Source: an optimization exercise on an open RTL-to-GDS flow (aim: a short achievable clock period and few clock cycles). Production flows keep margins and buffers that such runs may drop.
Where RTL was checked, it was by simulation tests only, not by an equivalence proof against the original.
The series may have gaps, and a smaller design here may also do less where the tests do not look.
Function not checked in runs 2 to 6: the RTL went through the layout flow alone.

### flow/run.sh
#!/bin/bash
# synth_recipe.tcl (not shown) runs the flow's synth.tcl, then flattens the netlist and writes it again
# the make line also repeats each setting of config.mk as NAME=value (left out here)
make -C /OpenROAD-flow-scripts/flow DESIGN_CONFIG=/design/flow/config.mk WORK_HOME=/design/flow/orfs CLKGATE_MAP_FILE= SYNTH_SCRIPT=/design/flow/synth_recipe.tcl finish
### flow/config.mk
export PLATFORM = sky130hd
export DESIGN_NAME = mips_cpu
export DESIGN_NICKNAME = mips_cpu
export VERILOG_FILES = /design/flow/design.v
export SDC_FILE = /design/flow/constraint.sdc
export NUM_CORES = 8
export LEC_CHECK = 0
export CAP_MARGIN = 20
export CORE_MARGIN = 2
export CORE_UTILIZATION = 40
export SLEW_MARGIN = 20
### flow/design.v
module ALU(A, B, ALUFun, Sign, Z);
    input [31:0] A, B;
    input [5:0] ALUFun;
    input Sign;
    output reg [31:0] Z;
    wire [31:0] add_out, logic_out, shift_out;
    wire cmp_out;
    wire z, lt;
    ADD add(A, B, ALUFun[0], Sign, z, lt, add_out);
    CMP cmp(A[31], z, lt, ALUFun[3:1], cmp_out);
    LOGIC lgc(A, B, ALUFun[3:2], logic_out);
    SHIFT shift(A[4:0], B, ALUFun[1:0], shift_out);
    always@*
        case (ALUFun[5:4])
            2'b00: Z <= add_out;
            2'b01: Z <= logic_out;
            2'b10: Z <= shift_out;
            default: Z <= {31'b0, cmp_out};
        endcase
endmodule
module ADD(A, B, Fun, Sign, Z, LT, out);
    input [31:0] A, B;
    input Fun;  
    input Sign;
    output Z;
    output LT;
    output [31:0] out;
    assign out = Fun? A - B : A + B;
    assign Z = ~(|out);
    assign LT = (~Sign & (A[31] ^ B[31]))? B[31] : out[31];
endmodule
module CMP(A_31, Z, LT, Fun, out);
    input A_31;
    input Z;
    input LT;
    input [2:0] Fun;  
    output out;
    assign out =
        (Fun[2:0] == 3'b001)? Z :  
        (Fun[2:0] == 3'b000)? ~Z :  
        (Fun[2:0] == 3'b010)? LT:
        (Fun[2:0] == 3'b110)? A_31 | Z :
        (Fun[2:0] == 3'b101)? A_31 :
        ~ (A_31 | Z);
endmodule
module LOGIC(A, B, Fun, out);
    input [31:0] A, B;
    input [1:0] Fun;  
    output [31:0] out;
    assign out =
        (Fun[1:0] == 2'b10)? A & B :
        (Fun[1:0] == 2'b11)? A | B :
        (Fun[1:0] == 2'b01)? A ^ B :
        ~(A | B);
endmodule
module SHIFT(Shamt, B, Fun, out);
    input [4:0] Shamt;  
    input [31:0] B;
    input [1:0] Fun;  
    output [31:0] out;
    wire [31:0] sll_1, sll_2, sll_4, sll_8, sll_16;
    wire [31:0] srl_1, srl_2, srl_4, srl_8, srl_16;
    wire [31:0] sra_1, sra_2, sra_4, sra_8, sra_16;
    assign sll_1 = Shamt[0]? {B[30:0], 1'b0} : B;
    assign sll_2 = Shamt[1]? {sll_1[29:0], 2'b0} : sll_1;
    assign sll_4 = Shamt[2]? {sll_2[27:0], 4'b0} : sll_2;
    assign sll_8 = Shamt[3]? {sll_4[23:0], 8'b0} : sll_4;
    assign sll_16 = Shamt[4]? {sll_8[15:0], 16'b0} : sll_8;
    assign srl_1 = Shamt[0]? {1'b0, B[31:1]} : B;
    assign srl_2 = Shamt[1]? {2'b0, srl_1[31:2]} : srl_1;
    assign srl_4 = Shamt[2]? {4'b0, srl_2[31:4]} : srl_2;
    assign srl_8 = Shamt[3]? {8'b0, srl_4[31:8]} : srl_4;
    assign srl_16 = Shamt[4]? {16'b0, srl_8[31:16]} : srl_8;
    assign sra_1 = Shamt[0]? {{1{B[31]}}, B[31:1]} : B;
    assign sra_2 = Shamt[1]? {{2{B[31]}}, sra_1[31:2]} : sra_1;
    assign sra_4 = Shamt[2]? {{4{B[31]}}, sra_2[31:4]} : sra_2;
    assign sra_8 = Shamt[3]? {{8{B[31]}}, sra_4[31:8]} : sra_4;
    assign sra_16 = Shamt[4]? {{16{B[31]}}, sra_8[31:16]} : sra_8;
    assign out =
        (Fun[1:0] == 2'b00)? sll_16 :
        (Fun[1:0] == 2'b01)? srl_16 :
        sra_16;
endmodule
module Control(OpCode, Funct, IRQ,
    PCSrc, Sign, RegWrite, RegDst, 
    MemRead, MemWrite, MemtoReg, 
    ALUSrc1, ALUSrc2, ExtOp, LuOp, B, J, ALUFun);
    input [5:0] OpCode;
    input [5:0] Funct;
    input IRQ;  
    output [2:0] PCSrc;
    output Sign;
    output RegWrite;
    output [1:0] RegDst;
    output MemRead;
    output MemWrite;
    output [1:0] MemtoReg;
    output ALUSrc1;
    output ALUSrc2;
    output ExtOp;
    output LuOp;
    output reg [5:0] ALUFun;
    output B;
    output J;
    wire exception;
    assign exception = 
        (OpCode == 6'h00 ||
         OpCode == 6'h01 ||
         OpCode == 6'h02 ||
         OpCode == 6'h03 ||
         OpCode == 6'h04 ||
         OpCode == 6'h05 ||
         OpCode == 6'h06 ||
         OpCode == 6'h07 ||
         OpCode == 6'h08 ||
         OpCode == 6'h09 ||
         OpCode == 6'h0a ||
         OpCode == 6'h0b ||
         OpCode == 6'h0c ||
         OpCode == 6'h0f ||
         OpCode == 6'h23 ||
         OpCode == 6'h2b) ? 1'b0 : 1'b1;
    assign PCSrc[2:0] =
        IRQ? 3'b100 :
        exception? 3'b101 :
        (OpCode == 6'h02 ||  
         OpCode == 6'h03)? 3'b010:  
        (OpCode == 6'h00 && (Funct == 6'h08 ||  
                             Funct == 6'h09))? 3'b011:  
        3'b000;
    assign B = 
        (OpCode == 6'h04 ||  
         OpCode == 6'h05 ||  
         OpCode == 6'h06 ||  
         OpCode == 6'h07 ||  
         OpCode == 6'h01);
    assign J = 
        (OpCode == 6'h02 ||  
         OpCode == 6'h03 ||  
        (OpCode == 6'h00 && (Funct == 6'h08 ||  
                             Funct == 6'h09)));  
    assign Sign = 
    	((OpCode == 6'h00 && Funct == 6'h2b) ||  
    	 OpCode == 6'h0b)? 1'b0:  
    	1'b1;
    assign RegWrite =
        (IRQ || exception)? 1'b1:
        (OpCode == 6'h2b ||  
         OpCode == 6'h04 ||  
         OpCode == 6'h05 ||  
         OpCode == 6'h06 ||  
         OpCode == 6'h07 ||  
         OpCode == 6'h01 ||  
         OpCode == 6'h02 ||  
        (OpCode == 6'h00 && Funct == 6'h08))? 1'b0:  
        1'b1;
    assign RegDst[1:0] =
        (IRQ || exception)? 2'b11:
        (OpCode == 6'h03)? 2'b10:  
        (OpCode == 6'h00)? 2'b01:  
        2'b00;
    assign MemRead =
        (OpCode == 6'h23)? 1'b1:  
        1'b0;
    assign MemWrite =
        (OpCode == 6'h2b)? 1'b1:  
        1'b0;
    assign MemtoReg =
        IRQ? 2'b11 :
        (exception ||
        OpCode == 6'h03 ||  
        (OpCode == 6'h00 && Funct == 6'h09))? 2'b10:  
        (OpCode == 6'h23)? 2'b01:  
        2'b00;
    assign ALUSrc1 = 
        (OpCode == 6'h00 && (Funct == 6'h00 ||  
                             Funct == 6'h02 ||  
                             Funct == 6'h03))? 1'b1:  
        1'b0;
    assign ALUSrc2 =
        (OpCode == 6'h00 ||  
         OpCode == 6'h04 ||  
         OpCode == 6'h05 ||  
         OpCode == 6'h06 ||  
         OpCode == 6'h07 ||  
         OpCode == 6'h01)? 1'b0:  
        1'b1;
    assign ExtOp =
        (OpCode == 6'h0c)? 1'b0:  
        1'b1;
    assign LuOp =
        (OpCode == 6'h0f)? 1'b1:  
        1'b0;
    reg [5:0] ALUFunTmp;
    always@(*)
        case(Funct)
            6'h22: ALUFunTmp[5:0] <= 6'b000001;  
            6'h23: ALUFunTmp[5:0] <= 6'b000001;  
            6'h24: ALUFunTmp[5:0] <= 6'b011000;  
            6'h25: ALUFunTmp[5:0] <= 6'b011110;  
            6'h26: ALUFunTmp[5:0] <= 6'b010110;  
            6'h27: ALUFunTmp[5:0] <= 6'b010001;  
            6'h00: ALUFunTmp[5:0] <= 6'b100000;  
            6'h02: ALUFunTmp[5:0] <= 6'b100001;  
            6'h03: ALUFunTmp[5:0] <= 6'b100011;  
            6'h2a: ALUFunTmp[5:0] <= 6'b110101;  
            6'h2b: ALUFunTmp[5:0] <= 6'b110101;  
            default: ALUFunTmp[5:0] <= 6'b000000;
        endcase
    always@(*)
        case(OpCode)
            6'h00: ALUFun[5:0] <= ALUFunTmp;  
            6'h0c: ALUFun[5:0] <= 6'b011000;  
            6'h0a: ALUFun[5:0] <= 6'b110101;  
            6'h0b: ALUFun[5:0] <= 6'b110101;  
            6'h04: ALUFun[5:0] <= 6'b110011;  
            6'h05: ALUFun[5:0] <= 6'b110001;  
            6'h06: ALUFun[5:0] <= 6'b111101;  
            6'h07: ALUFun[5:0] <= 6'b111111;  
            6'h01: ALUFun[5:0] <= 6'b111011;  
            default: ALUFun[5:0] <= 6'b000000;
        endcase
endmodule
module hazard_detection_unit(ID_EX_MemRead,
							ID_EX_RegisterRt,
							IF_ID_RegisterRs,
							IF_ID_RegisterRt,
							stall);
input ID_EX_MemRead;
input [4:0] ID_EX_RegisterRt,IF_ID_RegisterRs,IF_ID_RegisterRt;
output stall;
assign stall = ( ID_EX_MemRead & ( (ID_EX_RegisterRt == IF_ID_RegisterRs) | (ID_EX_RegisterRt == IF_ID_RegisterRt) ) )? 1'b0 : 1'b1;
endmodule
module bypassing_unit(ID_EX_RegisterRs,
					  ID_EX_RegisterRt,
					  EX_MEM_RegisterRd,
					  EX_MEM_RegWrite,
					  MEM_WB_RegisterRd,
					  MEM_WB_RegWrite,
					  ForwardA,
					  ForwardB);
input [4:0] ID_EX_RegisterRs,ID_EX_RegisterRt,EX_MEM_RegisterRd,MEM_WB_RegisterRd;
input EX_MEM_RegWrite,MEM_WB_RegWrite;
output [1:0] ForwardA,ForwardB;
assign ForwardA =    
					( EX_MEM_RegWrite & (EX_MEM_RegisterRd != 5'b0) & (EX_MEM_RegisterRd == ID_EX_RegisterRs) )? 2'b10:
					( MEM_WB_RegWrite & (MEM_WB_RegisterRd != 5'b0) 
						& (MEM_WB_RegisterRd == ID_EX_RegisterRs) )? 2'b01:
					2'b00;
assign ForwardB =	 
					( EX_MEM_RegWrite & (EX_MEM_RegisterRd != 5'b0) & (EX_MEM_RegisterRd == ID_EX_RegisterRt) )? 2'b10:
					( MEM_WB_RegWrite & (MEM_WB_RegisterRd != 5'b0) 
						& (MEM_WB_RegisterRd == ID_EX_RegisterRt) )? 2'b01: 
					2'b00;
endmodule
module RegFile (reset,clk,addr1,data1,addr2,data2,wr,addr3,data3);
input reset,clk;
input wr;
input [4:0] addr1,addr2,addr3;
output [31:0] data1,data2;
input [31:0] data3;
reg [31:0] RF_DATA[31:1];
integer i;
wire byp1 = wr && (addr3 != 5'b0) && (addr3 == addr1);
wire byp2 = wr && (addr3 != 5'b0) && (addr3 == addr2);
assign data1=(addr1==5'b0)?32'b0:byp1?data3:RF_DATA[addr1];	 
assign data2=(addr2==5'b0)?32'b0:byp2?data3:RF_DATA[addr2];
always@(negedge reset or posedge clk) begin
	if(~reset) begin
		for(i=1;i<32;i=i+1) RF_DATA[i]<=32'b0;
	end
	else begin
		if(wr && addr3) RF_DATA[addr3] <= data3;
	end
end
endmodule
module IF_ID_Register(sysclk,reset,IF_Flush,
					IF_ID_Write,IF_PC_plus_4,IF_Instruction,
					ID_Instruction,ID_PC_plus_4);
	input sysclk,reset;
	input IF_Flush;
	input IF_ID_Write;		 
	input [31:0] IF_Instruction;
	input [31:0] IF_PC_plus_4;
	output reg [31:0] ID_Instruction;
	output reg [31:0] ID_PC_plus_4;
	always @(posedge sysclk or negedge reset) begin
		if (~reset) begin
			ID_Instruction <= 32'b0;
		end
		else begin
			if(IF_Flush)	
				ID_Instruction <= 32'b0;
			else begin
				if(IF_ID_Write)		
					ID_Instruction <= IF_Instruction;
			end
			if(IF_ID_Write)
				ID_PC_plus_4 <= IF_PC_plus_4;
		end
	end
endmodule
module ID_EX_Register(sysclk,
					reset,
					wholeSignal,
					IF_ID_RegisterRs,
					IF_ID_RegisterRt,
					IF_ID_RegisterRd,
					input_DataBusA,
					ID_ConBA,
					ID_PC_plus_4,
					ID_DataBusB,
					ID_ALUSrc2,
					ID_LUOut,
					ID_IRQ,
					ID_branchIRQ,
					EX_ctrlSignal,
					WB_ctrlSignal,
					MEM_ctrlSignal,
					Rs,Rt,Rd,
					output_DataBusA,
					EX_ConBA,
					EX_PC_plus_4,
					EX_DataBusB,
					EX_ALUSrc2,
					EX_LUOut,
					EX_IRQ,
					EX_branchIRQ);
	input sysclk,reset;		
	input [15:0] wholeSignal;	 
	input [4:0] IF_ID_RegisterRs,IF_ID_RegisterRt,IF_ID_RegisterRd;
	input [31:0] input_DataBusA; 
	input [31:0] ID_ConBA,ID_PC_plus_4,ID_DataBusB;
	input ID_ALUSrc2;
	input [31:0] ID_LUOut;
	input ID_IRQ;
	input [1:0] ID_branchIRQ;
	output reg [31:0] EX_ConBA,EX_PC_plus_4;
	output reg [10:0] EX_ctrlSignal;
	output reg [1:0] MEM_ctrlSignal;
	output reg [2:0] WB_ctrlSignal;
	output reg [4:0] Rs,Rt,Rd;
	output reg [31:0] output_DataBusA,EX_DataBusB;
	output reg EX_ALUSrc2;
	output reg [31:0] EX_LUOut;
	output reg EX_IRQ;
	output reg [1:0] EX_branchIRQ;
	always @(posedge sysclk or negedge reset) begin
		if (~reset) begin
			EX_ctrlSignal <= 11'b0;
			MEM_ctrlSignal <= 2'b0;
			WB_ctrlSignal <= 3'b0;
			Rs <= 5'b0;
			Rt <= 5'b0; 
			Rd <= 5'b0;
			output_DataBusA <= 32'b0;
			EX_ConBA <= 32'b0;
			EX_DataBusB <= 32'b0;
			EX_ALUSrc2 <= 0;
			EX_LUOut <= 32'b0;
			EX_IRQ <= 1'b0;
			EX_branchIRQ <= 2'b0;
		end
		else begin
			EX_ctrlSignal <= wholeSignal[10:0];
			MEM_ctrlSignal <= wholeSignal[12:11];
			WB_ctrlSignal <= wholeSignal[15:13];
			Rs <= IF_ID_RegisterRs;
			Rt <= IF_ID_RegisterRt;
			Rd <= IF_ID_RegisterRd;
			output_DataBusA <= input_DataBusA;
			EX_ConBA <= ID_ConBA;
			EX_PC_plus_4 <= ID_PC_plus_4;
			EX_DataBusB <= ID_DataBusB;
			EX_ALUSrc2 <= ID_ALUSrc2;
			EX_LUOut <= ID_LUOut;
			EX_IRQ <= ID_IRQ;
			EX_branchIRQ <= ID_branchIRQ;
		end
	end
endmodule
module EX_MEM_Register(sysclk,
						reset,
						ID_EX_WB_ctrlSignal,
						ID_EX_MEM_ctrlSignal,
						EX_DataBusB,
						EX_ALUOut,
						EX_AddrC,
						EX_PC_plus_4,
						EX_IRQ,
						EX_branchIRQ,
						EX_B,
						MEM_ALUOut,
						WB_ctrlSignal,
						MEM_ctrlSignal,
						EX_MEM_RegisterRd,
						MEM_DataBusB,
						MEM_PC_plus_4,
						MEM_IRQ,
						MEM_branchIRQ,
						MEM_B);
	input sysclk,reset;		
	input [1:0] ID_EX_MEM_ctrlSignal;
	input [2:0] ID_EX_WB_ctrlSignal;
	input [31:0] EX_DataBusB,EX_ALUOut,EX_PC_plus_4;
	input [4:0] EX_AddrC;
	input EX_IRQ;
	input [1:0] EX_branchIRQ;
	input EX_B;
	output reg [31:0] MEM_ALUOut,MEM_DataBusB;
	output reg [31:0] MEM_PC_plus_4;
	output reg [1:0] MEM_ctrlSignal;
	output reg [2:0] WB_ctrlSignal;
	output reg [4:0] EX_MEM_RegisterRd;
	output reg MEM_IRQ;
	output reg [1:0] MEM_branchIRQ;
	output reg MEM_B;
	always @(posedge sysclk or negedge reset) begin
		if (~reset) begin
			EX_MEM_RegisterRd <= 5'b0;
			MEM_ALUOut <= 32'b0;
			MEM_DataBusB <= 32'b0;
			MEM_ctrlSignal <= 2'b0;
			WB_ctrlSignal <= 3'b0;
			MEM_IRQ <= 1'b0;
			MEM_branchIRQ <= 2'b0;
			MEM_B <= 1'b0;
		end
		else begin
			EX_MEM_RegisterRd <= EX_AddrC;
			MEM_ALUOut <= EX_ALUOut;
			MEM_DataBusB <= EX_DataBusB;
			MEM_ctrlSignal <= ID_EX_MEM_ctrlSignal;
			WB_ctrlSignal <= ID_EX_WB_ctrlSignal;
			MEM_PC_plus_4 <= EX_PC_plus_4;
			MEM_IRQ <= EX_IRQ;
			MEM_branchIRQ <= EX_branchIRQ;
			MEM_B <= EX_B;
		end
	end
endmodule
module MEM_WB_Register(sysclk,
						reset,
						MEM_RegWrite,
						MEM_DataBusC,
						EX_MEM_RegisterRd,
						MEM_IRQ,
						WB_RegWrite,
						WB_DataBusC,
						MEM_WB_RegisterRd,
						WB_IRQ);
	input sysclk,reset;	
	input MEM_RegWrite;
	input [31:0] MEM_DataBusC;
	input [4:0] EX_MEM_RegisterRd;
	input MEM_IRQ;
	output reg WB_RegWrite;
	output reg [31:0] WB_DataBusC;
	output reg [4:0] MEM_WB_RegisterRd;
	output reg WB_IRQ;
	always @(posedge sysclk or negedge reset) begin
		if (~reset) begin
			WB_RegWrite <= 1'b0;
			MEM_WB_RegisterRd <= 5'b0;
			WB_DataBusC <= 32'b0;
			WB_IRQ <= 0;
		end
		else begin
			WB_RegWrite <= MEM_RegWrite;
			MEM_WB_RegisterRd <= EX_MEM_RegisterRd;
			WB_DataBusC <= MEM_DataBusC;
			WB_IRQ <= MEM_IRQ;
		end
	end
endmodule
module PipelineCpu (reset, clk, PerData, IRQ, MEM_MemRead, MEM_MemWrite, MEM_ALUOut, MEM_DataBusB, PC_31,
                    PC, IF_Instruction);
    input reset;
    input clk;
    input IRQ;
    output [31:0] MEM_ALUOut;
    parameter ILLOP = 32'h80000004;  
    parameter XADR = 32'h80000008;  
    wire ID_Flush,IF_Flush;
    wire stall;   
    wire lu_go;   
    output reg [31:0] PC;
    reg [31:0] PC_next;
    always @(posedge clk or negedge reset) begin
        if (~reset)
            PC <= 32'h80000000;
        else if(stall)
            PC <= PC_next;
    end
    output PC_31;
    assign PC_31 = PC[31];
    wire [31:0] PC_plus_4;
    assign PC_plus_4 = {PC[31], PC[30:0] + 31'd4};
    input [31:0] IF_Instruction;
    wire [31:0] ID_Instruction;
    wire [31:0] ID_PC_plus_4;
    IF_ID_Register RegisterI(.sysclk(clk),
                            .reset(reset),
                            .IF_Flush(IF_Flush | IRQ),
                            .IF_ID_Write(stall),
                            .IF_PC_plus_4(PC_plus_4),
                            .IF_Instruction(IF_Instruction),
                            .ID_Instruction(ID_Instruction),
                            .ID_PC_plus_4(ID_PC_plus_4));
    wire [31:0] DataBusA;
    wire [31:0] DataBusB;
    wire [31:0] WB_DataBusC;
    wire [4:0] Rd;
    wire [4:0] Rt;
    wire [4:0] Rs;
    wire [4:0] Shamt;
    wire [15:0] Imm16;
    wire [25:0] ID_JT;
    wire [5:0] OpCode;
    wire [5:0] Funct;
    assign Rd = ID_Instruction[15:11];
    assign Rt = ID_Instruction[20:16];
    assign Rs = ID_Instruction[25:21];
    assign Imm16 = ID_Instruction[15:0];
    assign ID_JT = ID_Instruction[25:0];
    assign Shamt = ID_Instruction[10:6];
    assign OpCode = ID_Instruction[31:26];
    assign Funct = ID_Instruction[5:0];
    wire [2:0] Initial_PCSrc;
    wire [1:0] RegDst;
    wire RegWrite;
    wire ALUSrc1;
    wire ALUSrc2;
    wire [5:0] ALUFun;
    wire Sign;
    wire MemWrite;
    wire MemRead;
    wire [1:0] MemtoReg;
    wire ExtOp;
    wire LUOp;
    wire B;
    wire J;
    Control ctrl(
        .OpCode(OpCode),
        .Funct(Funct),
        .IRQ(IRQ),
        .PCSrc(Initial_PCSrc),
        .ALUSrc1(ALUSrc1),
        .ALUSrc2(ALUSrc2),
        .RegDst(RegDst),
        .RegWrite(RegWrite),
        .ALUFun(ALUFun),
        .Sign(Sign),
        .MemWrite(MemWrite),
        .MemRead(MemRead),
        .MemtoReg(MemtoReg),
        .ExtOp(ExtOp),
        .LuOp(LUOp),
        .B(B),
        .J(J));
    wire [2:0] WB_ctrlSignal;
    wire [1:0] MEM_ctrlSignal;
    wire [10:0] EX_ctrlSignal;
    wire [15:0] whole_ctrlSignal;
    assign EX_ctrlSignal = {B,J,Sign,ALUFun,RegDst};
    assign MEM_ctrlSignal = {MemRead,MemWrite};
    assign WB_ctrlSignal = {MemtoReg,RegWrite};
    assign whole_ctrlSignal = {WB_ctrlSignal,MEM_ctrlSignal,EX_ctrlSignal};
    wire [15:0] sent_to_Register_ctrlSignal;
    wire [4:0] ID_EX_RegisterRt;
    wire ID_EX_MemRead;
    hazard_detection_unit hazard_unit(.ID_EX_MemRead(ID_EX_MemRead),
                                    .ID_EX_RegisterRt(ID_EX_RegisterRt),
                                    .IF_ID_RegisterRs(Rs),
                                    .IF_ID_RegisterRt(Rt),
                                    .stall(lu_go));
    assign sent_to_Register_ctrlSignal = (~stall | ID_Flush | IRQ)?  16'b0 : whole_ctrlSignal;
    wire [4:0] MEM_WB_RegisterRd;
    wire MEM_WB_RegWrite;
    wire WB_IRQ;
    RegFile rgf(
        .reset(reset),
        .clk(clk),
        .addr1(Rs),
        .data1(DataBusA),
        .addr2(Rt),
        .data2(DataBusB),
        .wr(MEM_WB_RegWrite | WB_IRQ),
        .addr3(MEM_WB_RegisterRd),
        .data3(WB_DataBusC));
    wire [31:0] Ext_out;  
    assign Ext_out = {ExtOp? {16{Imm16[15]}} : 16'h0000, Imm16};
    wire [31:0] LUOut;  
    assign LUOut = (LUOp)? {Imm16, 16'h0000} : Ext_out;
    wire [31:0] ID_ConBA;
    assign ID_ConBA = {ID_PC_plus_4[31], ID_PC_plus_4[30:0] + {Ext_out[28:0], 2'b00}};
    wire [31:0] ID_processed_DataBusA; 
    assign ID_processed_DataBusA = (ALUSrc1)? {27'b0, Shamt} : DataBusA;
    wire [31:0] Branch;  
    wire [2:0] PCSrc;
    wire EX_B;
    wire EX_J;
    wire MEM_B;
    assign PCSrc = (EX_B & ALUOut[0] & ~IRQ)?3'b001 : Initial_PCSrc;
    always@*
        case (PCSrc[2:0])
            3'b100: PC_next <= ILLOP;                   
            3'b001: PC_next <= Branch;
            3'b000: PC_next <= PC_plus_4;
            3'b010: PC_next <= {PC_plus_4[31:28], ID_JT, 2'b00};
            3'b011: PC_next <= DataBusA;
            default: PC_next <= XADR;
        endcase
    wire [31:0] ALUOut;
    wire [1:0] ID_branchIRQ;
    assign ID_branchIRQ = (EX_B & ALUOut[0]) ? 2'b01 :
    						(EX_J | (MEM_B & MEM_ALUOut[0]) )? 2'b10 : 2'b00;
    wire [10:0] EX_EX_ctrlSignal;
    wire [1:0] EX_MEM_ctrlSignal;
    wire [2:0] EX_WB_ctrlSignal;
    wire [31:0] EX_processed_DataBusA; 
    wire [4:0] ID_EX_RegisterRs,ID_EX_RegisterRd;
    wire [31:0] EX_ConBA,EX_PC_plus_4;
    wire [31:0] EX_DataBusA,EX_DataBusB;
    wire EX_ALUSrc2;
    wire [31:0] EX_LUOut;
    wire EX_IRQ;
    wire [1:0] EX_branchIRQ;
    ID_EX_Register RegisterII(.sysclk(clk),
                              .reset(reset),
                              .wholeSignal(sent_to_Register_ctrlSignal),
                              .IF_ID_RegisterRs(Rs),
                              .IF_ID_RegisterRt(Rt),
                              .IF_ID_RegisterRd(Rd),
                              .input_DataBusA(ID_processed_DataBusA),
                              .ID_ConBA(ID_ConBA),
                              .ID_PC_plus_4(ID_PC_plus_4),
                              .ID_DataBusB(DataBusB),
                              .ID_ALUSrc2(ALUSrc2),      
                              .ID_LUOut(LUOut),
                              .ID_IRQ(IRQ),
                              .ID_branchIRQ(ID_branchIRQ),
                              .EX_ctrlSignal(EX_EX_ctrlSignal),
                              .WB_ctrlSignal(EX_WB_ctrlSignal),
                              .MEM_ctrlSignal(EX_MEM_ctrlSignal),
                              .Rs(ID_EX_RegisterRs),
                              .Rt(ID_EX_RegisterRt),
                              .Rd(ID_EX_RegisterRd),
                              .output_DataBusA(EX_processed_DataBusA),
                              .EX_ConBA(EX_ConBA),
                              .EX_PC_plus_4(EX_PC_plus_4),
                              .EX_DataBusB(EX_DataBusB),
                              .EX_ALUSrc2(EX_ALUSrc2),
                              .EX_LUOut(EX_LUOut),
                              .EX_IRQ(EX_IRQ),
                              .EX_branchIRQ(EX_branchIRQ));
    assign EX_J = EX_EX_ctrlSignal[9];
    assign EX_B = EX_EX_ctrlSignal[10];
    wire [1:0] EX_RegDst;
    assign EX_RegDst = EX_EX_ctrlSignal[1:0];
    wire [5:0] EX_ALUFun;
    assign EX_ALUFun = EX_EX_ctrlSignal[7:2];
    wire EX_Sign;
    assign EX_Sign = EX_EX_ctrlSignal[8];
    assign ID_EX_MemRead = EX_MEM_ctrlSignal[1];
    wire [1:0] ForwardA,ForwardB;
    wire [4:0] EX_MEM_RegisterRd;
    wire EX_MEM_RegWrite;
    bypassing_unit Bypassing(.ID_EX_RegisterRs(ID_EX_RegisterRs),
                             .ID_EX_RegisterRt(ID_EX_RegisterRt),
                             .EX_MEM_RegisterRd(EX_MEM_RegisterRd),
                             .EX_MEM_RegWrite(EX_MEM_RegWrite),
                             .MEM_WB_RegisterRd(MEM_WB_RegisterRd),
                             .MEM_WB_RegWrite(MEM_WB_RegWrite),
                             .ForwardA(ForwardA),
                             .ForwardB(ForwardB));
    wire EX_taken = EX_B & ALUOut[0];
    assign ID_Flush = EX_taken;
    assign IF_Flush = EX_taken | (stall & (J | Initial_PCSrc[2]));
    reg [31:0] input_A;
    wire [31:0] input_B;
    always@*
        case (ForwardA[1:0])
            2'b00: input_A <= EX_processed_DataBusA;
            2'b01: input_A <= WB_DataBusC;
            2'b10: input_A <= MEM_ALUOut;
            default: input_A <= 5'b0;
        endcase
    wire [31:0] forwarding_DataBusB;
    assign forwarding_DataBusB = 
        (ForwardB == 2'b00)? EX_DataBusB:
        (ForwardB == 2'b01)? WB_DataBusC:
        (ForwardB == 2'b10)? MEM_ALUOut:
        5'b0;
    assign input_B = (EX_ALUSrc2)? EX_LUOut : forwarding_DataBusB;
    assign Branch = ALUOut[0]? EX_ConBA : PC_plus_4;
    ALU alu(
    	.A(input_A),
    	.B(input_B),
    	.ALUFun(EX_ALUFun),
    	.Sign(EX_Sign),
    	.Z(ALUOut));
    parameter Xp = 5'd26;  
    parameter Ra = 5'd31;  
    reg [4:0] EX_AddrC;
    always@*
        case (EX_RegDst[1:0])
            2'b00: EX_AddrC <= EX_IRQ? Xp : ID_EX_RegisterRt; 
            2'b01: EX_AddrC <= ID_EX_RegisterRd;
            2'b10: EX_AddrC <= Ra;
            default: EX_AddrC <= Xp;
        endcase
    wire ID_JR = (OpCode == 6'h00) && (Funct == 6'h08 || Funct == 6'h09);
    wire jr_hazard = ID_JR && (Rs != 5'b0) &&
        ((EX_WB_ctrlSignal[0] && (EX_AddrC == Rs)) ||
         (EX_MEM_RegWrite && (EX_MEM_RegisterRd == Rs)));
    assign stall = lu_go & ~(jr_hazard & ~EX_taken);
    wire [2:0] MEM_WB_ctrlSignal;
    wire [1:0] MEM_MEM_ctrlSignal;
    output [31:0] MEM_DataBusB;
    wire [31:0] MEM_PC_plus_4;
    wire MEM_IRQ;
    wire [1:0] MEM_branchIRQ;
    EX_MEM_Register RegisterIII(.sysclk(clk),
                                .reset(reset),
                                .ID_EX_WB_ctrlSignal(EX_WB_ctrlSignal),
                                .ID_EX_MEM_ctrlSignal(EX_MEM_ctrlSignal),
                                .EX_ALUOut(ALUOut),
                                .EX_AddrC(EX_AddrC),
                                .EX_DataBusB(forwarding_DataBusB),
                                .EX_PC_plus_4(EX_PC_plus_4),
                                .EX_IRQ(EX_IRQ),
                                .EX_branchIRQ(EX_branchIRQ),
                                .EX_B(EX_B),
                                .MEM_ALUOut(MEM_ALUOut),
                                .WB_ctrlSignal(MEM_WB_ctrlSignal),
                                .MEM_ctrlSignal(MEM_MEM_ctrlSignal),
                                .EX_MEM_RegisterRd(EX_MEM_RegisterRd),       
                                .MEM_DataBusB(MEM_DataBusB),
                                .MEM_PC_plus_4(MEM_PC_plus_4),
                                .MEM_IRQ(MEM_IRQ),
                                .MEM_branchIRQ(MEM_branchIRQ),
                                .MEM_B(MEM_B));
    output MEM_MemWrite;
    assign MEM_MemWrite = MEM_MEM_ctrlSignal[0];
    output MEM_MemRead;
    assign MEM_MemRead = MEM_MEM_ctrlSignal[1];
    assign EX_MEM_RegWrite = MEM_WB_ctrlSignal[0];
    wire [31:0] DataOut;
    input [31:0] PerData;
    assign DataOut = PerData;
    reg [31:0] interruption_target;
    always@*
        case (MEM_branchIRQ[1:0])
            2'b00: interruption_target <= MEM_PC_plus_4 - 32'd4;
            2'b01: interruption_target <= MEM_PC_plus_4 - 32'd8;
            default: interruption_target <= EX_PC_plus_4 - 32'd4;
        endcase
    reg [31:0] DataBusC;
    wire [1:0] MEM_MemtoReg = MEM_WB_ctrlSignal[2:1];
    wire MEM_RegWrite = MEM_WB_ctrlSignal[0];
    always@*
        case (MEM_MemtoReg[1:0])
            2'b00: DataBusC <= MEM_IRQ? interruption_target : MEM_ALUOut;
            2'b01: DataBusC <= DataOut;
            2'b10: DataBusC <= MEM_PC_plus_4;
            default: DataBusC <= interruption_target;
        endcase
    MEM_WB_Register  RegisterIV(.sysclk(clk),
                                .reset(reset),
                                .MEM_RegWrite(MEM_RegWrite),
                                .MEM_DataBusC(DataBusC),
                                .EX_MEM_RegisterRd(EX_MEM_RegisterRd),
                                .MEM_IRQ(MEM_IRQ),
                                .WB_RegWrite(MEM_WB_RegWrite),
                                .WB_DataBusC(WB_DataBusC),
                                .MEM_WB_RegisterRd(MEM_WB_RegisterRd),
                                .WB_IRQ(WB_IRQ));
endmodule
module mips_cpu (
    input         clk,
    input         rst_n,
    output [31:0] imem_addr,
    input  [31:0] imem_data,
    output        dmem_re,
    output        dmem_we,
    output [31:0] dmem_addr,
    output [31:0] dmem_wdata,
    input  [31:0] dmem_rdata
);
    PipelineCpu cpu (
        .reset(rst_n),
        .clk(clk),
        .PerData(dmem_rdata),
        .IRQ(1'b0),
        .MEM_MemRead(dmem_re),
        .MEM_MemWrite(dmem_we),
        .MEM_ALUOut(dmem_addr),
        .MEM_DataBusB(dmem_wdata),
        .PC_31(),
        .PC(imem_addr),
        .IF_Instruction(imem_data));
endmodule
### flow/constraint.sdc
create_clock -name core_clock -period 10.5 [get_ports {clk}]
set_input_delay 2.1000 -clock core_clock [delete_from_list [all_inputs] [get_ports {clk}]]
set_output_delay 2.1000 -clock core_clock [all_outputs]
set_load 0.01 [all_outputs]
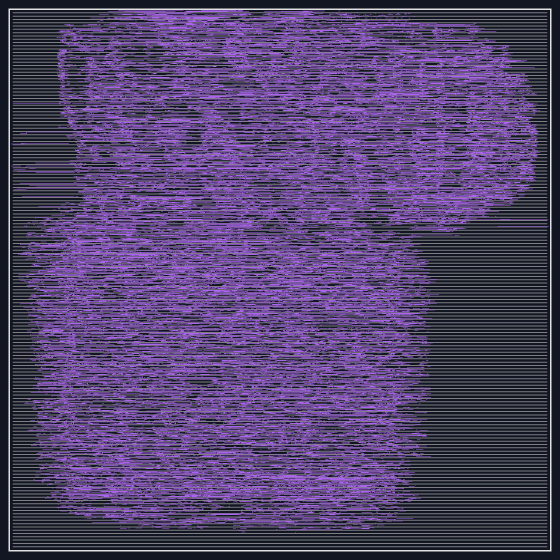
(run_1/m1.png)
Supply wires on this layer in grey.
longest straight run = 98.4 um
share of all routed wire = 38%
main direction = horizontal
via count: 70,100
met1 track demand over resource: 0.4826

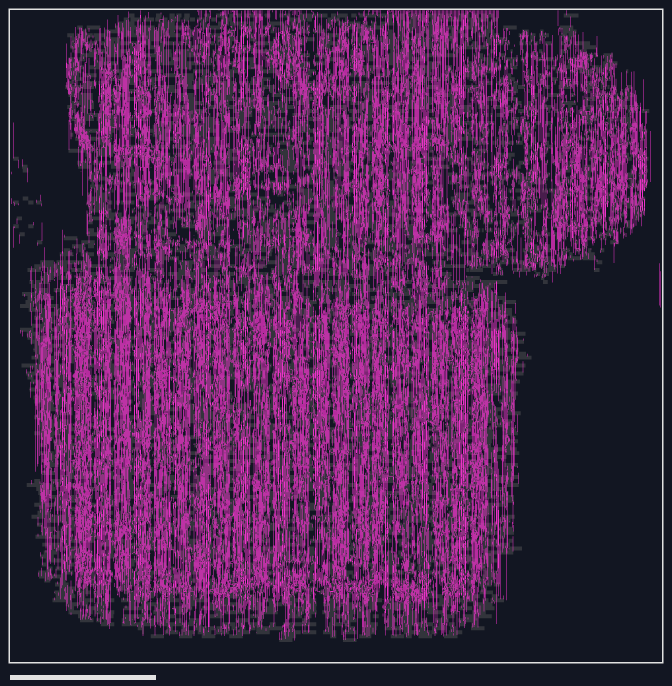
(run_1/m2.png)
Scale bar: 100 um.
main direction = vertical
share of all routed wire = 40%
longest straight run = 115 um
wire length on this layer = 148 mm
final WL: 375,100 um
M2 GR Usage: 0.5022

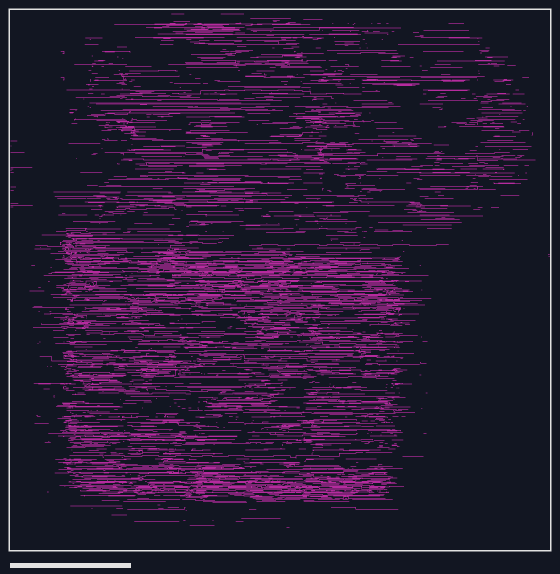
(run_1/m3.png)
Scale bar: 100 um.
main direction = horizontal
longest straight run = 178 um
met3 Use GR: 0.1270

==> impl_metrics.toml, run 1 <==
[finish]
layout_commonest_cell = "dfrtp_1"
final_layout_size_suffix_gt1_frac = 0.2377
final_cell_count_no_fill = 9854
area.sequential_mm2 = 0.03626
n_fill_cell = 17790
inverters = 130
antenna_cells = 22
syn_to_final_growth_pct = 13.62
nNetsFinal = 7353
clock_buffers = 229
multi_input_gates = 5016
final_area_mm2 = 0.08868
n_all_buffers = 422
buffer_area_frac = 0.04141

[setup_path]
reg2reg_to = "cpu.RegisterI.ID_PC_plus_4[29]"
critical_path_arrival_ns = 10.49
worst-setup-path-type = "register to register"
crit_cells = 31
r2r_cells = 31
worstPathRequired_ns = 11.02
cp-startpoint = "cpu.RegisterII.Rt[2]"
start_kind = "register"

[floorplan]
io_pins = 164
fp.dieH_um = 445.7
die_area_mm2 = 0.1987
tap_cells = 2542
initial_core_util = 0.4015

[timing]
fin_ws_ns = 0.5368
slew_headroom = 0.1327
hold_slack_ns = 0.3537
fmax_mhz = 100.4
tightest_slew_ns = 1.291

[global_route]
grt_pass1_wl_um = 518700
grt-busiest-layer = "met2"
grt_overflow_total = 0
antenna_found_initial = 27

[synthesis]
synth-edff-count = 96
yosysWarningCount = 9
synth-compound-area-share = 0.1817
synth_top_area_cell = "dfrtp_1"
ys_types = 101
synthAdderAreaFrac = 0.02087
synth.most_common_cell = "dfrtp_1"
syn_avg_cell_area_um2 = 10.77
synthTopCellsByCount = "1,332 x dfrtp_1, 1,009 x mux2_2, 566 x a22oi_1, 528 x clkbuf_1, 397 x nor2_1"
syn_inst = 7245
synthTopCellsByArea = "dfrtp_1 43%, mux2_2 15%, a22oi_1 5.4%, edfxtp_1 3.7%, a221oi_1 2.6%"
synth-xor-area-share = 0.02363
synth_top_family_by_area = "compound AO/OA/AOI/OAI gates"
yosysTopAreaCellShare = 0.4271
synthMuxAreaShare = 0.1756

[placed_design]
dpl_cell_area_mm2 = 0.08301
dp.cells = 9535
dp_slack_ns = 0.1355
gp_congestion = 0.9969

[hold_path]
hp-class = "register to register"
hp-start = "cpu.RegisterII.WB_ctrlSignal[2]"

[clock_tree]
cts_made_buffers = 159
cts-htree-levels = 4
clkTransAtPathRegs_ns = 0.06
cts_tree = "yes"
hold_buffers = 0
cts.sinks = 1429
post_cts_resized = 0
cts_root_buf = "clkbuf_16"

[detailed_routing]
met1_length_um = 142000
wl_met3_um = 51090
first_pass_iters = 10
ant_nets = 0
drc = 0

[outcome]
status = "no timing/DRC/antenna violations"

[flow_run]
cap_violations = 0
Testbench counts for the RTL of run 1, summed over its fixed seeds: cycles 655,351.
==> run_1/clock_nets.png <==
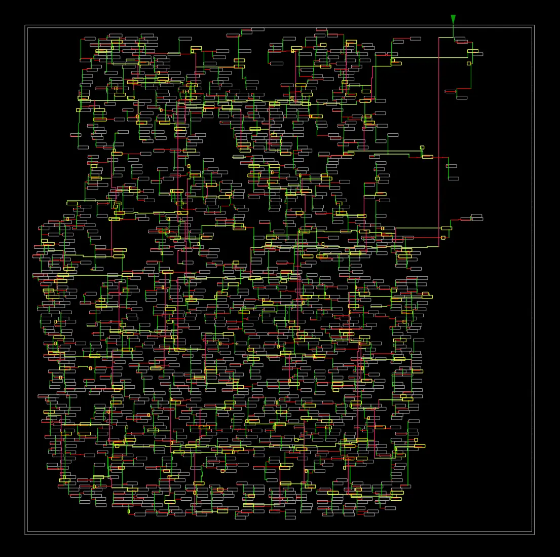

## Run 2: files that changed since run 1, shown whole
==> flow/design.v <==
module RegFile (
    input         clk,
    input         rst_n,
    input  [4:0]  ra,
    input  [4:0]  rb,
    output [31:0] da,
    output [31:0] db,
    input  [4:0]  wa,    
    input  [31:0] wd
);
    reg [31:0] r [1:31];
    reg [31:1] v;
    always @(posedge clk or negedge rst_n) begin
        if (!rst_n) v <= 31'b0;
        else if (wa != 5'd0) v[wa] <= 1'b1;
    end
    always @(posedge clk) begin
        if (wa != 5'd0) r[wa] <= wd;
    end
    assign da = (ra != 5'd0 && v[ra]) ? r[ra] : 32'h0;
    assign db = (rb != 5'd0 && v[rb]) ? r[rb] : 32'h0;
endmodule
module mips_cpu (
    input         clk,
    input         rst_n,
    output [31:0] imem_addr,
    input  [31:0] imem_data,
    output        dmem_re,
    output        dmem_we,
    output [31:0] dmem_addr,
    output [31:0] dmem_wdata,
    input  [31:0] dmem_rdata
);
    reg  [31:0] pc;             
    reg  [31:0] spec31, spec26;  
    reg         d_valid;
    reg  [31:0] d_ins;
    reg  [31:0] d_pc4;
    reg         d_ptaken;       
    reg  [31:0] d_xt;           
    reg         x_valid;
    reg  [31:0] x_A, x_B, x_S;  
    reg         x_fwdA, x_fwdB, x_fwdS;
    reg  [4:0]  x_sh;
    reg  [31:0] x_pc4;
    reg  [31:0] x_xt;
    reg  [4:0]  x_rd;           
    reg         x_load, x_store;
    reg         x_isjr;
    reg         x_m_eq, x_m_ne, x_m_lez, x_m_gtz, x_m_sg, x_m_nsg, x_m_jr;
    reg         x_sel_add, x_sel_sub, x_sel_and, x_sel_or, x_sel_xor, x_sel_nor;
    reg         x_sel_slt, x_sel_sltu, x_sel_sll, x_sel_srl, x_sel_sra, x_sel_link;
    reg  [31:0] m_res;          
    reg  [31:0] m_addr;         
    reg  [31:0] m_sdata;
    reg         m_we, m_re;
    reg  [4:0]  m_rd;           
    reg         m_load;
    assign imem_addr  = pc;
    assign dmem_addr  = m_addr;
    assign dmem_wdata = m_sdata;
    assign dmem_we    = m_we;
    assign dmem_re    = m_re;
    wire [31:0] m_wdata = m_load ? dmem_rdata : m_res;
    wire [31:0] rf_a, rf_b;
    wire [31:0] rf31, rf26;
    wire [4:0]  d_rs = d_ins[25:21];
    wire [4:0]  d_rt = d_ins[20:16];
    RegFile rgf(.clk(clk), .rst_n(rst_n),
                .ra(d_rs), .rb(d_rt), .da(rf_a), .db(rf_b),
                .wa(m_rd), .wd(m_wdata));
    wire [31:0] A = x_fwdA ? m_res : x_A;
    wire [31:0] B = x_fwdB ? m_res : x_B;
    wire [31:0] S = x_fwdS ? m_res : x_S;
    wire [31:0] sum_rr = x_A + x_B;
    wire [31:0] sum_mr = m_res + x_B;
    wire [31:0] sum_rm = x_A + m_res;
    wire [31:0] sum_mm = {m_res[30:0], 1'b0};
    wire [32:0] dif_rr = {1'b0, x_A} - {1'b0, x_B};
    wire [32:0] dif_mr = {1'b0, m_res} - {1'b0, x_B};
    wire [32:0] dif_rm = {1'b0, x_A} - {1'b0, m_res};
    reg  [31:0] sum;
    reg  [32:0] dif;
    always @* begin
        case ({x_fwdA, x_fwdB})
            2'b00: begin sum = sum_rr; dif = dif_rr; end
            2'b10: begin sum = sum_mr; dif = dif_mr; end
            2'b01: begin sum = sum_rm; dif = dif_rm; end
            default: begin sum = sum_mm; dif = 33'h0; end
        endcase
    end
    wire [31:0] shl = B << x_sh;
    wire [31:0] shr = B >> x_sh;
    wire [31:0] sha = $signed(B) >>> x_sh;
    wire [31:0] x_other =
        ({32{x_sel_and}}  & (A & B)) |
        ({32{x_sel_or}}   & (A | B)) |
        ({32{x_sel_xor}}  & (A ^ B)) |
        ({32{x_sel_nor}}  & ~(A | B)) |
        ({32{x_sel_sll}}  & shl) |
        ({32{x_sel_srl}}  & shr) |
        ({32{x_sel_sra}}  & sha) |
        ({32{x_sel_link}} & x_pc4);
    wire [31:0] x_res =
        ({32{x_sel_add}}  & sum) |
        ({32{x_sel_sub}}  & dif[31:0]) |
        {31'b0, (x_sel_slt & dif[31]) | (x_sel_sltu & dif[32])} |
        x_other;
    wire eq_rr = (x_A == x_B);
    wire eq_mr = (m_res == x_B);
    wire eq_rm = (x_A == m_res);
    reg  eq;
    always @* begin
        case ({x_fwdA, x_fwdB})
            2'b00: eq = eq_rr;
            2'b10: eq = eq_mr;
            2'b01: eq = eq_rm;
            default: eq = 1'b1;
        endcase
    end
    wire sg = x_fwdA ? m_res[31] : x_A[31];
    wire ne_r = (x_A != x_xt);
    wire ne_m = (m_res != x_xt);
    wire ne_jr = x_fwdA ? ne_m : ne_r;
    wire redirect = (x_m_eq & eq) | (x_m_ne & ~eq) | (x_m_lez & (sg | eq)) |
                    (x_m_gtz & ~(sg | eq)) | (x_m_sg & sg) | (x_m_nsg & ~sg) |
                    (x_m_jr & ne_jr);
    wire [31:0] redirect_pc = x_isjr ? A : x_xt;
    wire [5:0]  d_op = d_ins[31:26];
    wire [5:0]  d_fn = d_ins[5:0];
    wire [4:0]  d_rdf = d_ins[15:11];
    wire [15:0] d_imm = d_ins[15:0];
    wire d_rtype = (d_op == 6'h00);
    wire d_jr    = d_rtype & (d_fn == 6'h08);
    wire d_jalr  = d_rtype & (d_fn == 6'h09);
    wire d_jal   = (d_op == 6'h03);
    wire d_j     = (d_op == 6'h02);
    wire d_br    = (d_op == 6'h01) | (d_op == 6'h04) | (d_op == 6'h05) |
                   (d_op == 6'h06) | (d_op == 6'h07);
    wire d_iadd  = (d_op == 6'h08) | (d_op == 6'h09);
    wire d_slti  = (d_op == 6'h0a);
    wire d_sltiu = (d_op == 6'h0b);
    wire d_andi  = (d_op == 6'h0c);
    wire d_lui   = (d_op == 6'h0f);
    wire d_lw    = (d_op == 6'h23);
    wire d_sw    = (d_op == 6'h2b);
    wire d_undef = ~(d_rtype | d_j | d_jal | d_br | d_iadd | d_slti | d_sltiu |
                     d_andi | d_lui | d_lw | d_sw);
    wire d_imm_op = d_iadd | d_slti | d_sltiu | d_andi | d_lui | d_lw | d_sw;
    wire f_sub  = d_rtype & ((d_fn == 6'h22) | (d_fn == 6'h23));
    wire f_and  = d_rtype & (d_fn == 6'h24);
    wire f_or   = d_rtype & (d_fn == 6'h25);
    wire f_xor  = d_rtype & (d_fn == 6'h26);
    wire f_nor  = d_rtype & (d_fn == 6'h27);
    wire f_slt  = d_rtype & (d_fn == 6'h2a);
    wire f_sltu = d_rtype & (d_fn == 6'h2b);
    wire f_sll  = d_rtype & (d_fn == 6'h00);
    wire f_srl  = d_rtype & (d_fn == 6'h02);
    wire f_sra  = d_rtype & (d_fn == 6'h03);
    wire f_add  = d_rtype & ~(f_sub | f_and | f_or | f_xor | f_nor | f_slt | f_sltu |
                              f_sll | f_srl | f_sra | d_jr | d_jalr);
    wire [4:0] d_dest =
        d_rtype ? (d_jr ? 5'd0 : d_rdf) :
        d_jal   ? 5'd31 :
        d_undef ? 5'd26 :
        (d_imm_op & ~d_sw) ? d_rt : 5'd0;
    wire d_use_rs = ~(d_j | d_jal | d_undef);
    wire d_use_rt = (d_rtype & ~d_jr & ~d_jalr) | d_sw |
                    (d_op == 6'h04) | (d_op == 6'h05) | (d_op == 6'h06) | (d_op == 6'h07);
    wire m_hit_a = (m_rd != 5'd0) & (m_rd == d_rs);
    wire m_hit_b = (m_rd != 5'd0) & (m_rd == d_rt);
    wire [31:0] rv_a = m_hit_a ? m_wdata : rf_a;
    wire [31:0] rv_b = m_hit_b ? m_wdata : rf_b;
    wire x_hit_a = (x_rd != 5'd0) & (x_rd == d_rs);
    wire x_hit_b = (x_rd != 5'd0) & (x_rd == d_rt);
    wire stall = d_valid & x_load & ((d_use_rs & x_hit_a) | (d_use_rt & x_hit_b));
    wire [31:0] sext = {{16{d_imm[15]}}, d_imm};
    wire [31:0] d_bt = {d_pc4[31], d_pc4[30:0] + {sext[28:0], 2'b00}};   
    wire [31:0] d_immv = d_lui ? {d_imm, 16'h0000} : d_andi ? {16'h0000, d_imm} : sext;
    wire [31:0] ins = imem_data;
    wire [5:0]  i_op = ins[31:26];
    wire [5:0]  i_fn = ins[5:0];
    wire [4:0]  i_rs = ins[25:21];
    wire [4:0]  i_rt = ins[20:16];
    wire [4:0]  i_rd = ins[15:11];
    wire [31:0] f_pc4 = {pc[31], pc[30:0] + 31'd4};
    wire [29:0] f_bt_s = {pc[30:2], 1'b1} + {{13{ins[15]}}, ins[15:0], 1'b1};
    wire [31:0] f_bt  = {pc[31], f_bt_s[29:1], 2'b00};
    wire [31:0] f_jt  = {f_pc4[31:28], ins[25:0], 2'b00};
    wire i_j     = (i_op == 6'h02) | (i_op == 6'h03);
    wire i_jal   = (i_op == 6'h03);
    wire i_jr    = (i_op == 6'h00) & ((i_fn == 6'h08) | (i_fn == 6'h09));
    wire i_jalr  = (i_op == 6'h00) & (i_fn == 6'h09);
    wire i_br    = (i_op == 6'h01) | (i_op == 6'h04) | (i_op == 6'h05) |
                   (i_op == 6'h06) | (i_op == 6'h07);
    wire i_valid_op = (i_op <= 6'h0c) | (i_op == 6'h0f) | (i_op == 6'h23) | (i_op == 6'h2b);
    wire i_undef = ~i_valid_op;
    wire rs_eq_rt = (i_rs == i_rt);
    wire i_bpred = ins[15] | ((i_op == 6'h04) & rs_eq_rt) | ((i_op == 6'h05) & ~rs_eq_rt);
    wire i_br_t  = i_br & i_bpred;
    wire i_jr31  = i_jr & (i_rs == 5'd31);
    wire i_jr26  = i_jr & (i_rs == 5'd26);
    wire [31:0] f_other =
        ({32{i_j}} & f_jt) |
        ({32{i_undef}} & 32'h80000008) |
        ({32{i_jr31}} & spec31) |
        ({32{i_jr26 & ~i_jr31}} & spec26);
    wire f_other_t = i_j | i_undef | i_jr31 | i_jr26;
    wire [31:0] f_next = i_br_t ? f_bt : f_other_t ? f_other : f_pc4;
    wire f_adv = ~stall;    
    always @(posedge clk or negedge rst_n) begin
        if (!rst_n) begin
            pc <= 32'h80000000;
            spec31 <= 32'h0;
            spec26 <= 32'h0;
            d_valid <= 1'b0;
            x_valid <= 1'b0;
            x_rd <= 5'd0;
            x_load <= 1'b0;
            x_store <= 1'b0;
            x_isjr <= 1'b0;
            x_m_eq <= 1'b0; x_m_ne <= 1'b0; x_m_lez <= 1'b0; x_m_gtz <= 1'b0;
            x_m_sg <= 1'b0; x_m_nsg <= 1'b0; x_m_jr <= 1'b0;
            x_fwdA <= 1'b0;
            x_fwdB <= 1'b0;
            x_fwdS <= 1'b0;
            m_we <= 1'b0;
            m_re <= 1'b0;
            m_rd <= 5'd0;
            m_load <= 1'b0;
        end else begin
            if (redirect) pc <= redirect_pc;
            else if (f_adv) pc <= f_next;
            if (f_adv) begin
                if (i_jal | (i_jalr & (i_rd == 5'd31))) spec31 <= f_pc4;
                if (i_undef) spec26 <= f_pc4;
            end
            if (redirect) d_valid <= 1'b0;
            else if (f_adv) d_valid <= 1'b1;
            x_valid <= d_valid & ~redirect & ~stall;
            if (d_valid & ~redirect & ~stall) begin
                x_rd <= d_dest;
                x_load <= d_lw;
                x_store <= d_sw;
                x_isjr <= d_jr | d_jalr;
                x_m_eq  <= d_ptaken ? (d_op == 6'h05) : (d_op == 6'h04);
                x_m_ne  <= d_ptaken ? (d_op == 6'h04) : (d_op == 6'h05);
                x_m_lez <= d_ptaken ? (d_op == 6'h07) : (d_op == 6'h06);
                x_m_gtz <= d_ptaken ? (d_op == 6'h06) : (d_op == 6'h07);
                x_m_sg  <= ~d_ptaken & (d_op == 6'h01);
                x_m_nsg <= d_ptaken & (d_op == 6'h01);
                x_m_jr  <= d_jr | d_jalr;
                x_fwdA <= d_use_rs & x_hit_a;
                x_fwdB <= d_use_rt & ~d_sw & x_hit_b;
                x_fwdS <= d_sw & x_hit_b;
            end else begin
                x_rd <= 5'd0;
                x_load <= 1'b0;
                x_store <= 1'b0;
                x_isjr <= 1'b0;
                x_m_eq <= 1'b0; x_m_ne <= 1'b0; x_m_lez <= 1'b0; x_m_gtz <= 1'b0;
                x_m_sg <= 1'b0; x_m_nsg <= 1'b0; x_m_jr <= 1'b0;
                x_fwdA <= 1'b0;
                x_fwdB <= 1'b0;
                x_fwdS <= 1'b0;
            end
            m_we <= x_valid & x_store;
            m_re <= x_valid & x_load;
            m_load <= x_valid & x_load;
            m_rd <= x_valid ? x_rd : 5'd0;
        end
    end
    always @(posedge clk) begin
        if (f_adv) begin
            d_ins <= ins;
            d_pc4 <= f_pc4;
            d_ptaken <= i_br_t;
            d_xt <= f_other_t ? f_other : f_pc4;
        end
        if (~stall) begin
            x_A <= d_use_rs ? rv_a : 32'h0;
            x_B <= d_imm_op ? d_immv : rv_b;
            x_S <= rv_b;
            x_sh <= d_ins[10:6];
            x_pc4 <= d_pc4;
            x_xt <= d_br ? (d_ptaken ? d_pc4 : d_bt) : d_xt;
            x_sel_add  <= f_add | d_iadd | d_lui | d_lw | d_sw;
            x_sel_sub  <= f_sub;
            x_sel_and  <= f_and | d_andi;
            x_sel_or   <= f_or;
            x_sel_xor  <= f_xor;
            x_sel_nor  <= f_nor;
            x_sel_slt  <= f_slt | d_slti;
            x_sel_sltu <= f_sltu | d_sltiu;
            x_sel_sll  <= f_sll;
            x_sel_srl  <= f_srl;
            x_sel_sra  <= f_sra;
            x_sel_link <= d_jal | d_jalr | d_undef;
        end
        m_res <= x_res;
        m_addr <= x_res;
        m_sdata <= S;
    end
endmodule
==> flow/config.mk <==
export PLATFORM = sky130hd
export DESIGN_NAME = mips_cpu
export DESIGN_NICKNAME = mips_cpu
export VERILOG_FILES = /design/flow/design.v
export SDC_FILE = /design/flow/constraint.sdc
export NUM_CORES = 8
export LEC_CHECK = 0
export ABC_CLOCK_PERIOD_IN_PS = 3000
export CAP_MARGIN = 20
export CORE_MARGIN = 2
export CORE_UTILIZATION = 40
export SETUP_SLACK_MARGIN = 5
export SLEW_MARGIN = 20
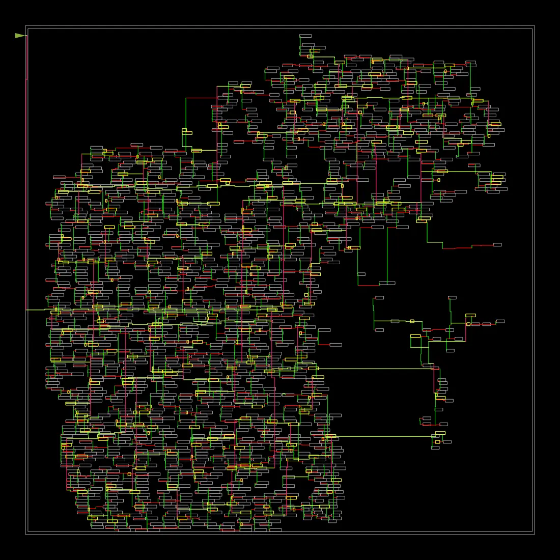
(run_2/clock_nets.png)
clock buffers: 209
Seq cells: 1,493

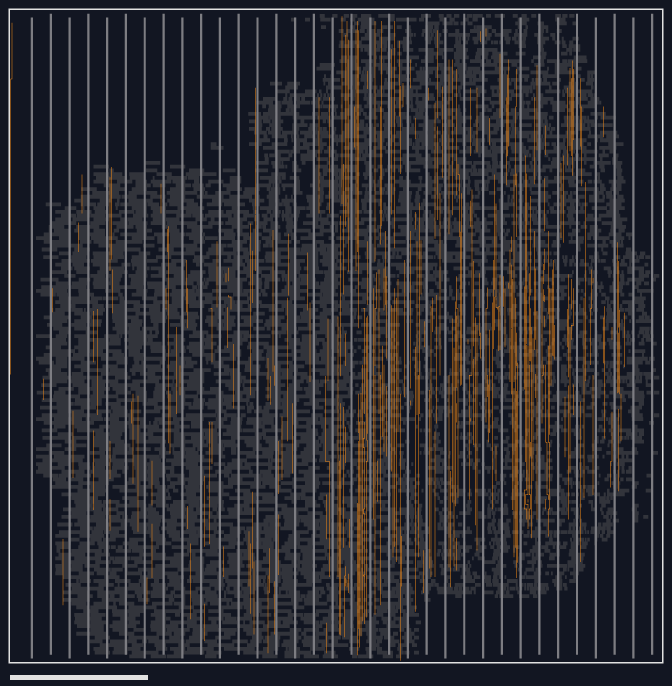
(run_2/m4.png)
Scale bar: 100 um. Supply wires on this layer in grey.
longest straight run = 221 um
nets with wire on the layer = 220
share of all routed wire = 6.6%
wire length on this layer = 21.2 mm
final WL: 320,700 um
via count: 62,930

==> impl_metrics.toml, run 2 <==
[outcome]
status = "no timing/DRC/antenna violations"

[timing]
tightest_slew_ns = 1.153
grt_setup_unrepaired = "false"
fin_ws_ns = 5.275
hold_viol = 0
fmax_mhz = 191.4
slew_headroom = 0.2092
period_share = 0.4977
hold_slack_ns = 0.4657
slew_viol_final = 0
finalSetupViolations = 0
post-route-min-period_ns = 5.225
fin_skew_ns = 0.09159
final.setup.tns_ns = 0

[clock_tree]
cts_made_buffers = 162
cts_root_buf = "clkbuf_16"
cts-htree-levels = 4
cts_setup_buffers = 0
clk_path_buf_depth = 3
cts_tree = "yes"
clock_latency_ns = 0.86
post_cts_resized = 0
cts.sinks = 1493
hold_buffers = 0
clkTransAtPathRegs_ns = 0.06

[setup_path]
start_kind = "register"
critical_path_arrival_ns = 5.94
crit_top_cell = "buf_4"
reg2reg_from = "x_fwdB"
reg2reg_slack_ns = 5.27
crit_family = "compound AO/OA/AOI/OAI gates"
cp-end-kind = "register"
worstPathRequired_ns = 11.22
slowest_delay_ns = 0.83
cp_slowest_cell = "dfrtp_4"
critPathCapture = "m_addr[28]"
path_buf_inv = 3
reg2reg_to = "m_addr[28]"
crit_chain = "inv_2, buf_4, nor2_4, buf_4, o21ai_0, ha_1, nor2b_1, o31a_1, o211a_1, o311ai_1, a21oi_1, a2bb2oi_1, o21ai_1, xnor2_1, o221ai_1, a211o_1"
cp_max_fo = 65
cp-startpoint = "x_fwdB"
worst-setup-path-type = "register to register"
r2r_cells = 16
crit_cells = 16

[synthesis]
synth.most_common_cell = "edfxtp_1"
syn_avg_cell_area_um2 = 12.84
synthAdderAreaFrac = 0.04368
yosysWarningCount = 2
synth_seq_cells = 1493
synth_top_family_by_area = "multiplexers"
synth_top_area_cell = "edfxtp_1"
synth.cell_area_mm2 = 0.08715
ys_seq_area_frac = 0.4972
synthMuxAreaShare = 0.2125
synth-xor-area-share = 0.02653
synth-compound-area-share = 0.1117
yosysTopAreaCellShare = 0.4362
synthTopCellsByArea = "edfxtp_1 44%, mux4_2 16%, dfrtp_1 4.4%, ha_1 4.2%, mux2i_1 4.2%"
synth-edff-count = 1266
synthFlopType = "edfxtp_1"
ys_types = 100
syn_inst = 6787
synthSimpleGateAreaFrac = 0.07585
async_reset_ff_frac = 0.1025
synthTopCellsByCount = "1,266 x edfxtp_1, 616 x mux4_2, 449 x nor2_1, 424 x nand2_1, 391 x a21oi_1"

[finish]
multi_input_gates = 4553
mostFrequentLayoutCells = "1,266 x edfxtp_1, 616 x mux4_2, 423 x nand2_1, 417 x nor2_1, 390 x a21oi_1"
largest_cell_class = "sequential cells"
syn_to_final_growth_pct = 12.21
buffer_area_frac = 0.03112
multi_input_area_share = 0.4222
sh_seq_area = 0.4435
n_fill_cell = 19440
final_util = 0.4507
area_share_clock_buf_inv = 0.05521
final_layout_size_suffix_gt1_frac = 0.1752
nNetsFinal = 7209
area.sequential_mm2 = 0.04337
layout_commonest_cell = "edfxtp_1"
final_area_mm2 = 0.09779
antenna_cells = 5
inverters = 292
n_all_buffers = 341
final_cell_count_no_fill = 9833
largest_register_ff_count = 992
regMostFlops = "rgf.r"

[floorplan]
die_area_mm2 = 0.2216
fp.dieH_um = 470.8
initial_core_util = 0.4017
core_mm2 = 0.2170
tap_cells = 2854
rows = 171
io_pins = 164
die_x_um = 470.8

[global_route]
grt_max_degree = 94
track_usage = 0.2832
use_met2 = 0.4470
grt-busiest-layer = "met2"
grt.met3_usage = 0.05384
grt_use_met1 = 0.3658
antenna_found_initial = 12
grt_overflow_total = 0
grt_pass1_vias = 60800
grt_pass1_wl_um = 451700

[placed_design]
gp_congestion = 1.026
dp.cells = 9530
dp_slack_ns = 4.289
dpl.hpwl_um = 220700
dpl_cell_area_mm2 = 0.09230

[detailed_routing]
drt_iter0_drc = 7970
dr_wl_met2_um = 148700
viasPerCell = 6.400
top_layer_used = "met5"
drc = 0
wl_met3_um = 27340
ant_nets = 0
first_pass_iters = 10
routedWlPerCell_um = 32.62
met1_length_um = 123400

[hold_path]
hp-class = "register to register"
holdPathEnd = "m_we"
hp-start = "x_store"

[flow_run]
cap_violations = 0
==> run_2/m2.png <==
Scale bar: 100 um.
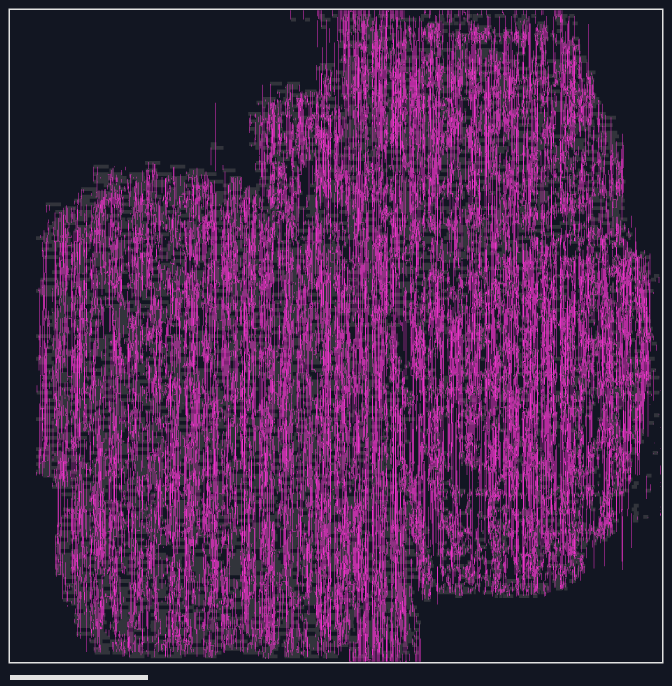

==> run 3, diff against run 2 <==
--- a/flow/config.mk
+++ b/flow/config.mk
@@ -9,5 +9,6 @@
 export CAP_MARGIN = 20
 export CORE_MARGIN = 2
-export CORE_UTILIZATION = 40
+export CORE_UTILIZATION = 55
+export GPL_TIMING_DRIVEN = 1
 export SETUP_SLACK_MARGIN = 5
 export SLEW_MARGIN = 20
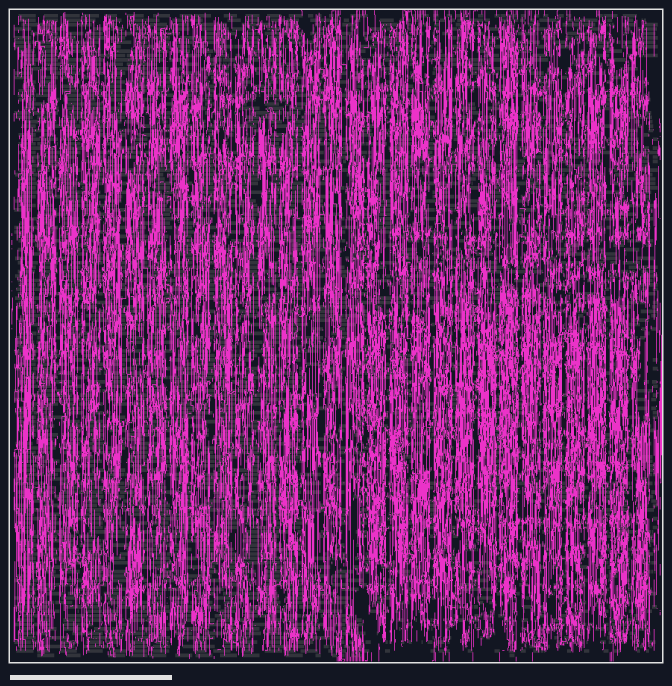
(run_3/m2.png)
Scale bar: 100 um.
share of all routed wire = 46%
longest straight run = 144 um

==> impl_metrics.toml, run 3 <==
[outcome]
status = "no timing/DRC/antenna violations"

[global_route]
grt_pass1_wl_um = 456000
grt_use_met1 = 0.5280
grt-busiest-layer = "met2"
grt_max_degree = 153
grt.met3_usage = 0.09224
grt_overflow_total = 0
track_usage = 0.3973

[setup_path]
slowest_delay_ns = 0.85
worstPathRequired_ns = 11.19
reg2reg_from = "x_fwdA"
r2r_cells = 16
cp-end-kind = "register"
critPathCapture = "m_addr[28]"
path_buf_inv = 2
cp_max_fo = 24
reg2reg_to = "m_addr[28]"
crit_cells = 16

[clock_tree]
clock_latency_ns = 0.84
clkTransAtPathRegs_ns = 0.06
cts_root_buf = "clkbuf_16"
cts_made_buffers = 161
hold_buffers = 0
clk_path_buf_depth = 3

[detailed_routing]
drc = 0
drt_iter0_drc = 8989
routedWlPerCell_um = 35.77
dr_wl_met2_um = 149000
top_layer_used = "met5"
met1_length_um = 121600
viasPerCell = 7.083
wl_met3_um = 34650
ant_nets = 0

[flow_run]
cap_violations = 0

[finish]
final_layout_size_suffix_gt1_frac = 0.1762
area_share_clock_buf_inv = 0.05659
final_util = 0.6140
antenna_cells = 15
multi_input_area_share = 0.4260
mostFrequentLayoutCells = "1,266 x edfxtp_1, 616 x mux4_2, 424 x nand2_1, 418 x nor2_1, 391 x a21oi_1"
final_cell_count_no_fill = 9064
layout_commonest_cell = "edfxtp_1"
regMostFlops = "rgf.r"
clock_buffers = 208
sh_seq_area = 0.4476
multi_input_gates = 4553
inverters = 292

[synthesis]
async_reset_ff_frac = 0.1025
syn_avg_cell_area_um2 = 12.84
yosysWarningCount = 2
syn_inst = 6787
synth-compound-area-share = 0.1117
synth_top_family_by_area = "multiplexers"
synth-xor-area-share = 0.02653
synthFlopType = "edfxtp_1"
yosysTopAreaCellShare = 0.4362
synth-edff-count = 1266
ys_seq_area_frac = 0.4972
ys_types = 100

[hold_path]
holdPathEnd = "m_sdata[24]"

[timing]
period_share = 0.5220
fin_ws_ns = 5.019
slew_headroom = 0.2050
hold_slack_ns = 0.4738
finalSetupViolations = 0
final.setup.tns_ns = 0
hold_viol = 0
fin_skew_ns = 0.07936
post-route-min-period_ns = 5.481
slew_viol_final = 0
tightest_slew_ns = 1.191

[floorplan]
fp.dieH_um = 402.1
rows = 146
die_area_mm2 = 0.1616
die_x_um = 402.1
io_pins = 164

[placed_design]
gp_congestion = 1.080
dpl.hpwl_um = 219500
dpl_cell_area_mm2 = 0.09136
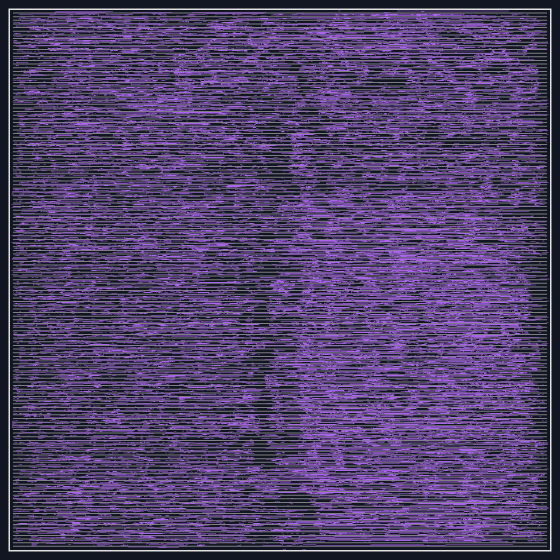
(run_3/m1.png)
Supply wires on this layer in grey.
share of all routed wire = 38%
longest straight run = 142 um
nets with wire on the layer = 6,855
wire length on this layer = 122 mm

==> run_3/m3.png <==
Scale bar: 100 um.
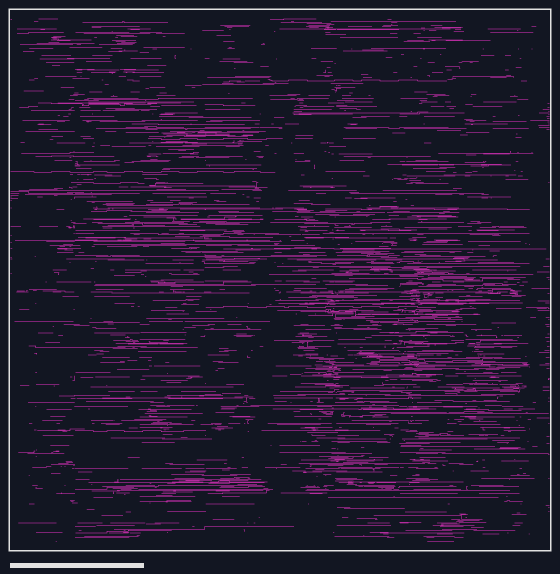

==> run 4, diff against run 3 <==
--- a/flow/design.v
+++ b/flow/design.v
@@ -7,5 +7,6 @@
     output [31:0] db,
     input  [4:0]  wa,    
-    input  [31:0] wd
+    input  [31:0] wd,
+    output [31:0] sgn    
 );
     reg [31:0] r [1:31];
@@ -20,4 +21,9 @@
     assign da = (ra != 5'd0 && v[ra]) ? r[ra] : 32'h0;
     assign db = (rb != 5'd0 && v[rb]) ? r[rb] : 32'h0;
+    genvar i;
+    assign sgn[0] = 1'b0;
+    generate for (i = 1; i < 32; i = i + 1) begin : g_sgn
+        assign sgn[i] = v[i] & r[i][31];
+    end endgenerate
 endmodule
 module mips_cpu (
@@ -33,4 +39,5 @@
 );
     reg  [31:0] pc;             
+    reg  [31:0] pc_out;         
     reg  [31:0] spec31, spec26;  
     reg         d_valid;
@@ -57,5 +64,5 @@
     reg  [4:0]  m_rd;           
     reg         m_load;
-    assign imem_addr  = pc;
+    assign imem_addr  = pc_out;
     assign dmem_addr  = m_addr;
     assign dmem_wdata = m_sdata;
@@ -69,5 +76,5 @@
     RegFile rgf(.clk(clk), .rst_n(rst_n),
                 .ra(d_rs), .rb(d_rt), .da(rf_a), .db(rf_b),
-                .wa(m_rd), .wd(m_wdata));
+                .wa(m_rd), .wd(m_wdata), .sgn(rf_sgn));
     wire [31:0] A = x_fwdA ? m_res : x_A;
     wire [31:0] B = x_fwdB ? m_res : x_B;
@@ -185,6 +192,13 @@
     wire [4:0]  i_rd = ins[15:11];
     wire [31:0] f_pc4 = {pc[31], pc[30:0] + 31'd4};
-    wire [29:0] f_bt_s = {pc[30:2], 1'b1} + {{13{ins[15]}}, ins[15:0], 1'b1};
-    wire [31:0] f_bt  = {pc[31], f_bt_s[29:1], 2'b00};
+    wire [16:0] f_bt_lo = {1'b0, pc[17:2]} + {1'b0, ins[15:0]} + 17'd1;
+    wire [12:0] pc_hi    = pc[30:18];
+    wire [12:0] pc_hi_p1 = pc[30:18] + 13'd1;
+    wire [12:0] pc_hi_m1 = pc[30:18] - 13'd1;
+    wire [12:0] f_bt_hi = ins[15] ? (f_bt_lo[16] ? pc_hi : pc_hi_m1)
+                                  : (f_bt_lo[16] ? pc_hi_p1 : pc_hi);
+    wire [31:0] f_bt  = {pc[31], f_bt_hi, f_bt_lo[15:0], 2'b00};
+    wire [31:0] rf_sgn;
+    wire i_sg = rf_sgn[i_rs];
     wire [31:0] f_jt  = {f_pc4[31:28], ins[25:0], 2'b00};
     wire i_j     = (i_op == 6'h02) | (i_op == 6'h03);
@@ -197,5 +211,6 @@
     wire i_undef = ~i_valid_op;
     wire rs_eq_rt = (i_rs == i_rt);
-    wire i_bpred = ins[15] | ((i_op == 6'h04) & rs_eq_rt) | ((i_op == 6'h05) & ~rs_eq_rt);
+    wire i_bpred = ins[15] | ((i_op == 6'h04) & rs_eq_rt) | ((i_op == 6'h05) & ~rs_eq_rt) |
+                   (((i_op == 6'h06) | (i_op == 6'h01)) & i_sg) | ((i_op == 6'h07) & ~i_sg);
     wire i_br_t  = i_br & i_bpred;
     wire i_jr31  = i_jr & (i_rs == 5'd31);
@@ -212,4 +227,6 @@
         if (!rst_n) begin
             pc <= 32'h80000000;
+            pc_out <= 32'h80000000;
+            m_addr <= 32'h0;
             spec31 <= 32'h0;
             spec26 <= 32'h0;
@@ -232,4 +249,6 @@
             if (redirect) pc <= redirect_pc;
             else if (f_adv) pc <= f_next;
+            pc_out <= redirect ? redirect_pc : f_adv ? f_next : pc;
+            m_addr <= x_res;
             if (f_adv) begin
                 if (i_jal | (i_jalr & (i_rd == 5'd31))) spec31 <= f_pc4;
@@ -299,5 +318,4 @@
         end
         m_res <= x_res;
-        m_addr <= x_res;
         m_sdata <= S;
     end
==> flow/flow/run.sh (new file) <==
#!/bin/bash
set -euo pipefail
bash standard.sh SETUP_SLACK_MARGIN=7.5 finish > flow_standard.log 2>&1
==> flow/standard.sh (new file) <==
#!/bin/bash
# synth_recipe.tcl (not shown) runs the flow's synth.tcl, then flattens the netlist and writes it again
# the make line also repeats each setting of config.mk as NAME=value (left out here)
make -C /OpenROAD-flow-scripts/flow DESIGN_CONFIG=/design/flow/config.mk WORK_HOME=/design/flow/orfs CLKGATE_MAP_FILE= SYNTH_SCRIPT=/design/flow/synth_recipe.tcl "${@:-finish}"
--- a/flow/config.mk
+++ b/flow/config.mk
@@ -9,6 +9,5 @@
 export CAP_MARGIN = 20
 export CORE_MARGIN = 2
-export CORE_UTILIZATION = 55
-export GPL_TIMING_DRIVEN = 1
+export CORE_UTILIZATION = 40
 export SETUP_SLACK_MARGIN = 5
 export SLEW_MARGIN = 20
removed: flow/run.sh
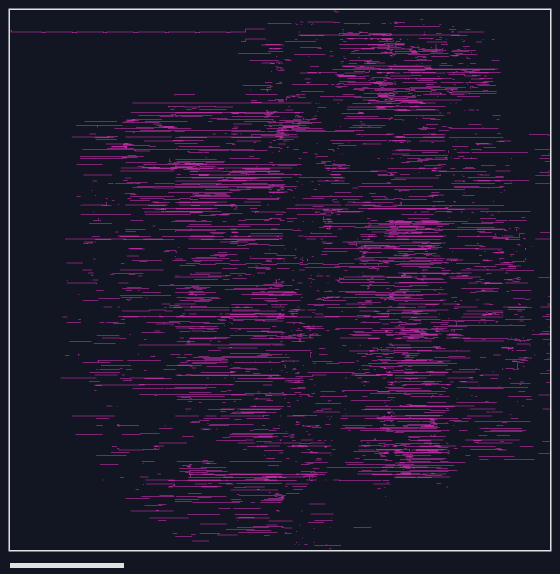
(run_4/m3.png)
Scale bar: 100 um.
main direction = horizontal
longest straight run = 157 um
wire length on this layer = 35.9 mm
share of all routed wire = 9.9%
nets with wire on the layer = 1,379

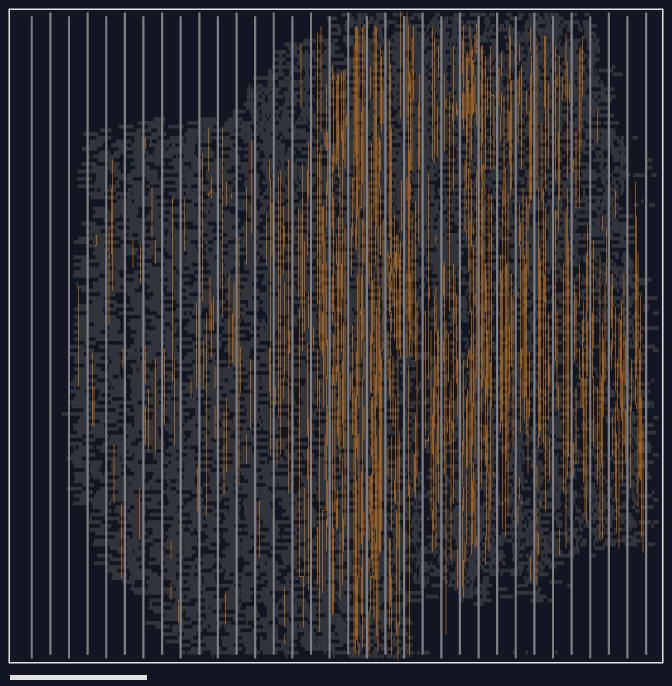
(run_4/m4.png)
Scale bar: 100 um. Supply wires on this layer in grey.
share of all routed wire = 9.5%
nets with wire on the layer = 390
main direction = vertical
longest straight run = 269 um
wire length on this layer = 34.7 mm

==> impl_metrics.toml, run 4 <==
[floorplan]
die_area_mm2 = 0.2259
rows = 173
die_x_um = 475.3
io_pins = 164

[timing]
final.setup.tns_ns = 0
hold_viol = 0
hold_slack_ns = 0.4681
period_share = 0.4036
slew_viol_final = 0
slew_headroom = 0.07363
tightest_slew_ns = 1.380
post-route-min-period_ns = 4.238
fin_skew_ns = 0.05697

[setup_path]
cp_max_fo = 6
critPathCapture = "m_addr[29]"
slowest_delay_ns = 0.57
r2r_cells = 18
reg2reg_to = "m_addr[29]"
crit_cells = 18
reg2reg_from = "x_fwdA"
path_buf_inv = 4
cp-end-kind = "register"
worstPathRequired_ns = 11.19

[finish]
regMostFlops = "rgf.r"
final_layout_size_suffix_gt1_frac = 0.3742
final_cell_count_no_fill = 10600
multi_input_area_share = 0.4130
multi_input_gates = 4510
mostFrequentLayoutCells = "1,298 x edfxtp_1, 684 x mux4_2, 492 x buf_4, 459 x nand2_1, 321 x nor2_1"
clock_buffers = 202
area_share_clock_buf_inv = 0.04977
layout_commonest_cell = "edfxtp_1"

[global_route]
track_usage = 0.3118
grt_max_degree = 153
grt_pass1_wl_um = 497900
grt_use_met1 = 0.3785

[synthesis]
ys_seq_area_frac = 0.5075
synth-edff-count = 1298
syn_avg_cell_area_um2 = 13.13
async_reset_ff_frac = 0.1188
ys_types = 102
synth_top_family_by_area = "multiplexers"
synthFlopType = "edfxtp_1"
synth-xor-area-share = 0.02603
yosysWarningCount = 2
synth-compound-area-share = 0.1045
syn_inst = 6764

[hold_path]
holdPathEnd = "m_sdata[23]"

[clock_tree]
clock_latency_ns = 0.88
clkTransAtPathRegs_ns = 0.06
cts_made_buffers = 168
cts_root_buf = "clkbuf_16"

[detailed_routing]
dr_wl_met2_um = 168000
routedWlPerCell_um = 34.41
met1_length_um = 126000
ant_nets = 0

[outcome]
status = "no timing/DRC/antenna violations"

[placed_design]
dpl_cell_area_mm2 = 0.09465
dpl.hpwl_um = 218700

[flow_run]
cap_violations = 0
==> run_4/m1.png <==
Supply wires on this layer in grey.
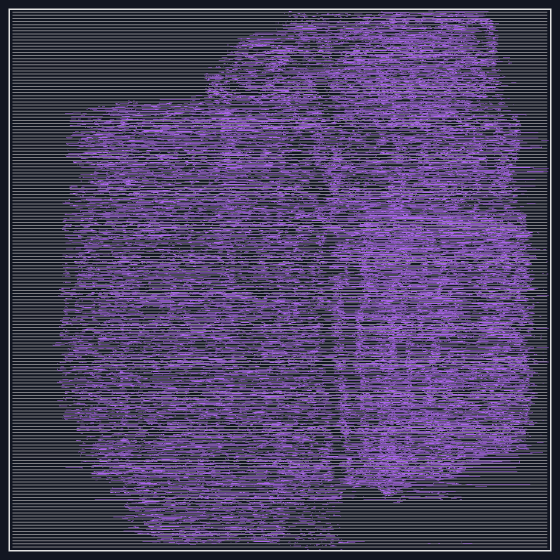

==> run 5, diff against run 4 <==
==> flow/flow/run.sh (replaced) <==
#!/bin/bash
set -euo pipefail
bash standard.sh SETUP_SLACK_MARGIN=6.5 finish > flow_standard.log 2>&1
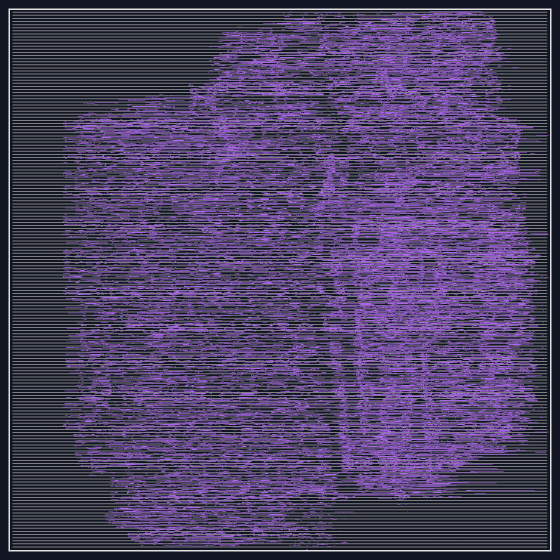
(run_5/m1.png)
Supply wires on this layer in grey.
longest straight run = 86.9 um
nets with wire on the layer = 7,066
share of all routed wire = 37%
via count: 64,490
final WL: 329,000 um

==> impl_metrics.toml, run 5 <==
[setup_path]
critPathCapture = "m_addr[29]"
reg2reg_to = "m_addr[29]"
worst-setup-path-type = "register to register"
r2r_cells = 21
reg2reg_slack_ns = 6.25
cp-end-kind = "register"
cp_max_fo = 6
start_kind = "register"
worstPathRequired_ns = 11.21
slowest_delay_ns = 0.49
cp_slowest_cell = "dfrtp_4"
path_buf_inv = 6
cp-startpoint = "x_fwdA"
crit_family = "compound AO/OA/AOI/OAI gates"
critical_path_arrival_ns = 4.97
reg2reg_from = "x_fwdA"
crit_cells = 21
crit_chain = "buf_12, buf_16, nor2b_4, buf_6, buf_12, nor2_2, a21o_1, ha_4, a211oi_4, o211ai_1, nand3b_1, a21oi_4, buf_12, a211oi_2, buf_4, o31ai_4, o31a_1, and3b_1, a2111o_1, a211oi_2, nand2_1"
crit_top_cell = "buf_12"

[timing]
fmax_mhz = 235.0
fin_ws_ns = 6.245
grt_setup_unrepaired = "true"
hold_viol = 0
hold_slack_ns = 0.4460
final.setup.tns_ns = 0
fin_skew_ns = 0.03998
slew_headroom = 0.3194
tightest_slew_ns = 1.021
post-route-min-period_ns = 4.255
slew_viol_final = 0
period_share = 0.4052
finalSetupViolations = 0

[floorplan]
rows = 173
die_area_mm2 = 0.2259
core_mm2 = 0.2214
initial_core_util = 0.4012
tap_cells = 2975
die_x_um = 475.3
io_pins = 164
fp.dieH_um = 475.3

[synthesis]
ys_types = 102
synth_top_family_by_area = "multiplexers"
synth-compound-area-share = 0.1045
synth_top_area_cell = "edfxtp_1"
yosysWarningCount = 2
async_reset_ff_frac = 0.1188
synth.most_common_cell = "edfxtp_1"
synthAdderAreaFrac = 0.04321
synth-edff-count = 1298
synthMuxAreaShare = 0.2121
synthFlopType = "edfxtp_1"
syn_avg_cell_area_um2 = 13.13
synth.cell_area_mm2 = 0.08884
synthTopCellsByArea = "edfxtp_1 44%, mux4_2 17%, dfrtp_1 5.2%, ha_1 4.1%, mux2i_1 2.9%"
synthSimpleGateAreaFrac = 0.07438
syn_inst = 6764
synth_seq_cells = 1557
synthTopCellsByCount = "1,298 x edfxtp_1, 684 x mux4_2, 511 x nand2_1, 387 x nor2_1, 371 x a21oi_1"
synth-xor-area-share = 0.02603
ys_seq_area_frac = 0.5075
yosysTopAreaCellShare = 0.4387

[finish]
syn_to_final_growth_pct = 16.63
sh_seq_area = 0.4363
n_all_buffers = 526
area.sequential_mm2 = 0.04521
largest_cell_class = "sequential cells"
largest_register_ff_count = 1024
final_layout_size_suffix_gt1_frac = 0.2468
buffer_area_frac = 0.05024
regMostFlops = "rgf.r"
multi_input_gates = 4506
final_cell_count_no_fill = 10180
final_util = 0.4679
final_area_mm2 = 0.1036
multiInputGateArea_mm2 = 0.04281
multi_input_area_share = 0.4131
mostFrequentLayoutCells = "1,298 x edfxtp_1, 684 x mux4_2, 503 x nand2_1, 357 x a21oi_1, 345 x nor2_1"
layout_commonest_cell = "edfxtp_1"
antenna_cells = 8
area_share_clock_buf_inv = 0.05277
n_fill_cell = 19390
seq_cell_count = 1557
nNetsFinal = 7423
clock_buffers = 207
inverters = 297

[global_route]
grt_pass1_vias = 62540
grt_max_degree = 122
grt_overflow_total = 0
track_usage = 0.2846
antenna_found_initial = 13
grt_pass1_wl_um = 459700
grt-busiest-layer = "met2"
grt_use_met1 = 0.3543
use_met2 = 0.4553

[placed_design]
gp_congestion = 1.009
io_buffers = 163
dpl.hpwl_um = 217800
dp_slack_ns = 3.590
dpl_cell_area_mm2 = 0.09436
dp.cells = 9653

[clock_tree]
cts_setup_buffers = 108
post_cts_resized = 363
clk_path_buf_depth = 3
cts_made_buffers = 167
cts_root_buf = "clkbuf_16"
hold_buffers = 0
clkTransAtPathRegs_ns = 0.06
cts.sinks = 1557
cts-htree-levels = 4
clock_latency_ns = 0.86
cts_tree = "yes"

[hold_path]
min_path_cells = 1
holdPathEnd = "m_sdata[23]"
hp-class = "register to register"
hp-start = "x_S[23]"

[outcome]
status = "no timing/DRC/antenna violations"

[detailed_routing]
met1_length_um = 121100
ant_nets = 0
drc = 0
top_layer_used = "met5"
dr_wl_met2_um = 154300
first_pass_iters = 14
routedWlPerCell_um = 32.32
wl_met3_um = 27830
drt_iter0_drc = 7672
viasPerCell = 6.334

[flow_run]
cap_violations = 0
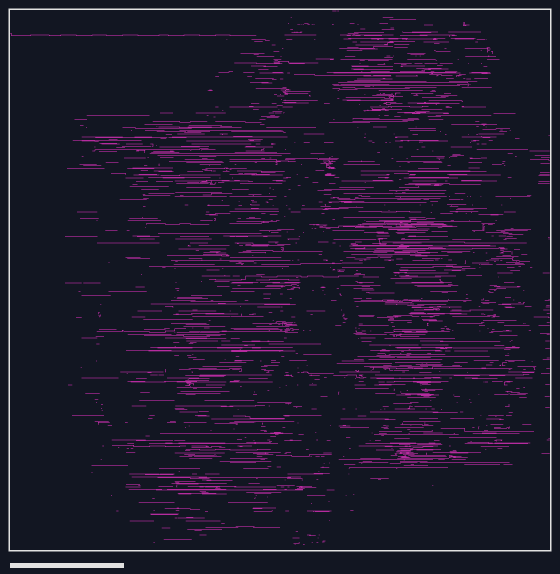
(run_5/m3.png)
Scale bar: 100 um.
main direction = horizontal
share of all routed wire = 8.5%
longest straight run = 131 um
nets with wire on the layer = 1,075
met3 Use GR: 0.05282

==> run_5/clock_nets.png <==
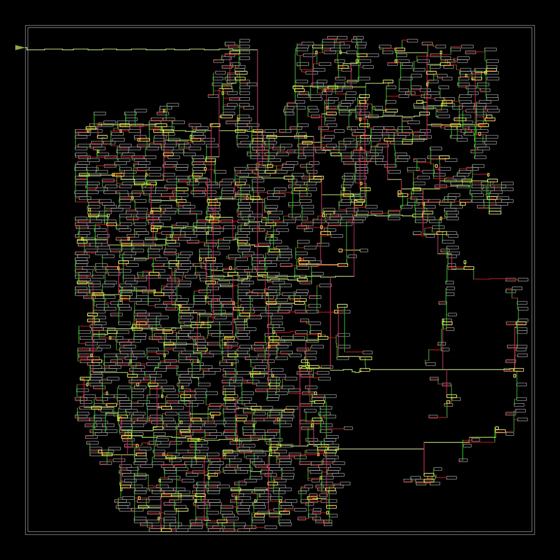

--- run 6: outline of the changes from run 5 ---
flow/design.v: 322 -> 485 lines; modules unchanged: 0
  XAlu: new, 41 lines
  XBr: new, 37 lines
  FDec: new, 118 lines
  PcNext: new, 14 lines
  BrTgt: new, 8 lines
  BtLook: new, 21 lines
  RegFile: edited, 28 -> 24 lines
  mips_cpu: edited, 294 -> 222 lines
==> module RegFile as of run 6 <==
module RegFile (
    input         clk,
    input         rst_n,
    input  [4:0]  ra,
    input  [4:0]  rb,
    output [31:0] da,
    output [31:0] db,
    input  [4:0]  wa,    
    input  [31:0] wd
);
    reg [31:0] r [1:31];
    wire [31:0] q [0:31];
    genvar i;
    assign q[0] = 32'h0;
    generate for (i = 1; i < 32; i = i + 1) begin : g_r
        always @(posedge clk or negedge rst_n) begin
            if (!rst_n) r[i] <= 32'h0;
            else if (wa == i) r[i] <= wd;
        end
        assign q[i] = r[i];
    end endgenerate
    assign da = q[ra];
    assign db = q[rb];
endmodule
==> module FDec as of run 6 <==
module FDec (
    input  [31:0] ins,
    input  [31:0] f_pc4,
    input  [31:0] spec31,
    input  [31:0] spec26,
    input         bt_hit,
    input  [31:0] bt_t,
    input  [4:0]  x_rd,
    input         x_load,
    output [4:0]  i_dest,
    output        use_rs,
    output        use_rt,
    output        i_imm_op,
    output [31:0] immv,
    output        x_hit_a,
    output        x_hit_b,
    output        stall,
    output        i_br,
    output        i_br_t,
    output        f1_set,
    output        f_other_t,
    output [31:0] f_other,
    output [31:0] f_next,
    output        i_spec31,
    output        i_spec26,
    output        i_lw,
    output        i_sw,
    output        i_isjr,
    output        m_eq, m_ne, m_lez, m_gtz, m_sg, m_nsg,
    output        s_add, s_sub, s_slt, s_sltu, s_lg,
    output [3:0]  lt,
    output        s_sll, s_srl, s_sra, s_link
);
    wire [5:0]  op  = ins[31:26];
    wire [5:0]  fn  = ins[5:0];
    wire [4:0]  rs  = ins[25:21];
    wire [4:0]  rt  = ins[20:16];
    wire [4:0]  rdf = ins[15:11];
    wire [15:0] imm = ins[15:0];
    wire i_rtype = (op == 6'h00);
    wire i_jr    = i_rtype & (fn == 6'h08);
    wire i_jalr  = i_rtype & (fn == 6'h09);
    wire i_jal   = (op == 6'h03);
    wire i_j     = (op == 6'h02) | i_jal;
    wire i_beq   = (op == 6'h04);
    wire i_bne   = (op == 6'h05);
    wire i_blez  = (op == 6'h06);
    wire i_bgtz  = (op == 6'h07);
    wire i_bltz  = (op == 6'h01);
    assign i_br  = i_beq | i_bne | i_blez | i_bgtz | i_bltz;
    wire i_iadd  = (op == 6'h08) | (op == 6'h09);
    wire i_slti  = (op == 6'h0a);
    wire i_sltiu = (op == 6'h0b);
    wire i_andi  = (op == 6'h0c);
    wire i_lui   = (op == 6'h0f);
    assign i_lw  = (op == 6'h23);
    assign i_sw  = (op == 6'h2b);
    wire i_undef = ~((op <= 6'h0c) | i_lui | i_lw | i_sw);
    assign i_imm_op = i_iadd | i_slti | i_sltiu | i_andi | i_lui | i_lw | i_sw;
    assign i_isjr = i_jr | i_jalr;
    wire f_sub  = i_rtype & ((fn == 6'h22) | (fn == 6'h23));
    wire f_and  = i_rtype & (fn == 6'h24);
    wire f_or   = i_rtype & (fn == 6'h25);
    wire f_xor  = i_rtype & (fn == 6'h26);
    wire f_nor  = i_rtype & (fn == 6'h27);
    wire f_slt  = i_rtype & (fn == 6'h2a);
    wire f_sltu = i_rtype & (fn == 6'h2b);
    wire f_sll  = i_rtype & (fn == 6'h00);
    wire f_srl  = i_rtype & (fn == 6'h02);
    wire f_sra  = i_rtype & (fn == 6'h03);
    wire f_add  = i_rtype & ~(f_sub | f_and | f_or | f_xor | f_nor | f_slt | f_sltu |
                              f_sll | f_srl | f_sra | i_jr | i_jalr);
    assign i_dest =
        i_rtype ? (i_jr ? 5'd0 : rdf) :
        i_jal   ? 5'd31 :
        i_undef ? 5'd26 :
        (i_imm_op & ~i_sw) ? rt : 5'd0;
    assign use_rs = ~(i_j | i_undef);
    assign use_rt = (i_rtype & ~i_jr & ~i_jalr) | i_sw | i_beq | i_bne | i_blez | i_bgtz;
    assign x_hit_a = (x_rd != 5'd0) & (x_rd == rs);
    assign x_hit_b = (x_rd != 5'd0) & (x_rd == rt);
    assign stall = x_load & ((use_rs & x_hit_a) | (use_rt & x_hit_b));
    wire [31:0] sext = {{16{imm[15]}}, imm};
    assign immv = i_lui ? {imm, 16'h0000} : i_andi ? {16'h0000, imm} : sext;
    wire [31:0] f_jt  = {f_pc4[31:28], ins[25:0], 2'b00};
    wire rs_eq_rt = (rs == rt);
    wire i_bpred = imm[15] | (i_beq & rs_eq_rt) | (i_bne & ~rs_eq_rt);
    assign i_br_t  = i_br & (i_bpred | bt_hit);
    wire i_jr31  = (i_jr | i_jalr) & (rs == 5'd31);
    wire i_jr26  = (i_jr | i_jalr) & (rs == 5'd26);
    assign f_other =
        ({32{i_j}} & f_jt) |
        ({32{i_undef}} & 32'h80000008) |
        ({32{i_jr31}} & spec31) |
        ({32{i_jr26}} & spec26);
    assign f_other_t = i_j | i_undef | i_jr31 | i_jr26;
    wire [31:0] f_seq = bt_hit ? bt_t : f_pc4;
    assign f_next = f_other_t ? f_other : f_seq;
    assign f1_set = i_br & i_bpred & ~bt_hit;
    assign i_spec31 = i_jal | (i_jalr & (rdf == 5'd31));
    assign i_spec26 = i_undef;
    assign m_eq  = i_br_t ? i_bne  : i_beq;
    assign m_ne  = i_br_t ? i_beq  : i_bne;
    assign m_lez = i_br_t ? i_bgtz : i_blez;
    assign m_gtz = i_br_t ? i_blez : i_bgtz;
    assign m_sg  = ~i_br_t & i_bltz;
    assign m_nsg = i_br_t & i_bltz;
    assign s_add  = f_add | i_iadd | i_lui | i_lw | i_sw;
    assign s_sub  = f_sub;
    assign s_slt  = f_slt | i_slti;
    assign s_sltu = f_sltu | i_sltiu;
    assign s_lg   = f_and | i_andi | f_or | f_xor | f_nor;
    assign lt     = (f_and | i_andi) ? 4'b1000 : f_or ? 4'b1110 : f_xor ? 4'b0110 : 4'b0001;
    assign s_sll  = f_sll;
    assign s_srl  = f_srl;
    assign s_sra  = f_sra;
    assign s_link = i_jal | i_jalr | i_undef;
endmodule
==> module BrTgt as of run 6 <==
module BrTgt (
    input  [31:0] pc4,
    input  [15:0] off,
    output [31:0] bt
);
    wire [30:0] s = pc4[30:0] + {{13{off[15]}}, off, 2'b00};
    assign bt = {pc4[31], s};
endmodule
==> module BtLook as of run 6 <==
module BtLook #(parameter NB = 4) (
    input  [31:0]      pc,
    input  [NB-1:0]    bt_v,
    input  [NB*30-1:0] bt_tag,
    input  [NB*32-1:0] bt_tgt,
    output             bt_hit,
    output [31:0]      bt_t
);
    reg  [NB-1:0] hv;
    reg  [31:0] t;
    integer k;
    always @* begin
        t = 32'h0;
        for (k = 0; k < NB; k = k + 1) begin
            hv[k] = bt_v[k] & (bt_tag[k*30 +: 30] == pc[31:2]);
            t = t | ({32{hv[k]}} & bt_tgt[k*32 +: 32]);
        end
    end
    assign bt_hit = |hv;
    assign bt_t = t;
endmodule
==> module XAlu as of run 6 <==
module XAlu (
    input  [31:0] x_A,
    input  [31:0] x_B,
    input  [31:0] m_res,
    input         x_fwdA, x_fwdA1, x_fwdA2,
    input         x_fwdB, x_fwdB1, x_fwdB2,
    input  [4:0]  x_sh,
    input  [31:0] x_pc4,
    input         x_s_add, x_s_sub, x_s_slt, x_s_sltu, x_s_lg,
    input  [3:0]  x_lt,
    input         x_sel_sll, x_sel_srl, x_sel_sra, x_sel_link,
    output [31:0] A,
    output [31:0] x_res
);
    wire [31:0] B;
    genvar gi;
    generate for (gi = 0; gi < 32; gi = gi + 1) begin : g_fwd
        wire fa = (gi < 11) ? x_fwdA : (gi < 22) ? x_fwdA1 : x_fwdA2;
        wire fb = (gi < 11) ? x_fwdB : (gi < 22) ? x_fwdB1 : x_fwdB2;
        assign A[gi] = fa ? m_res[gi] : x_A[gi];
        assign B[gi] = fb ? m_res[gi] : x_B[gi];
    end endgenerate
    wire [31:0] sum = A + B;
    wire [32:0] dif = {1'b0, A} - {1'b0, B};
    wire [31:0] lg;
    generate for (gi = 0; gi < 32; gi = gi + 1) begin : g_lg
        assign lg[gi] = x_lt[{A[gi], B[gi]}];
    end endgenerate
    wire [31:0] shl = B << x_sh;
    wire [31:0] shr = B >> x_sh;
    wire [31:0] sha = $signed(B) >>> x_sh;
    assign x_res =
        ({32{x_s_add}} & sum) |
        ({32{x_s_sub}} & dif[31:0]) |
        {31'b0, (x_s_slt & dif[31]) | (x_s_sltu & dif[32])} |
        ({32{x_s_lg}} & lg) |
        ({32{x_sel_sll}} & shl) |
        ({32{x_sel_srl}} & shr) |
        ({32{x_sel_sra}} & sha) |
        ({32{x_sel_link}} & x_pc4);
endmodule
==> module PcNext as of run 6 <==
module PcNext (
    input         redirect,
    input  [31:0] redirect_pc,
    input         f1_redir,
    input  [31:0] f1_tgt,
    input         stall,
    input  [31:0] pc,
    input  [31:0] f_next,
    output [31:0] pc_d
);
    assign pc_d = redirect ? redirect_pc :
                  f1_redir ? f1_tgt :
                  stall    ? pc : f_next;
endmodule
==> flow/flow/run.sh (replaced) <==
#!/bin/bash
set -euo pipefail
bash standard.sh SETUP_SLACK_MARGIN=7.5 finish > flow_standard.log 2>&1
--- a/flow/config.mk
+++ b/flow/config.mk
@@ -12,2 +12,3 @@
 export SETUP_SLACK_MARGIN = 5
 export SLEW_MARGIN = 20
+export SYNTH_HIERARCHICAL = 1
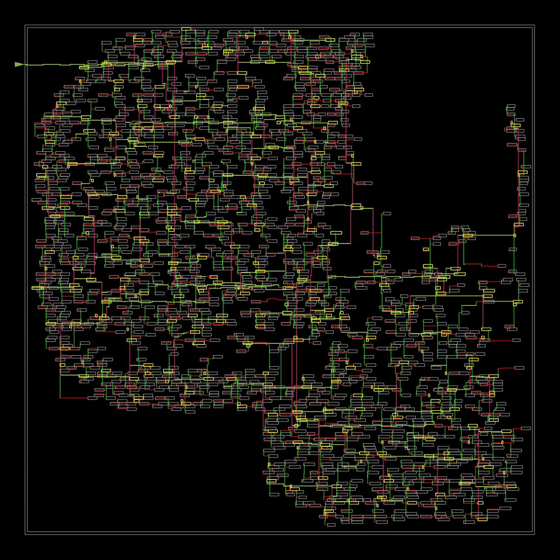
(run_6/clock_nets.png)
clk sinks: 1,714
Clock Latency Late Sink: 0.91 ns
Seq cells: 1,714
clock buffers: 273
CTS Buf Count: 186

==> impl_metrics.toml, run 6 <==
[outcome]
status = "no timing/DRC/antenna violations"

[floorplan]
io_pins = 164
core_mm2 = 0.2482
initial_core_util = 0.4013
tap_cells = 3330
rows = 183
fp.dieH_um = 503.0

[finish]
final_util = 0.5293
syn_to_final_growth_pct = 31.90
area_share_clock_buf_inv = 0.04912
multi_input_area_share = 0.4527
sh_seq_area = 0.3279
regMostFlops = "rgf.r"
final_layout_size_suffix_gt1_frac = 0.3968
layout_commonest_cell = "dfrtp_1"
multi_input_gates = 6610
area.sequential_mm2 = 0.04309

[timing]
period_share = 0.4058
post-route-min-period_ns = 4.261
grt_setup_unrepaired = "true"
tightest_slew_ns = 1.458
finalSetupViolations = 0
slew_headroom = 0.02562
fmax_mhz = 234.7
fin_ws_ns = 6.239

[detailed_routing]
first_pass_iters = 15
met1_length_um = 189300
vias = 100500
ant_nets = 0
wl_um = 566900
top_layer_used = "met5"

[global_route]
grt_overflow_total = 0
grt_max_degree = 150
grt_use_met1 = 0.4860
track_usage = 0.4261
use_met2 = 0.5766

[setup_path]
r2r_cells = 14
worstPathRequired_ns = 11.22
path_buf_inv = 4
crit_chain = "buf_12, buf_16, nor2b_4, a2111oi_1, a22oi_1, nand2_1, nand3_1, o41ai_4, mux2_4, nand3_4, buf_6, buf_16, nor3b_4, a211oi_2"
crit_family = "compound AO/OA/AOI/OAI gates"
start_kind = "register"
critPathCapture = "pc_out[1]"
reg2reg_from = "x_fwdB"

[placed_design]
gp_congestion = 1.019
dp_slack_ns = 3.931

[hold_path]
hp-start = "bt_v[3]"
min_path_cells = 1
holdPathEnd = "bt_v[3]"

[synthesis]
syn_avg_cell_area_um2 = 10.37
yosysWarningCount = 11

[clock_tree]
post_cts_resized = 1886
cts-htree-levels = 4
clk_path_buf_depth = 3
cts_setup_buffers = 525
hold_buffers = 0
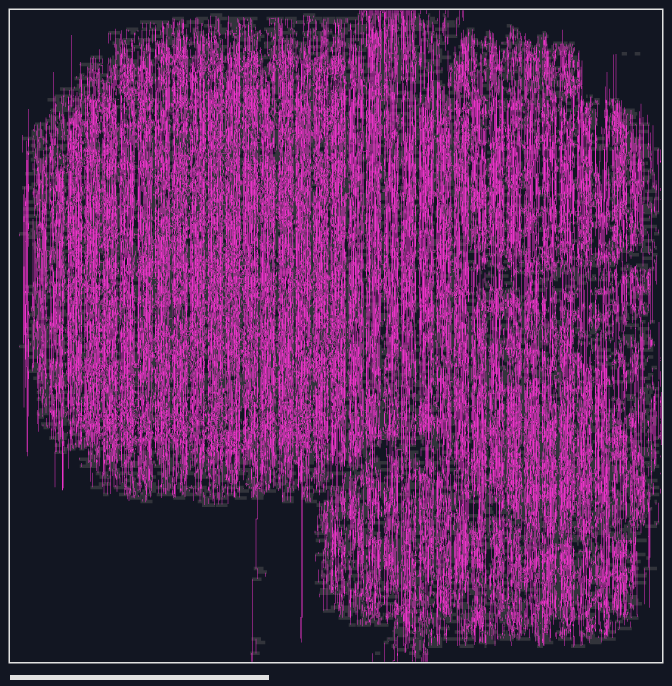
(run_6/m2.png)
Scale bar: 200 um.
main direction = vertical
wire length on this layer = 219 mm
share of all routed wire = 39%
longest straight run = 235 um
nets with wire on the layer = 9,206

==> run_6/m4.png <==
Scale bar: 200 um. Supply wires on this layer in grey.
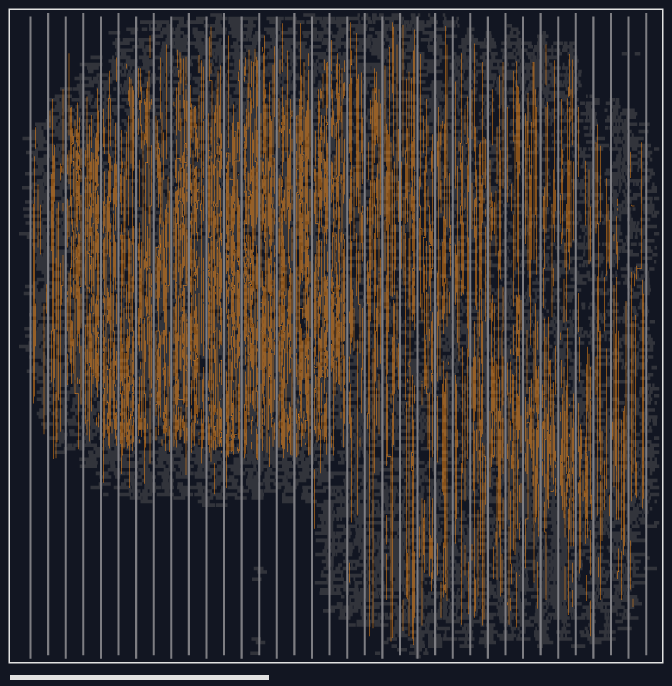

==> run 7, diff against run 6 <==
--- a/flow/design.v
+++ b/flow/design.v
@@ -5,7 +5,8 @@
     input         x_fwdA, x_fwdA1, x_fwdA2,
     input         x_fwdB, x_fwdB1, x_fwdB2,
+    input         x_inv,
     input  [4:0]  x_sh,
     input  [31:0] x_pc4,
-    input         x_s_add, x_s_sub, x_s_slt, x_s_sltu, x_s_lg,
+    input         x_s_arith, x_s_slt, x_s_sltu, x_s_lg,
     input  [3:0]  x_lt,
     input         x_sel_sll, x_sel_srl, x_sel_sra, x_sel_link,
@@ -19,8 +20,9 @@
         wire fb = (gi < 11) ? x_fwdB : (gi < 22) ? x_fwdB1 : x_fwdB2;
         assign A[gi] = fa ? m_res[gi] : x_A[gi];
-        assign B[gi] = fb ? m_res[gi] : x_B[gi];
+        assign B[gi] = fb ? (m_res[gi] ^ x_inv) : (x_B[gi] ^ x_inv);
     end endgenerate
-    wire [31:0] sum = A + B;
-    wire [32:0] dif = {1'b0, A} - {1'b0, B};
+    wire [33:0] s2 = {1'b0, A, x_inv} + {1'b0, B, x_inv};
+    wire [31:0] sum = s2[32:1];
+    wire cout = s2[33];
     wire [31:0] lg;
     generate for (gi = 0; gi < 32; gi = gi + 1) begin : g_lg
@@ -29,9 +31,7 @@
     wire [31:0] shl = B << x_sh;
     wire [31:0] shr = B >> x_sh;
-    wire [31:0] sha = $signed(B) >>> x_sh;
-    assign x_res =
-        ({32{x_s_add}} & sum) |
-        ({32{x_s_sub}} & dif[31:0]) |
-        {31'b0, (x_s_slt & dif[31]) | (x_s_sltu & dif[32])} |
+    wire [31:0] sha = shr | ({32{B[31]}} & ~(32'hffffffff >> x_sh));
+    wire [31:0] other =
+        {31'b0, (x_s_slt & sum[31]) | (x_s_sltu & ~cout)} |
         ({32{x_s_lg}} & lg) |
         ({32{x_sel_sll}} & shl) |
@@ -39,4 +39,5 @@
         ({32{x_sel_sra}} & sha) |
         ({32{x_sel_link}} & x_pc4);
+    assign x_res = x_s_arith ? sum : other;
 endmodule
 module XBr (
@@ -82,6 +83,7 @@
     input  [31:0] spec31,
     input  [31:0] spec26,
-    input         bt_hit,
-    input  [31:0] bt_t,
+    input  [31:0] pc,
+    input  [24:0] pc_up_p1,     
+    input  [24:0] pc_up_m1,
     input  [4:0]  x_rd,
     input         x_load,
@@ -106,5 +108,5 @@
     output        i_isjr,
     output        m_eq, m_ne, m_lez, m_gtz, m_sg, m_nsg,
-    output        s_add, s_sub, s_slt, s_sltu, s_lg,
+    output        s_arith, s_inv, s_slt, s_sltu, s_lg,
     output [3:0]  lt,
     output        s_sll, s_srl, s_sra, s_link
@@ -164,5 +166,5 @@
     wire rs_eq_rt = (rs == rt);
     wire i_bpred = imm[15] | (i_beq & rs_eq_rt) | (i_bne & ~rs_eq_rt);
-    assign i_br_t  = i_br & (i_bpred | bt_hit);
+    assign i_br_t  = i_br & i_bpred;
     wire i_jr31  = (i_jr | i_jalr) & (rs == 5'd31);
     wire i_jr26  = (i_jr | i_jalr) & (rs == 5'd26);
@@ -173,7 +175,13 @@
         ({32{i_jr26}} & spec26);
     assign f_other_t = i_j | i_undef | i_jr31 | i_jr26;
-    wire [31:0] f_seq = bt_hit ? bt_t : f_pc4;
+    wire short = (imm[15:3] == 13'h0000) | (imm[15:3] == 13'h1fff);
+    wire [6:0] lo = {1'b0, pc[6:2], 1'b1} + {1'b0, imm[4:0], 1'b1};    
+    wire [24:0] up = lo[6] ? (imm[15] ? pc[31:7] : pc_up_p1)
+                           : (imm[15] ? pc_up_m1 : pc[31:7]);
+    wire [31:0] f_sbt = {up, lo[5:1], 2'b00};
+    wire take_s = i_br & i_bpred & short;
+    wire [31:0] f_seq = take_s ? f_sbt : f_pc4;
     assign f_next = f_other_t ? f_other : f_seq;
-    assign f1_set = i_br & i_bpred & ~bt_hit;
+    assign f1_set = i_br & i_bpred & ~short;
     assign i_spec31 = i_jal | (i_jalr & (rdf == 5'd31));
     assign i_spec26 = i_undef;
@@ -184,6 +192,6 @@
     assign m_sg  = ~i_br_t & i_bltz;
     assign m_nsg = i_br_t & i_bltz;
-    assign s_add  = f_add | i_iadd | i_lui | i_lw | i_sw;
-    assign s_sub  = f_sub;
+    assign s_arith = f_add | i_iadd | i_lui | i_lw | i_sw | f_sub;
+    assign s_inv  = f_sub | f_slt | i_slti | f_sltu | i_sltiu;
     assign s_slt  = f_slt | i_slti;
     assign s_sltu = f_sltu | i_sltiu;
@@ -217,25 +225,4 @@
     assign bt = {pc4[31], s};
 endmodule
-module BtLook #(parameter NB = 4) (
-    input  [31:0]      pc,
-    input  [NB-1:0]    bt_v,
-    input  [NB*30-1:0] bt_tag,
-    input  [NB*32-1:0] bt_tgt,
-    output             bt_hit,
-    output [31:0]      bt_t
-);
-    reg  [NB-1:0] hv;
-    reg  [31:0] t;
-    integer k;
-    always @* begin
-        t = 32'h0;
-        for (k = 0; k < NB; k = k + 1) begin
-            hv[k] = bt_v[k] & (bt_tag[k*30 +: 30] == pc[31:2]);
-            t = t | ({32{hv[k]}} & bt_tgt[k*32 +: 32]);
-        end
-    end
-    assign bt_hit = |hv;
-    assign bt_t = t;
-endmodule
 module RegFile (
     input         clk,
@@ -259,6 +246,18 @@
         assign q[i] = r[i];
     end endgenerate
-    assign da = q[ra];
-    assign db = q[rb];
+    wire [31:0] a1 [0:7];
+    wire [31:0] b1 [0:7];
+    wire [31:0] a2 [0:1];
+    wire [31:0] b2 [0:1];
+    generate for (i = 0; i < 8; i = i + 1) begin : g_l1
+        assign a1[i] = ra[1] ? (ra[0] ? q[4*i+3] : q[4*i+2]) : (ra[0] ? q[4*i+1] : q[4*i]);
+        assign b1[i] = rb[1] ? (rb[0] ? q[4*i+3] : q[4*i+2]) : (rb[0] ? q[4*i+1] : q[4*i]);
+    end endgenerate
+    generate for (i = 0; i < 2; i = i + 1) begin : g_l2
+        assign a2[i] = ra[3] ? (ra[2] ? a1[4*i+3] : a1[4*i+2]) : (ra[2] ? a1[4*i+1] : a1[4*i]);
+        assign b2[i] = rb[3] ? (rb[2] ? b1[4*i+3] : b1[4*i+2]) : (rb[2] ? b1[4*i+1] : b1[4*i]);
+    end endgenerate
+    assign da = ra[4] ? a2[1] : a2[0];
+    assign db = rb[4] ? b2[1] : b2[0];
 endmodule
 module mips_cpu (
@@ -273,5 +272,4 @@
     input  [31:0] dmem_rdata
 );
-    localparam NB = 4;          
     reg  [31:0] pc_n;           
     reg  [31:0] pc_out;
@@ -282,9 +280,4 @@
     reg  [15:0] f1_off;
     wire [31:0] f1_tgt;
-    reg  [29:0] f1_pc;          
-    reg  [NB-1:0] bt_v;
-    reg  [NB*30-1:0] bt_tag;
-    reg  [NB*32-1:0] bt_tgt;
-    reg  [1:0]  bt_ptr;
     reg         x_valid;
     reg  [31:0] x_A, x_B, x_S;  
@@ -301,5 +294,5 @@
     reg         x_isjr;
     reg         x_m_eq, x_m_ne, x_m_lez, x_m_gtz, x_m_sg, x_m_nsg, x_m_jr;
-    reg         x_s_add, x_s_sub, x_s_slt, x_s_sltu, x_s_lg;
+    reg         x_s_arith, x_inv, x_s_slt, x_s_sltu, x_s_lg;
     reg  [3:0]  x_lt;           
     reg         x_sel_sll, x_sel_srl, x_sel_sra, x_sel_link;
@@ -329,10 +322,8 @@
     wire [31:0] rv_b = m_hit_b ? m_wdata : rf_b;
     wire [31:0] f_pc4 = {pc[31], pc[30:2] + 29'd1, 2'b00};
+    wire [24:0] pc_up_p1 = {pc[31], pc[30:7] + 24'd1};
+    wire [24:0] pc_up_m1 = {pc[31], pc[30:7] - 24'd1};
     BrTgt f1t(.pc4(f1_pc4), .off(f1_off), .bt(f1_tgt));
     BrTgt xbt(.pc4(x_pc4), .off(x_off), .bt(x_bt));
-    wire bt_hit;
-    wire [31:0] bt_t;
-    BtLook #(.NB(NB)) btl(.pc(pc), .bt_v(bt_v), .bt_tag(bt_tag), .bt_tgt(bt_tgt),
-                          .bt_hit(bt_hit), .bt_t(bt_t));
     wire [4:0]  i_dest;
     wire        use_rs, use_rt, i_imm_op, x_hit_a, x_hit_b, stall, i_br, i_br_t, f1_set;
@@ -340,9 +331,10 @@
     wire [31:0] immv, f_other, f_next;
     wire        d_m_eq, d_m_ne, d_m_lez, d_m_gtz, d_m_sg, d_m_nsg;
-    wire        d_s_add, d_s_sub, d_s_slt, d_s_sltu, d_s_lg;
+    wire        d_s_arith, d_s_inv, d_s_slt, d_s_sltu, d_s_lg;
     wire [3:0]  d_lt;
     wire        d_s_sll, d_s_srl, d_s_sra, d_s_link;
     FDec fdec(.ins(ins), .f_pc4(f_pc4), .spec31(spec31), .spec26(spec26),
-              .bt_hit(bt_hit), .bt_t(bt_t), .x_rd(x_rd), .x_load(x_load),
+              .pc(pc), .pc_up_p1(pc_up_p1), .pc_up_m1(pc_up_m1),
+              .x_rd(x_rd), .x_load(x_load),
               .i_dest(i_dest), .use_rs(use_rs), .use_rt(use_rt), .i_imm_op(i_imm_op),
               .immv(immv), .x_hit_a(x_hit_a), .x_hit_b(x_hit_b), .stall(stall),
@@ -352,5 +344,5 @@
               .m_eq(d_m_eq), .m_ne(d_m_ne), .m_lez(d_m_lez), .m_gtz(d_m_gtz),
               .m_sg(d_m_sg), .m_nsg(d_m_nsg),
-              .s_add(d_s_add), .s_sub(d_s_sub), .s_slt(d_s_slt), .s_sltu(d_s_sltu),
+              .s_arith(d_s_arith), .s_inv(d_s_inv), .s_slt(d_s_slt), .s_sltu(d_s_sltu),
               .s_lg(d_s_lg), .lt(d_lt), .s_sll(d_s_sll), .s_srl(d_s_srl),
               .s_sra(d_s_sra), .s_link(d_s_link));
@@ -360,5 +352,5 @@
               .x_fwdB(x_fwdB), .x_fwdB1(x_fwdB1), .x_fwdB2(x_fwdB2),
               .x_sh(x_sh), .x_pc4(x_pc4),
-              .x_s_add(x_s_add), .x_s_sub(x_s_sub), .x_s_slt(x_s_slt),
+              .x_inv(x_inv), .x_s_arith(x_s_arith), .x_s_slt(x_s_slt),
               .x_s_sltu(x_s_sltu), .x_s_lg(x_s_lg), .x_lt(x_lt),
               .x_sel_sll(x_sel_sll), .x_sel_srl(x_sel_srl), .x_sel_sra(x_sel_sra),
@@ -385,6 +377,4 @@
             spec26 <= 32'h0;
             f1_redir <= 1'b0;
-            bt_v <= {NB{1'b0}};
-            bt_ptr <= 2'd0;
             x_valid <= 1'b0;
             x_rd <= 5'd0;
@@ -412,8 +402,4 @@
             end
             f1_redir <= f_go & f1_set;
-            if (f1_redir) begin
-                bt_v[bt_ptr] <= 1'b1;
-                bt_ptr <= bt_ptr + 2'd1;
-            end
             x_valid <= f_go;
             if (f_go) begin
@@ -455,9 +441,4 @@
         f1_pc4 <= f_pc4;
         f1_off <= ins[15:0];
-        f1_pc <= pc[31:2];
-        if (f1_redir) begin
-            bt_tag[bt_ptr*30 +: 30] <= f1_pc;
-            bt_tgt[bt_ptr*32 +: 32] <= f1_tgt;
-        end
         x_fwdA2 <= f_go & use_rs & x_hit_a;
         x_fwdB2 <= f_go & use_rt & ~i_sw & x_hit_b;
@@ -469,6 +450,6 @@
         x_off <= ins[15:0];
         x_ptaken <= i_br_t;
-        x_s_add  <= d_s_add;
-        x_s_sub  <= d_s_sub;
+        x_s_arith <= d_s_arith;
+        x_inv    <= d_s_inv;
         x_s_slt  <= d_s_slt;
         x_s_sltu <= d_s_sltu;
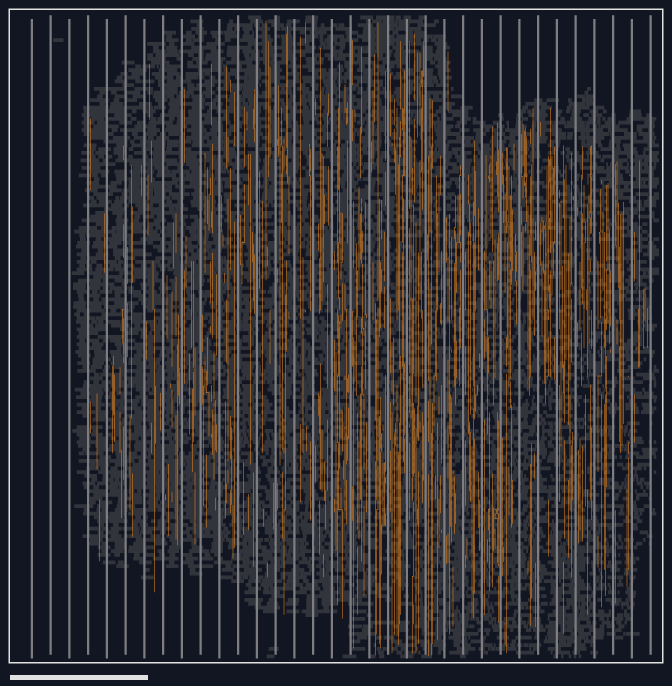
(run_7/m4.png)
Scale bar: 100 um. Supply wires on this layer in grey.
wire length on this layer = 34.7 mm
share of all routed wire = 8.9%

==> impl_metrics.toml, run 7 <==
[setup_path]
cp-startpoint = "x_A[3]"
r2r_cells = 12
critPathCapture = "pc_n[2]"
crit_cells = 12
reg2reg_slack_ns = 6.47
slowest_delay_ns = 0.69
cp_slowest_cell = "o41ai_4"
worstPathRequired_ns = 11.26
critical_path_arrival_ns = 4.80
start_kind = "register"
crit_family = "compound AO/OA/AOI/OAI gates"
cp_max_fo = 8
crit_chain = "inv_1, a221o_1, a2111oi_4, nand4_1, o41ai_4, mux2_4, nand3_4, buf_12, nor2_4, buf_12, a211oi_4, inv_1"
reg2reg_to = "pc_n[2]"
worst-setup-path-type = "register to register"
cp-end-kind = "register"
reg2reg_from = "x_A[3]"
path_buf_inv = 4

[detailed_routing]
first_pass_iters = 6
routedWlPerCell_um = 35.91
drt_iter0_drc = 8385
top_layer_used = "met5"
viasPerCell = 6.628
ant_nets = 0
wl_met3_um = 37480
met1_length_um = 145500
drc = 0
dr_wl_met2_um = 173300

[timing]
fmax_mhz = 248.0
period_share = 0.3840
slew_viol_final = 0
final.setup.tns_ns = 0
tightest_slew_ns = 1.170
slew_headroom = 0.2202
fin_ws_ns = 6.468
hold_viol = 0
fin_skew_ns = 0.04386
post-route-min-period_ns = 4.032
hold_slack_ns = 0.4472
finalSetupViolations = 0
grt_setup_unrepaired = "true"

[finish]
syn_to_final_growth_pct = 28.33
final_area_mm2 = 0.1124
nNetsFinal = 8067
sh_seq_area = 0.3100
area.sequential_mm2 = 0.03484
inverters = 224
n_all_buffers = 954
mostFrequentLayoutCells = "1,139 x dfrtp_1, 1,133 x mux2_2, 450 x mux4_2, 413 x buf_4, 391 x mux2i_1"
multiInputGateArea_mm2 = 0.05509
multi_input_area_share = 0.4902
largest_cell_class = "multi-input gates"
clock_buffers = 227
area_share_clock_buf_inv = 0.04789
antenna_cells = 8
final_util = 0.5170
seq_cell_count = 1431
regMostFlops = "rgf.r"
multi_input_gates = 5132
largest_register_ff_count = 992
layout_commonest_cell = "dfrtp_1"
final_cell_count_no_fill = 10890
final_layout_size_suffix_gt1_frac = 0.4756
n_fill_cell = 18260
buffer_area_frac = 0.1100

[synthesis]
syn_inst = 7423
yosysWarningCount = 10
syn_avg_cell_area_um2 = 11.80
synth.cell_area_mm2 = 0.08758

[clock_tree]
cts.sinks = 1431
cts_made_buffers = 159
cts-htree-levels = 4
cts_root_buf = "clkbuf_16"
hold_buffers = 0
clkTransAtPathRegs_ns = 0.06
clk_path_buf_depth = 3
clock_latency_ns = 0.86
post_cts_resized = 1685
cts_tree = "yes"
cts_setup_buffers = 419

[floorplan]
die_x_um = 471.9
rows = 171
initial_core_util = 0.4029
io_pins = 164
fp.dieH_um = 471.9
core_mm2 = 0.2174
die_area_mm2 = 0.2227
tap_cells = 2854

[global_route]
use_met2 = 0.5168
track_usage = 0.3406
grt-busiest-layer = "met2"
grt_max_degree = 164
grt_overflow_total = 0
grt_pass1_wl_um = 545600
antenna_found_initial = 25
grt_pass1_vias = 71350
grt_use_met1 = 0.4219

[placed_design]
dp.cells = 9904
dpl_cell_area_mm2 = 0.09157
io_buffers = 163
dpl.hpwl_um = 227300
dp_slack_ns = 4.469
gp_congestion = 1.023

[hold_path]
hp-start = "pc_n[2]"
hp-class = "register to register"
holdPathEnd = "x_pc4[2]"
min_path_cells = 0

[outcome]
status = "no timing/DRC/antenna violations"

[flow_run]
cap_violations = 0
Testbench counts for the RTL of run 7, summed over its fixed seeds: cycles 528,967.
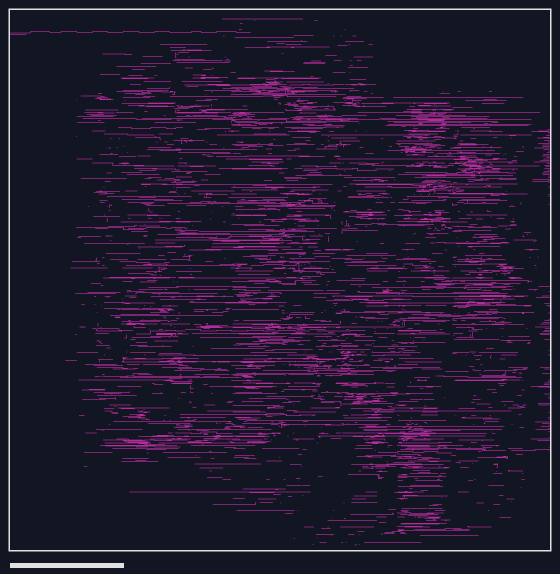
(run_7/m3.png)
Scale bar: 100 um.
main direction = horizontal
share of all routed wire = 9.6%
nets with wire on the layer = 1,320
longest straight run = 159 um
wire length on this layer = 37.5 mm
met3 Use GR: 0.08168
via count: 72,200
final WL: 391,100 um


## Gallery

The metal 2 layer.
Scale bar: 100 um.
image #1
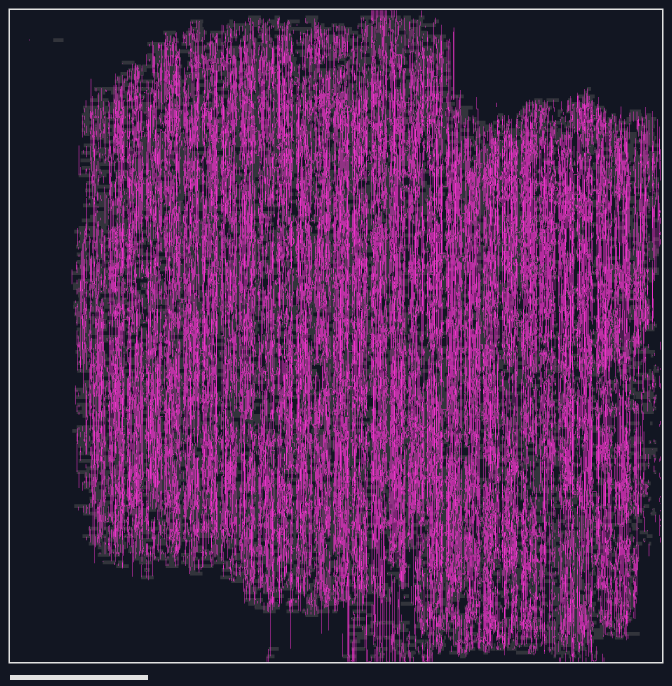
image #2
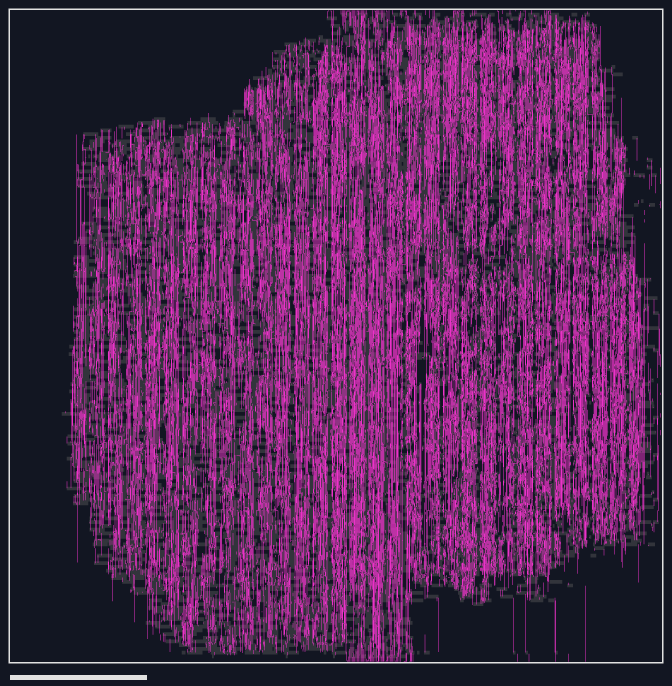
run 4: image #2
run 7: image #1

Key to image #1:
main direction = vertical
wire length on this layer = 173 mm
share of all routed wire = 44%
nets with wire on the layer = 7,264
longest straight run = 134 um


==> screenshots <==
Clock wiring as the flow saved it.
shot_01.png
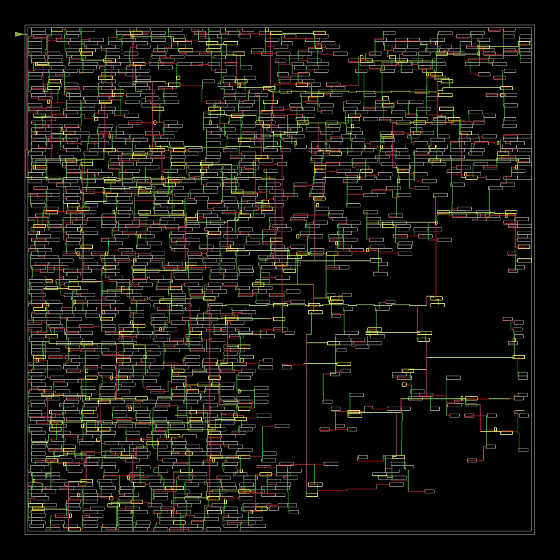
shot_02.png
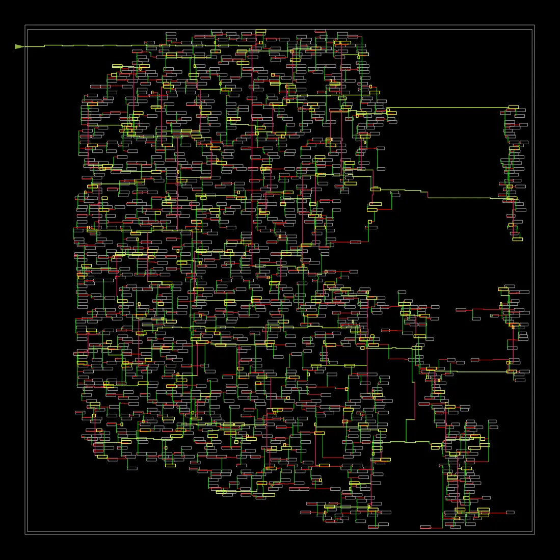
shot_03.png
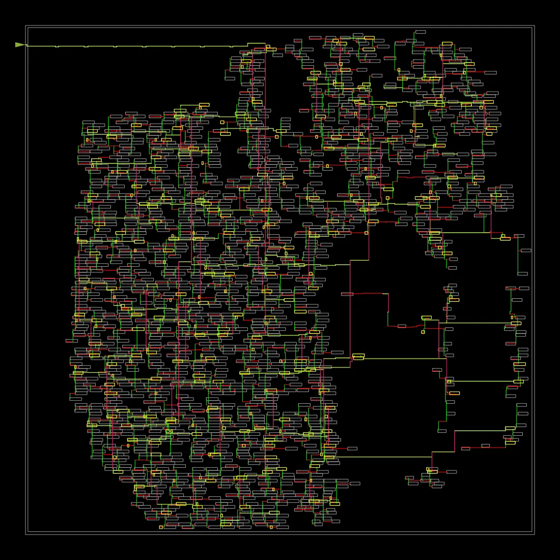
shot_01.png comes from run 3.
shot_02.png comes from run 7.
shot_03.png comes from run 4.

## re-timing with driven ports
The flow's constraints put no driver on any port. The routed layouts listed below were extracted and timed again, unchanged, in two steps.
Step 1: set_driving_cell puts a clkbuf_16 on clk and a buf_2 on each other input, an assumption about the parent block.
Step 2 moves the port delays by t, midway between the first and last clock arrival at a register: inputs arrive t later, outputs are due t later. That takes back most of the time a late clock gives input paths.
Slacks: no drivers / after step 1 / after step 2; pairs: no drivers / after step 1.
| run | shift t [ns] | setup WS [ns] | worst hold slack (ns) | worst setup path at the end |
|---|---|---|---|---|
| run 1 | 0.926 | 0.537 / 0.537 / 0.537 | 0.354 / 0.354 / 0.354 | register to register |
| run 2 | 0.906 | 5.275 / 5.275 / 4.441 | 0.466 / 0.466 / 0.466 | input to register |
| run 3 | 0.879 | 5.019 / 5.019 / 4.494 | 0.474 / 0.474 / 0.474 | input to register |
| run 4 | 0.942 | 6.262 / 6.262 / 5.449 | 0.468 / 0.468 / 0.468 | input to register |
| run 5 | 0.936 | 6.245 / 6.245 / 5.574 | 0.446 / 0.446 / 0.446 | input to register |
| run 6 | 0.985 | 6.239 / 6.239 / 5.488 | 0.452 / 0.452 / 0.452 | input to register |
| run 7 | 0.944 | 6.468 / 6.468 / 5.693 | 0.447 / 0.447 / 0.447 | input to register |
After both steps setup and hold are still met in every run listed. The setup slack of run 2, which loses most, moves by 0.000 ns with the drivers and by -0.834 ns with both steps.
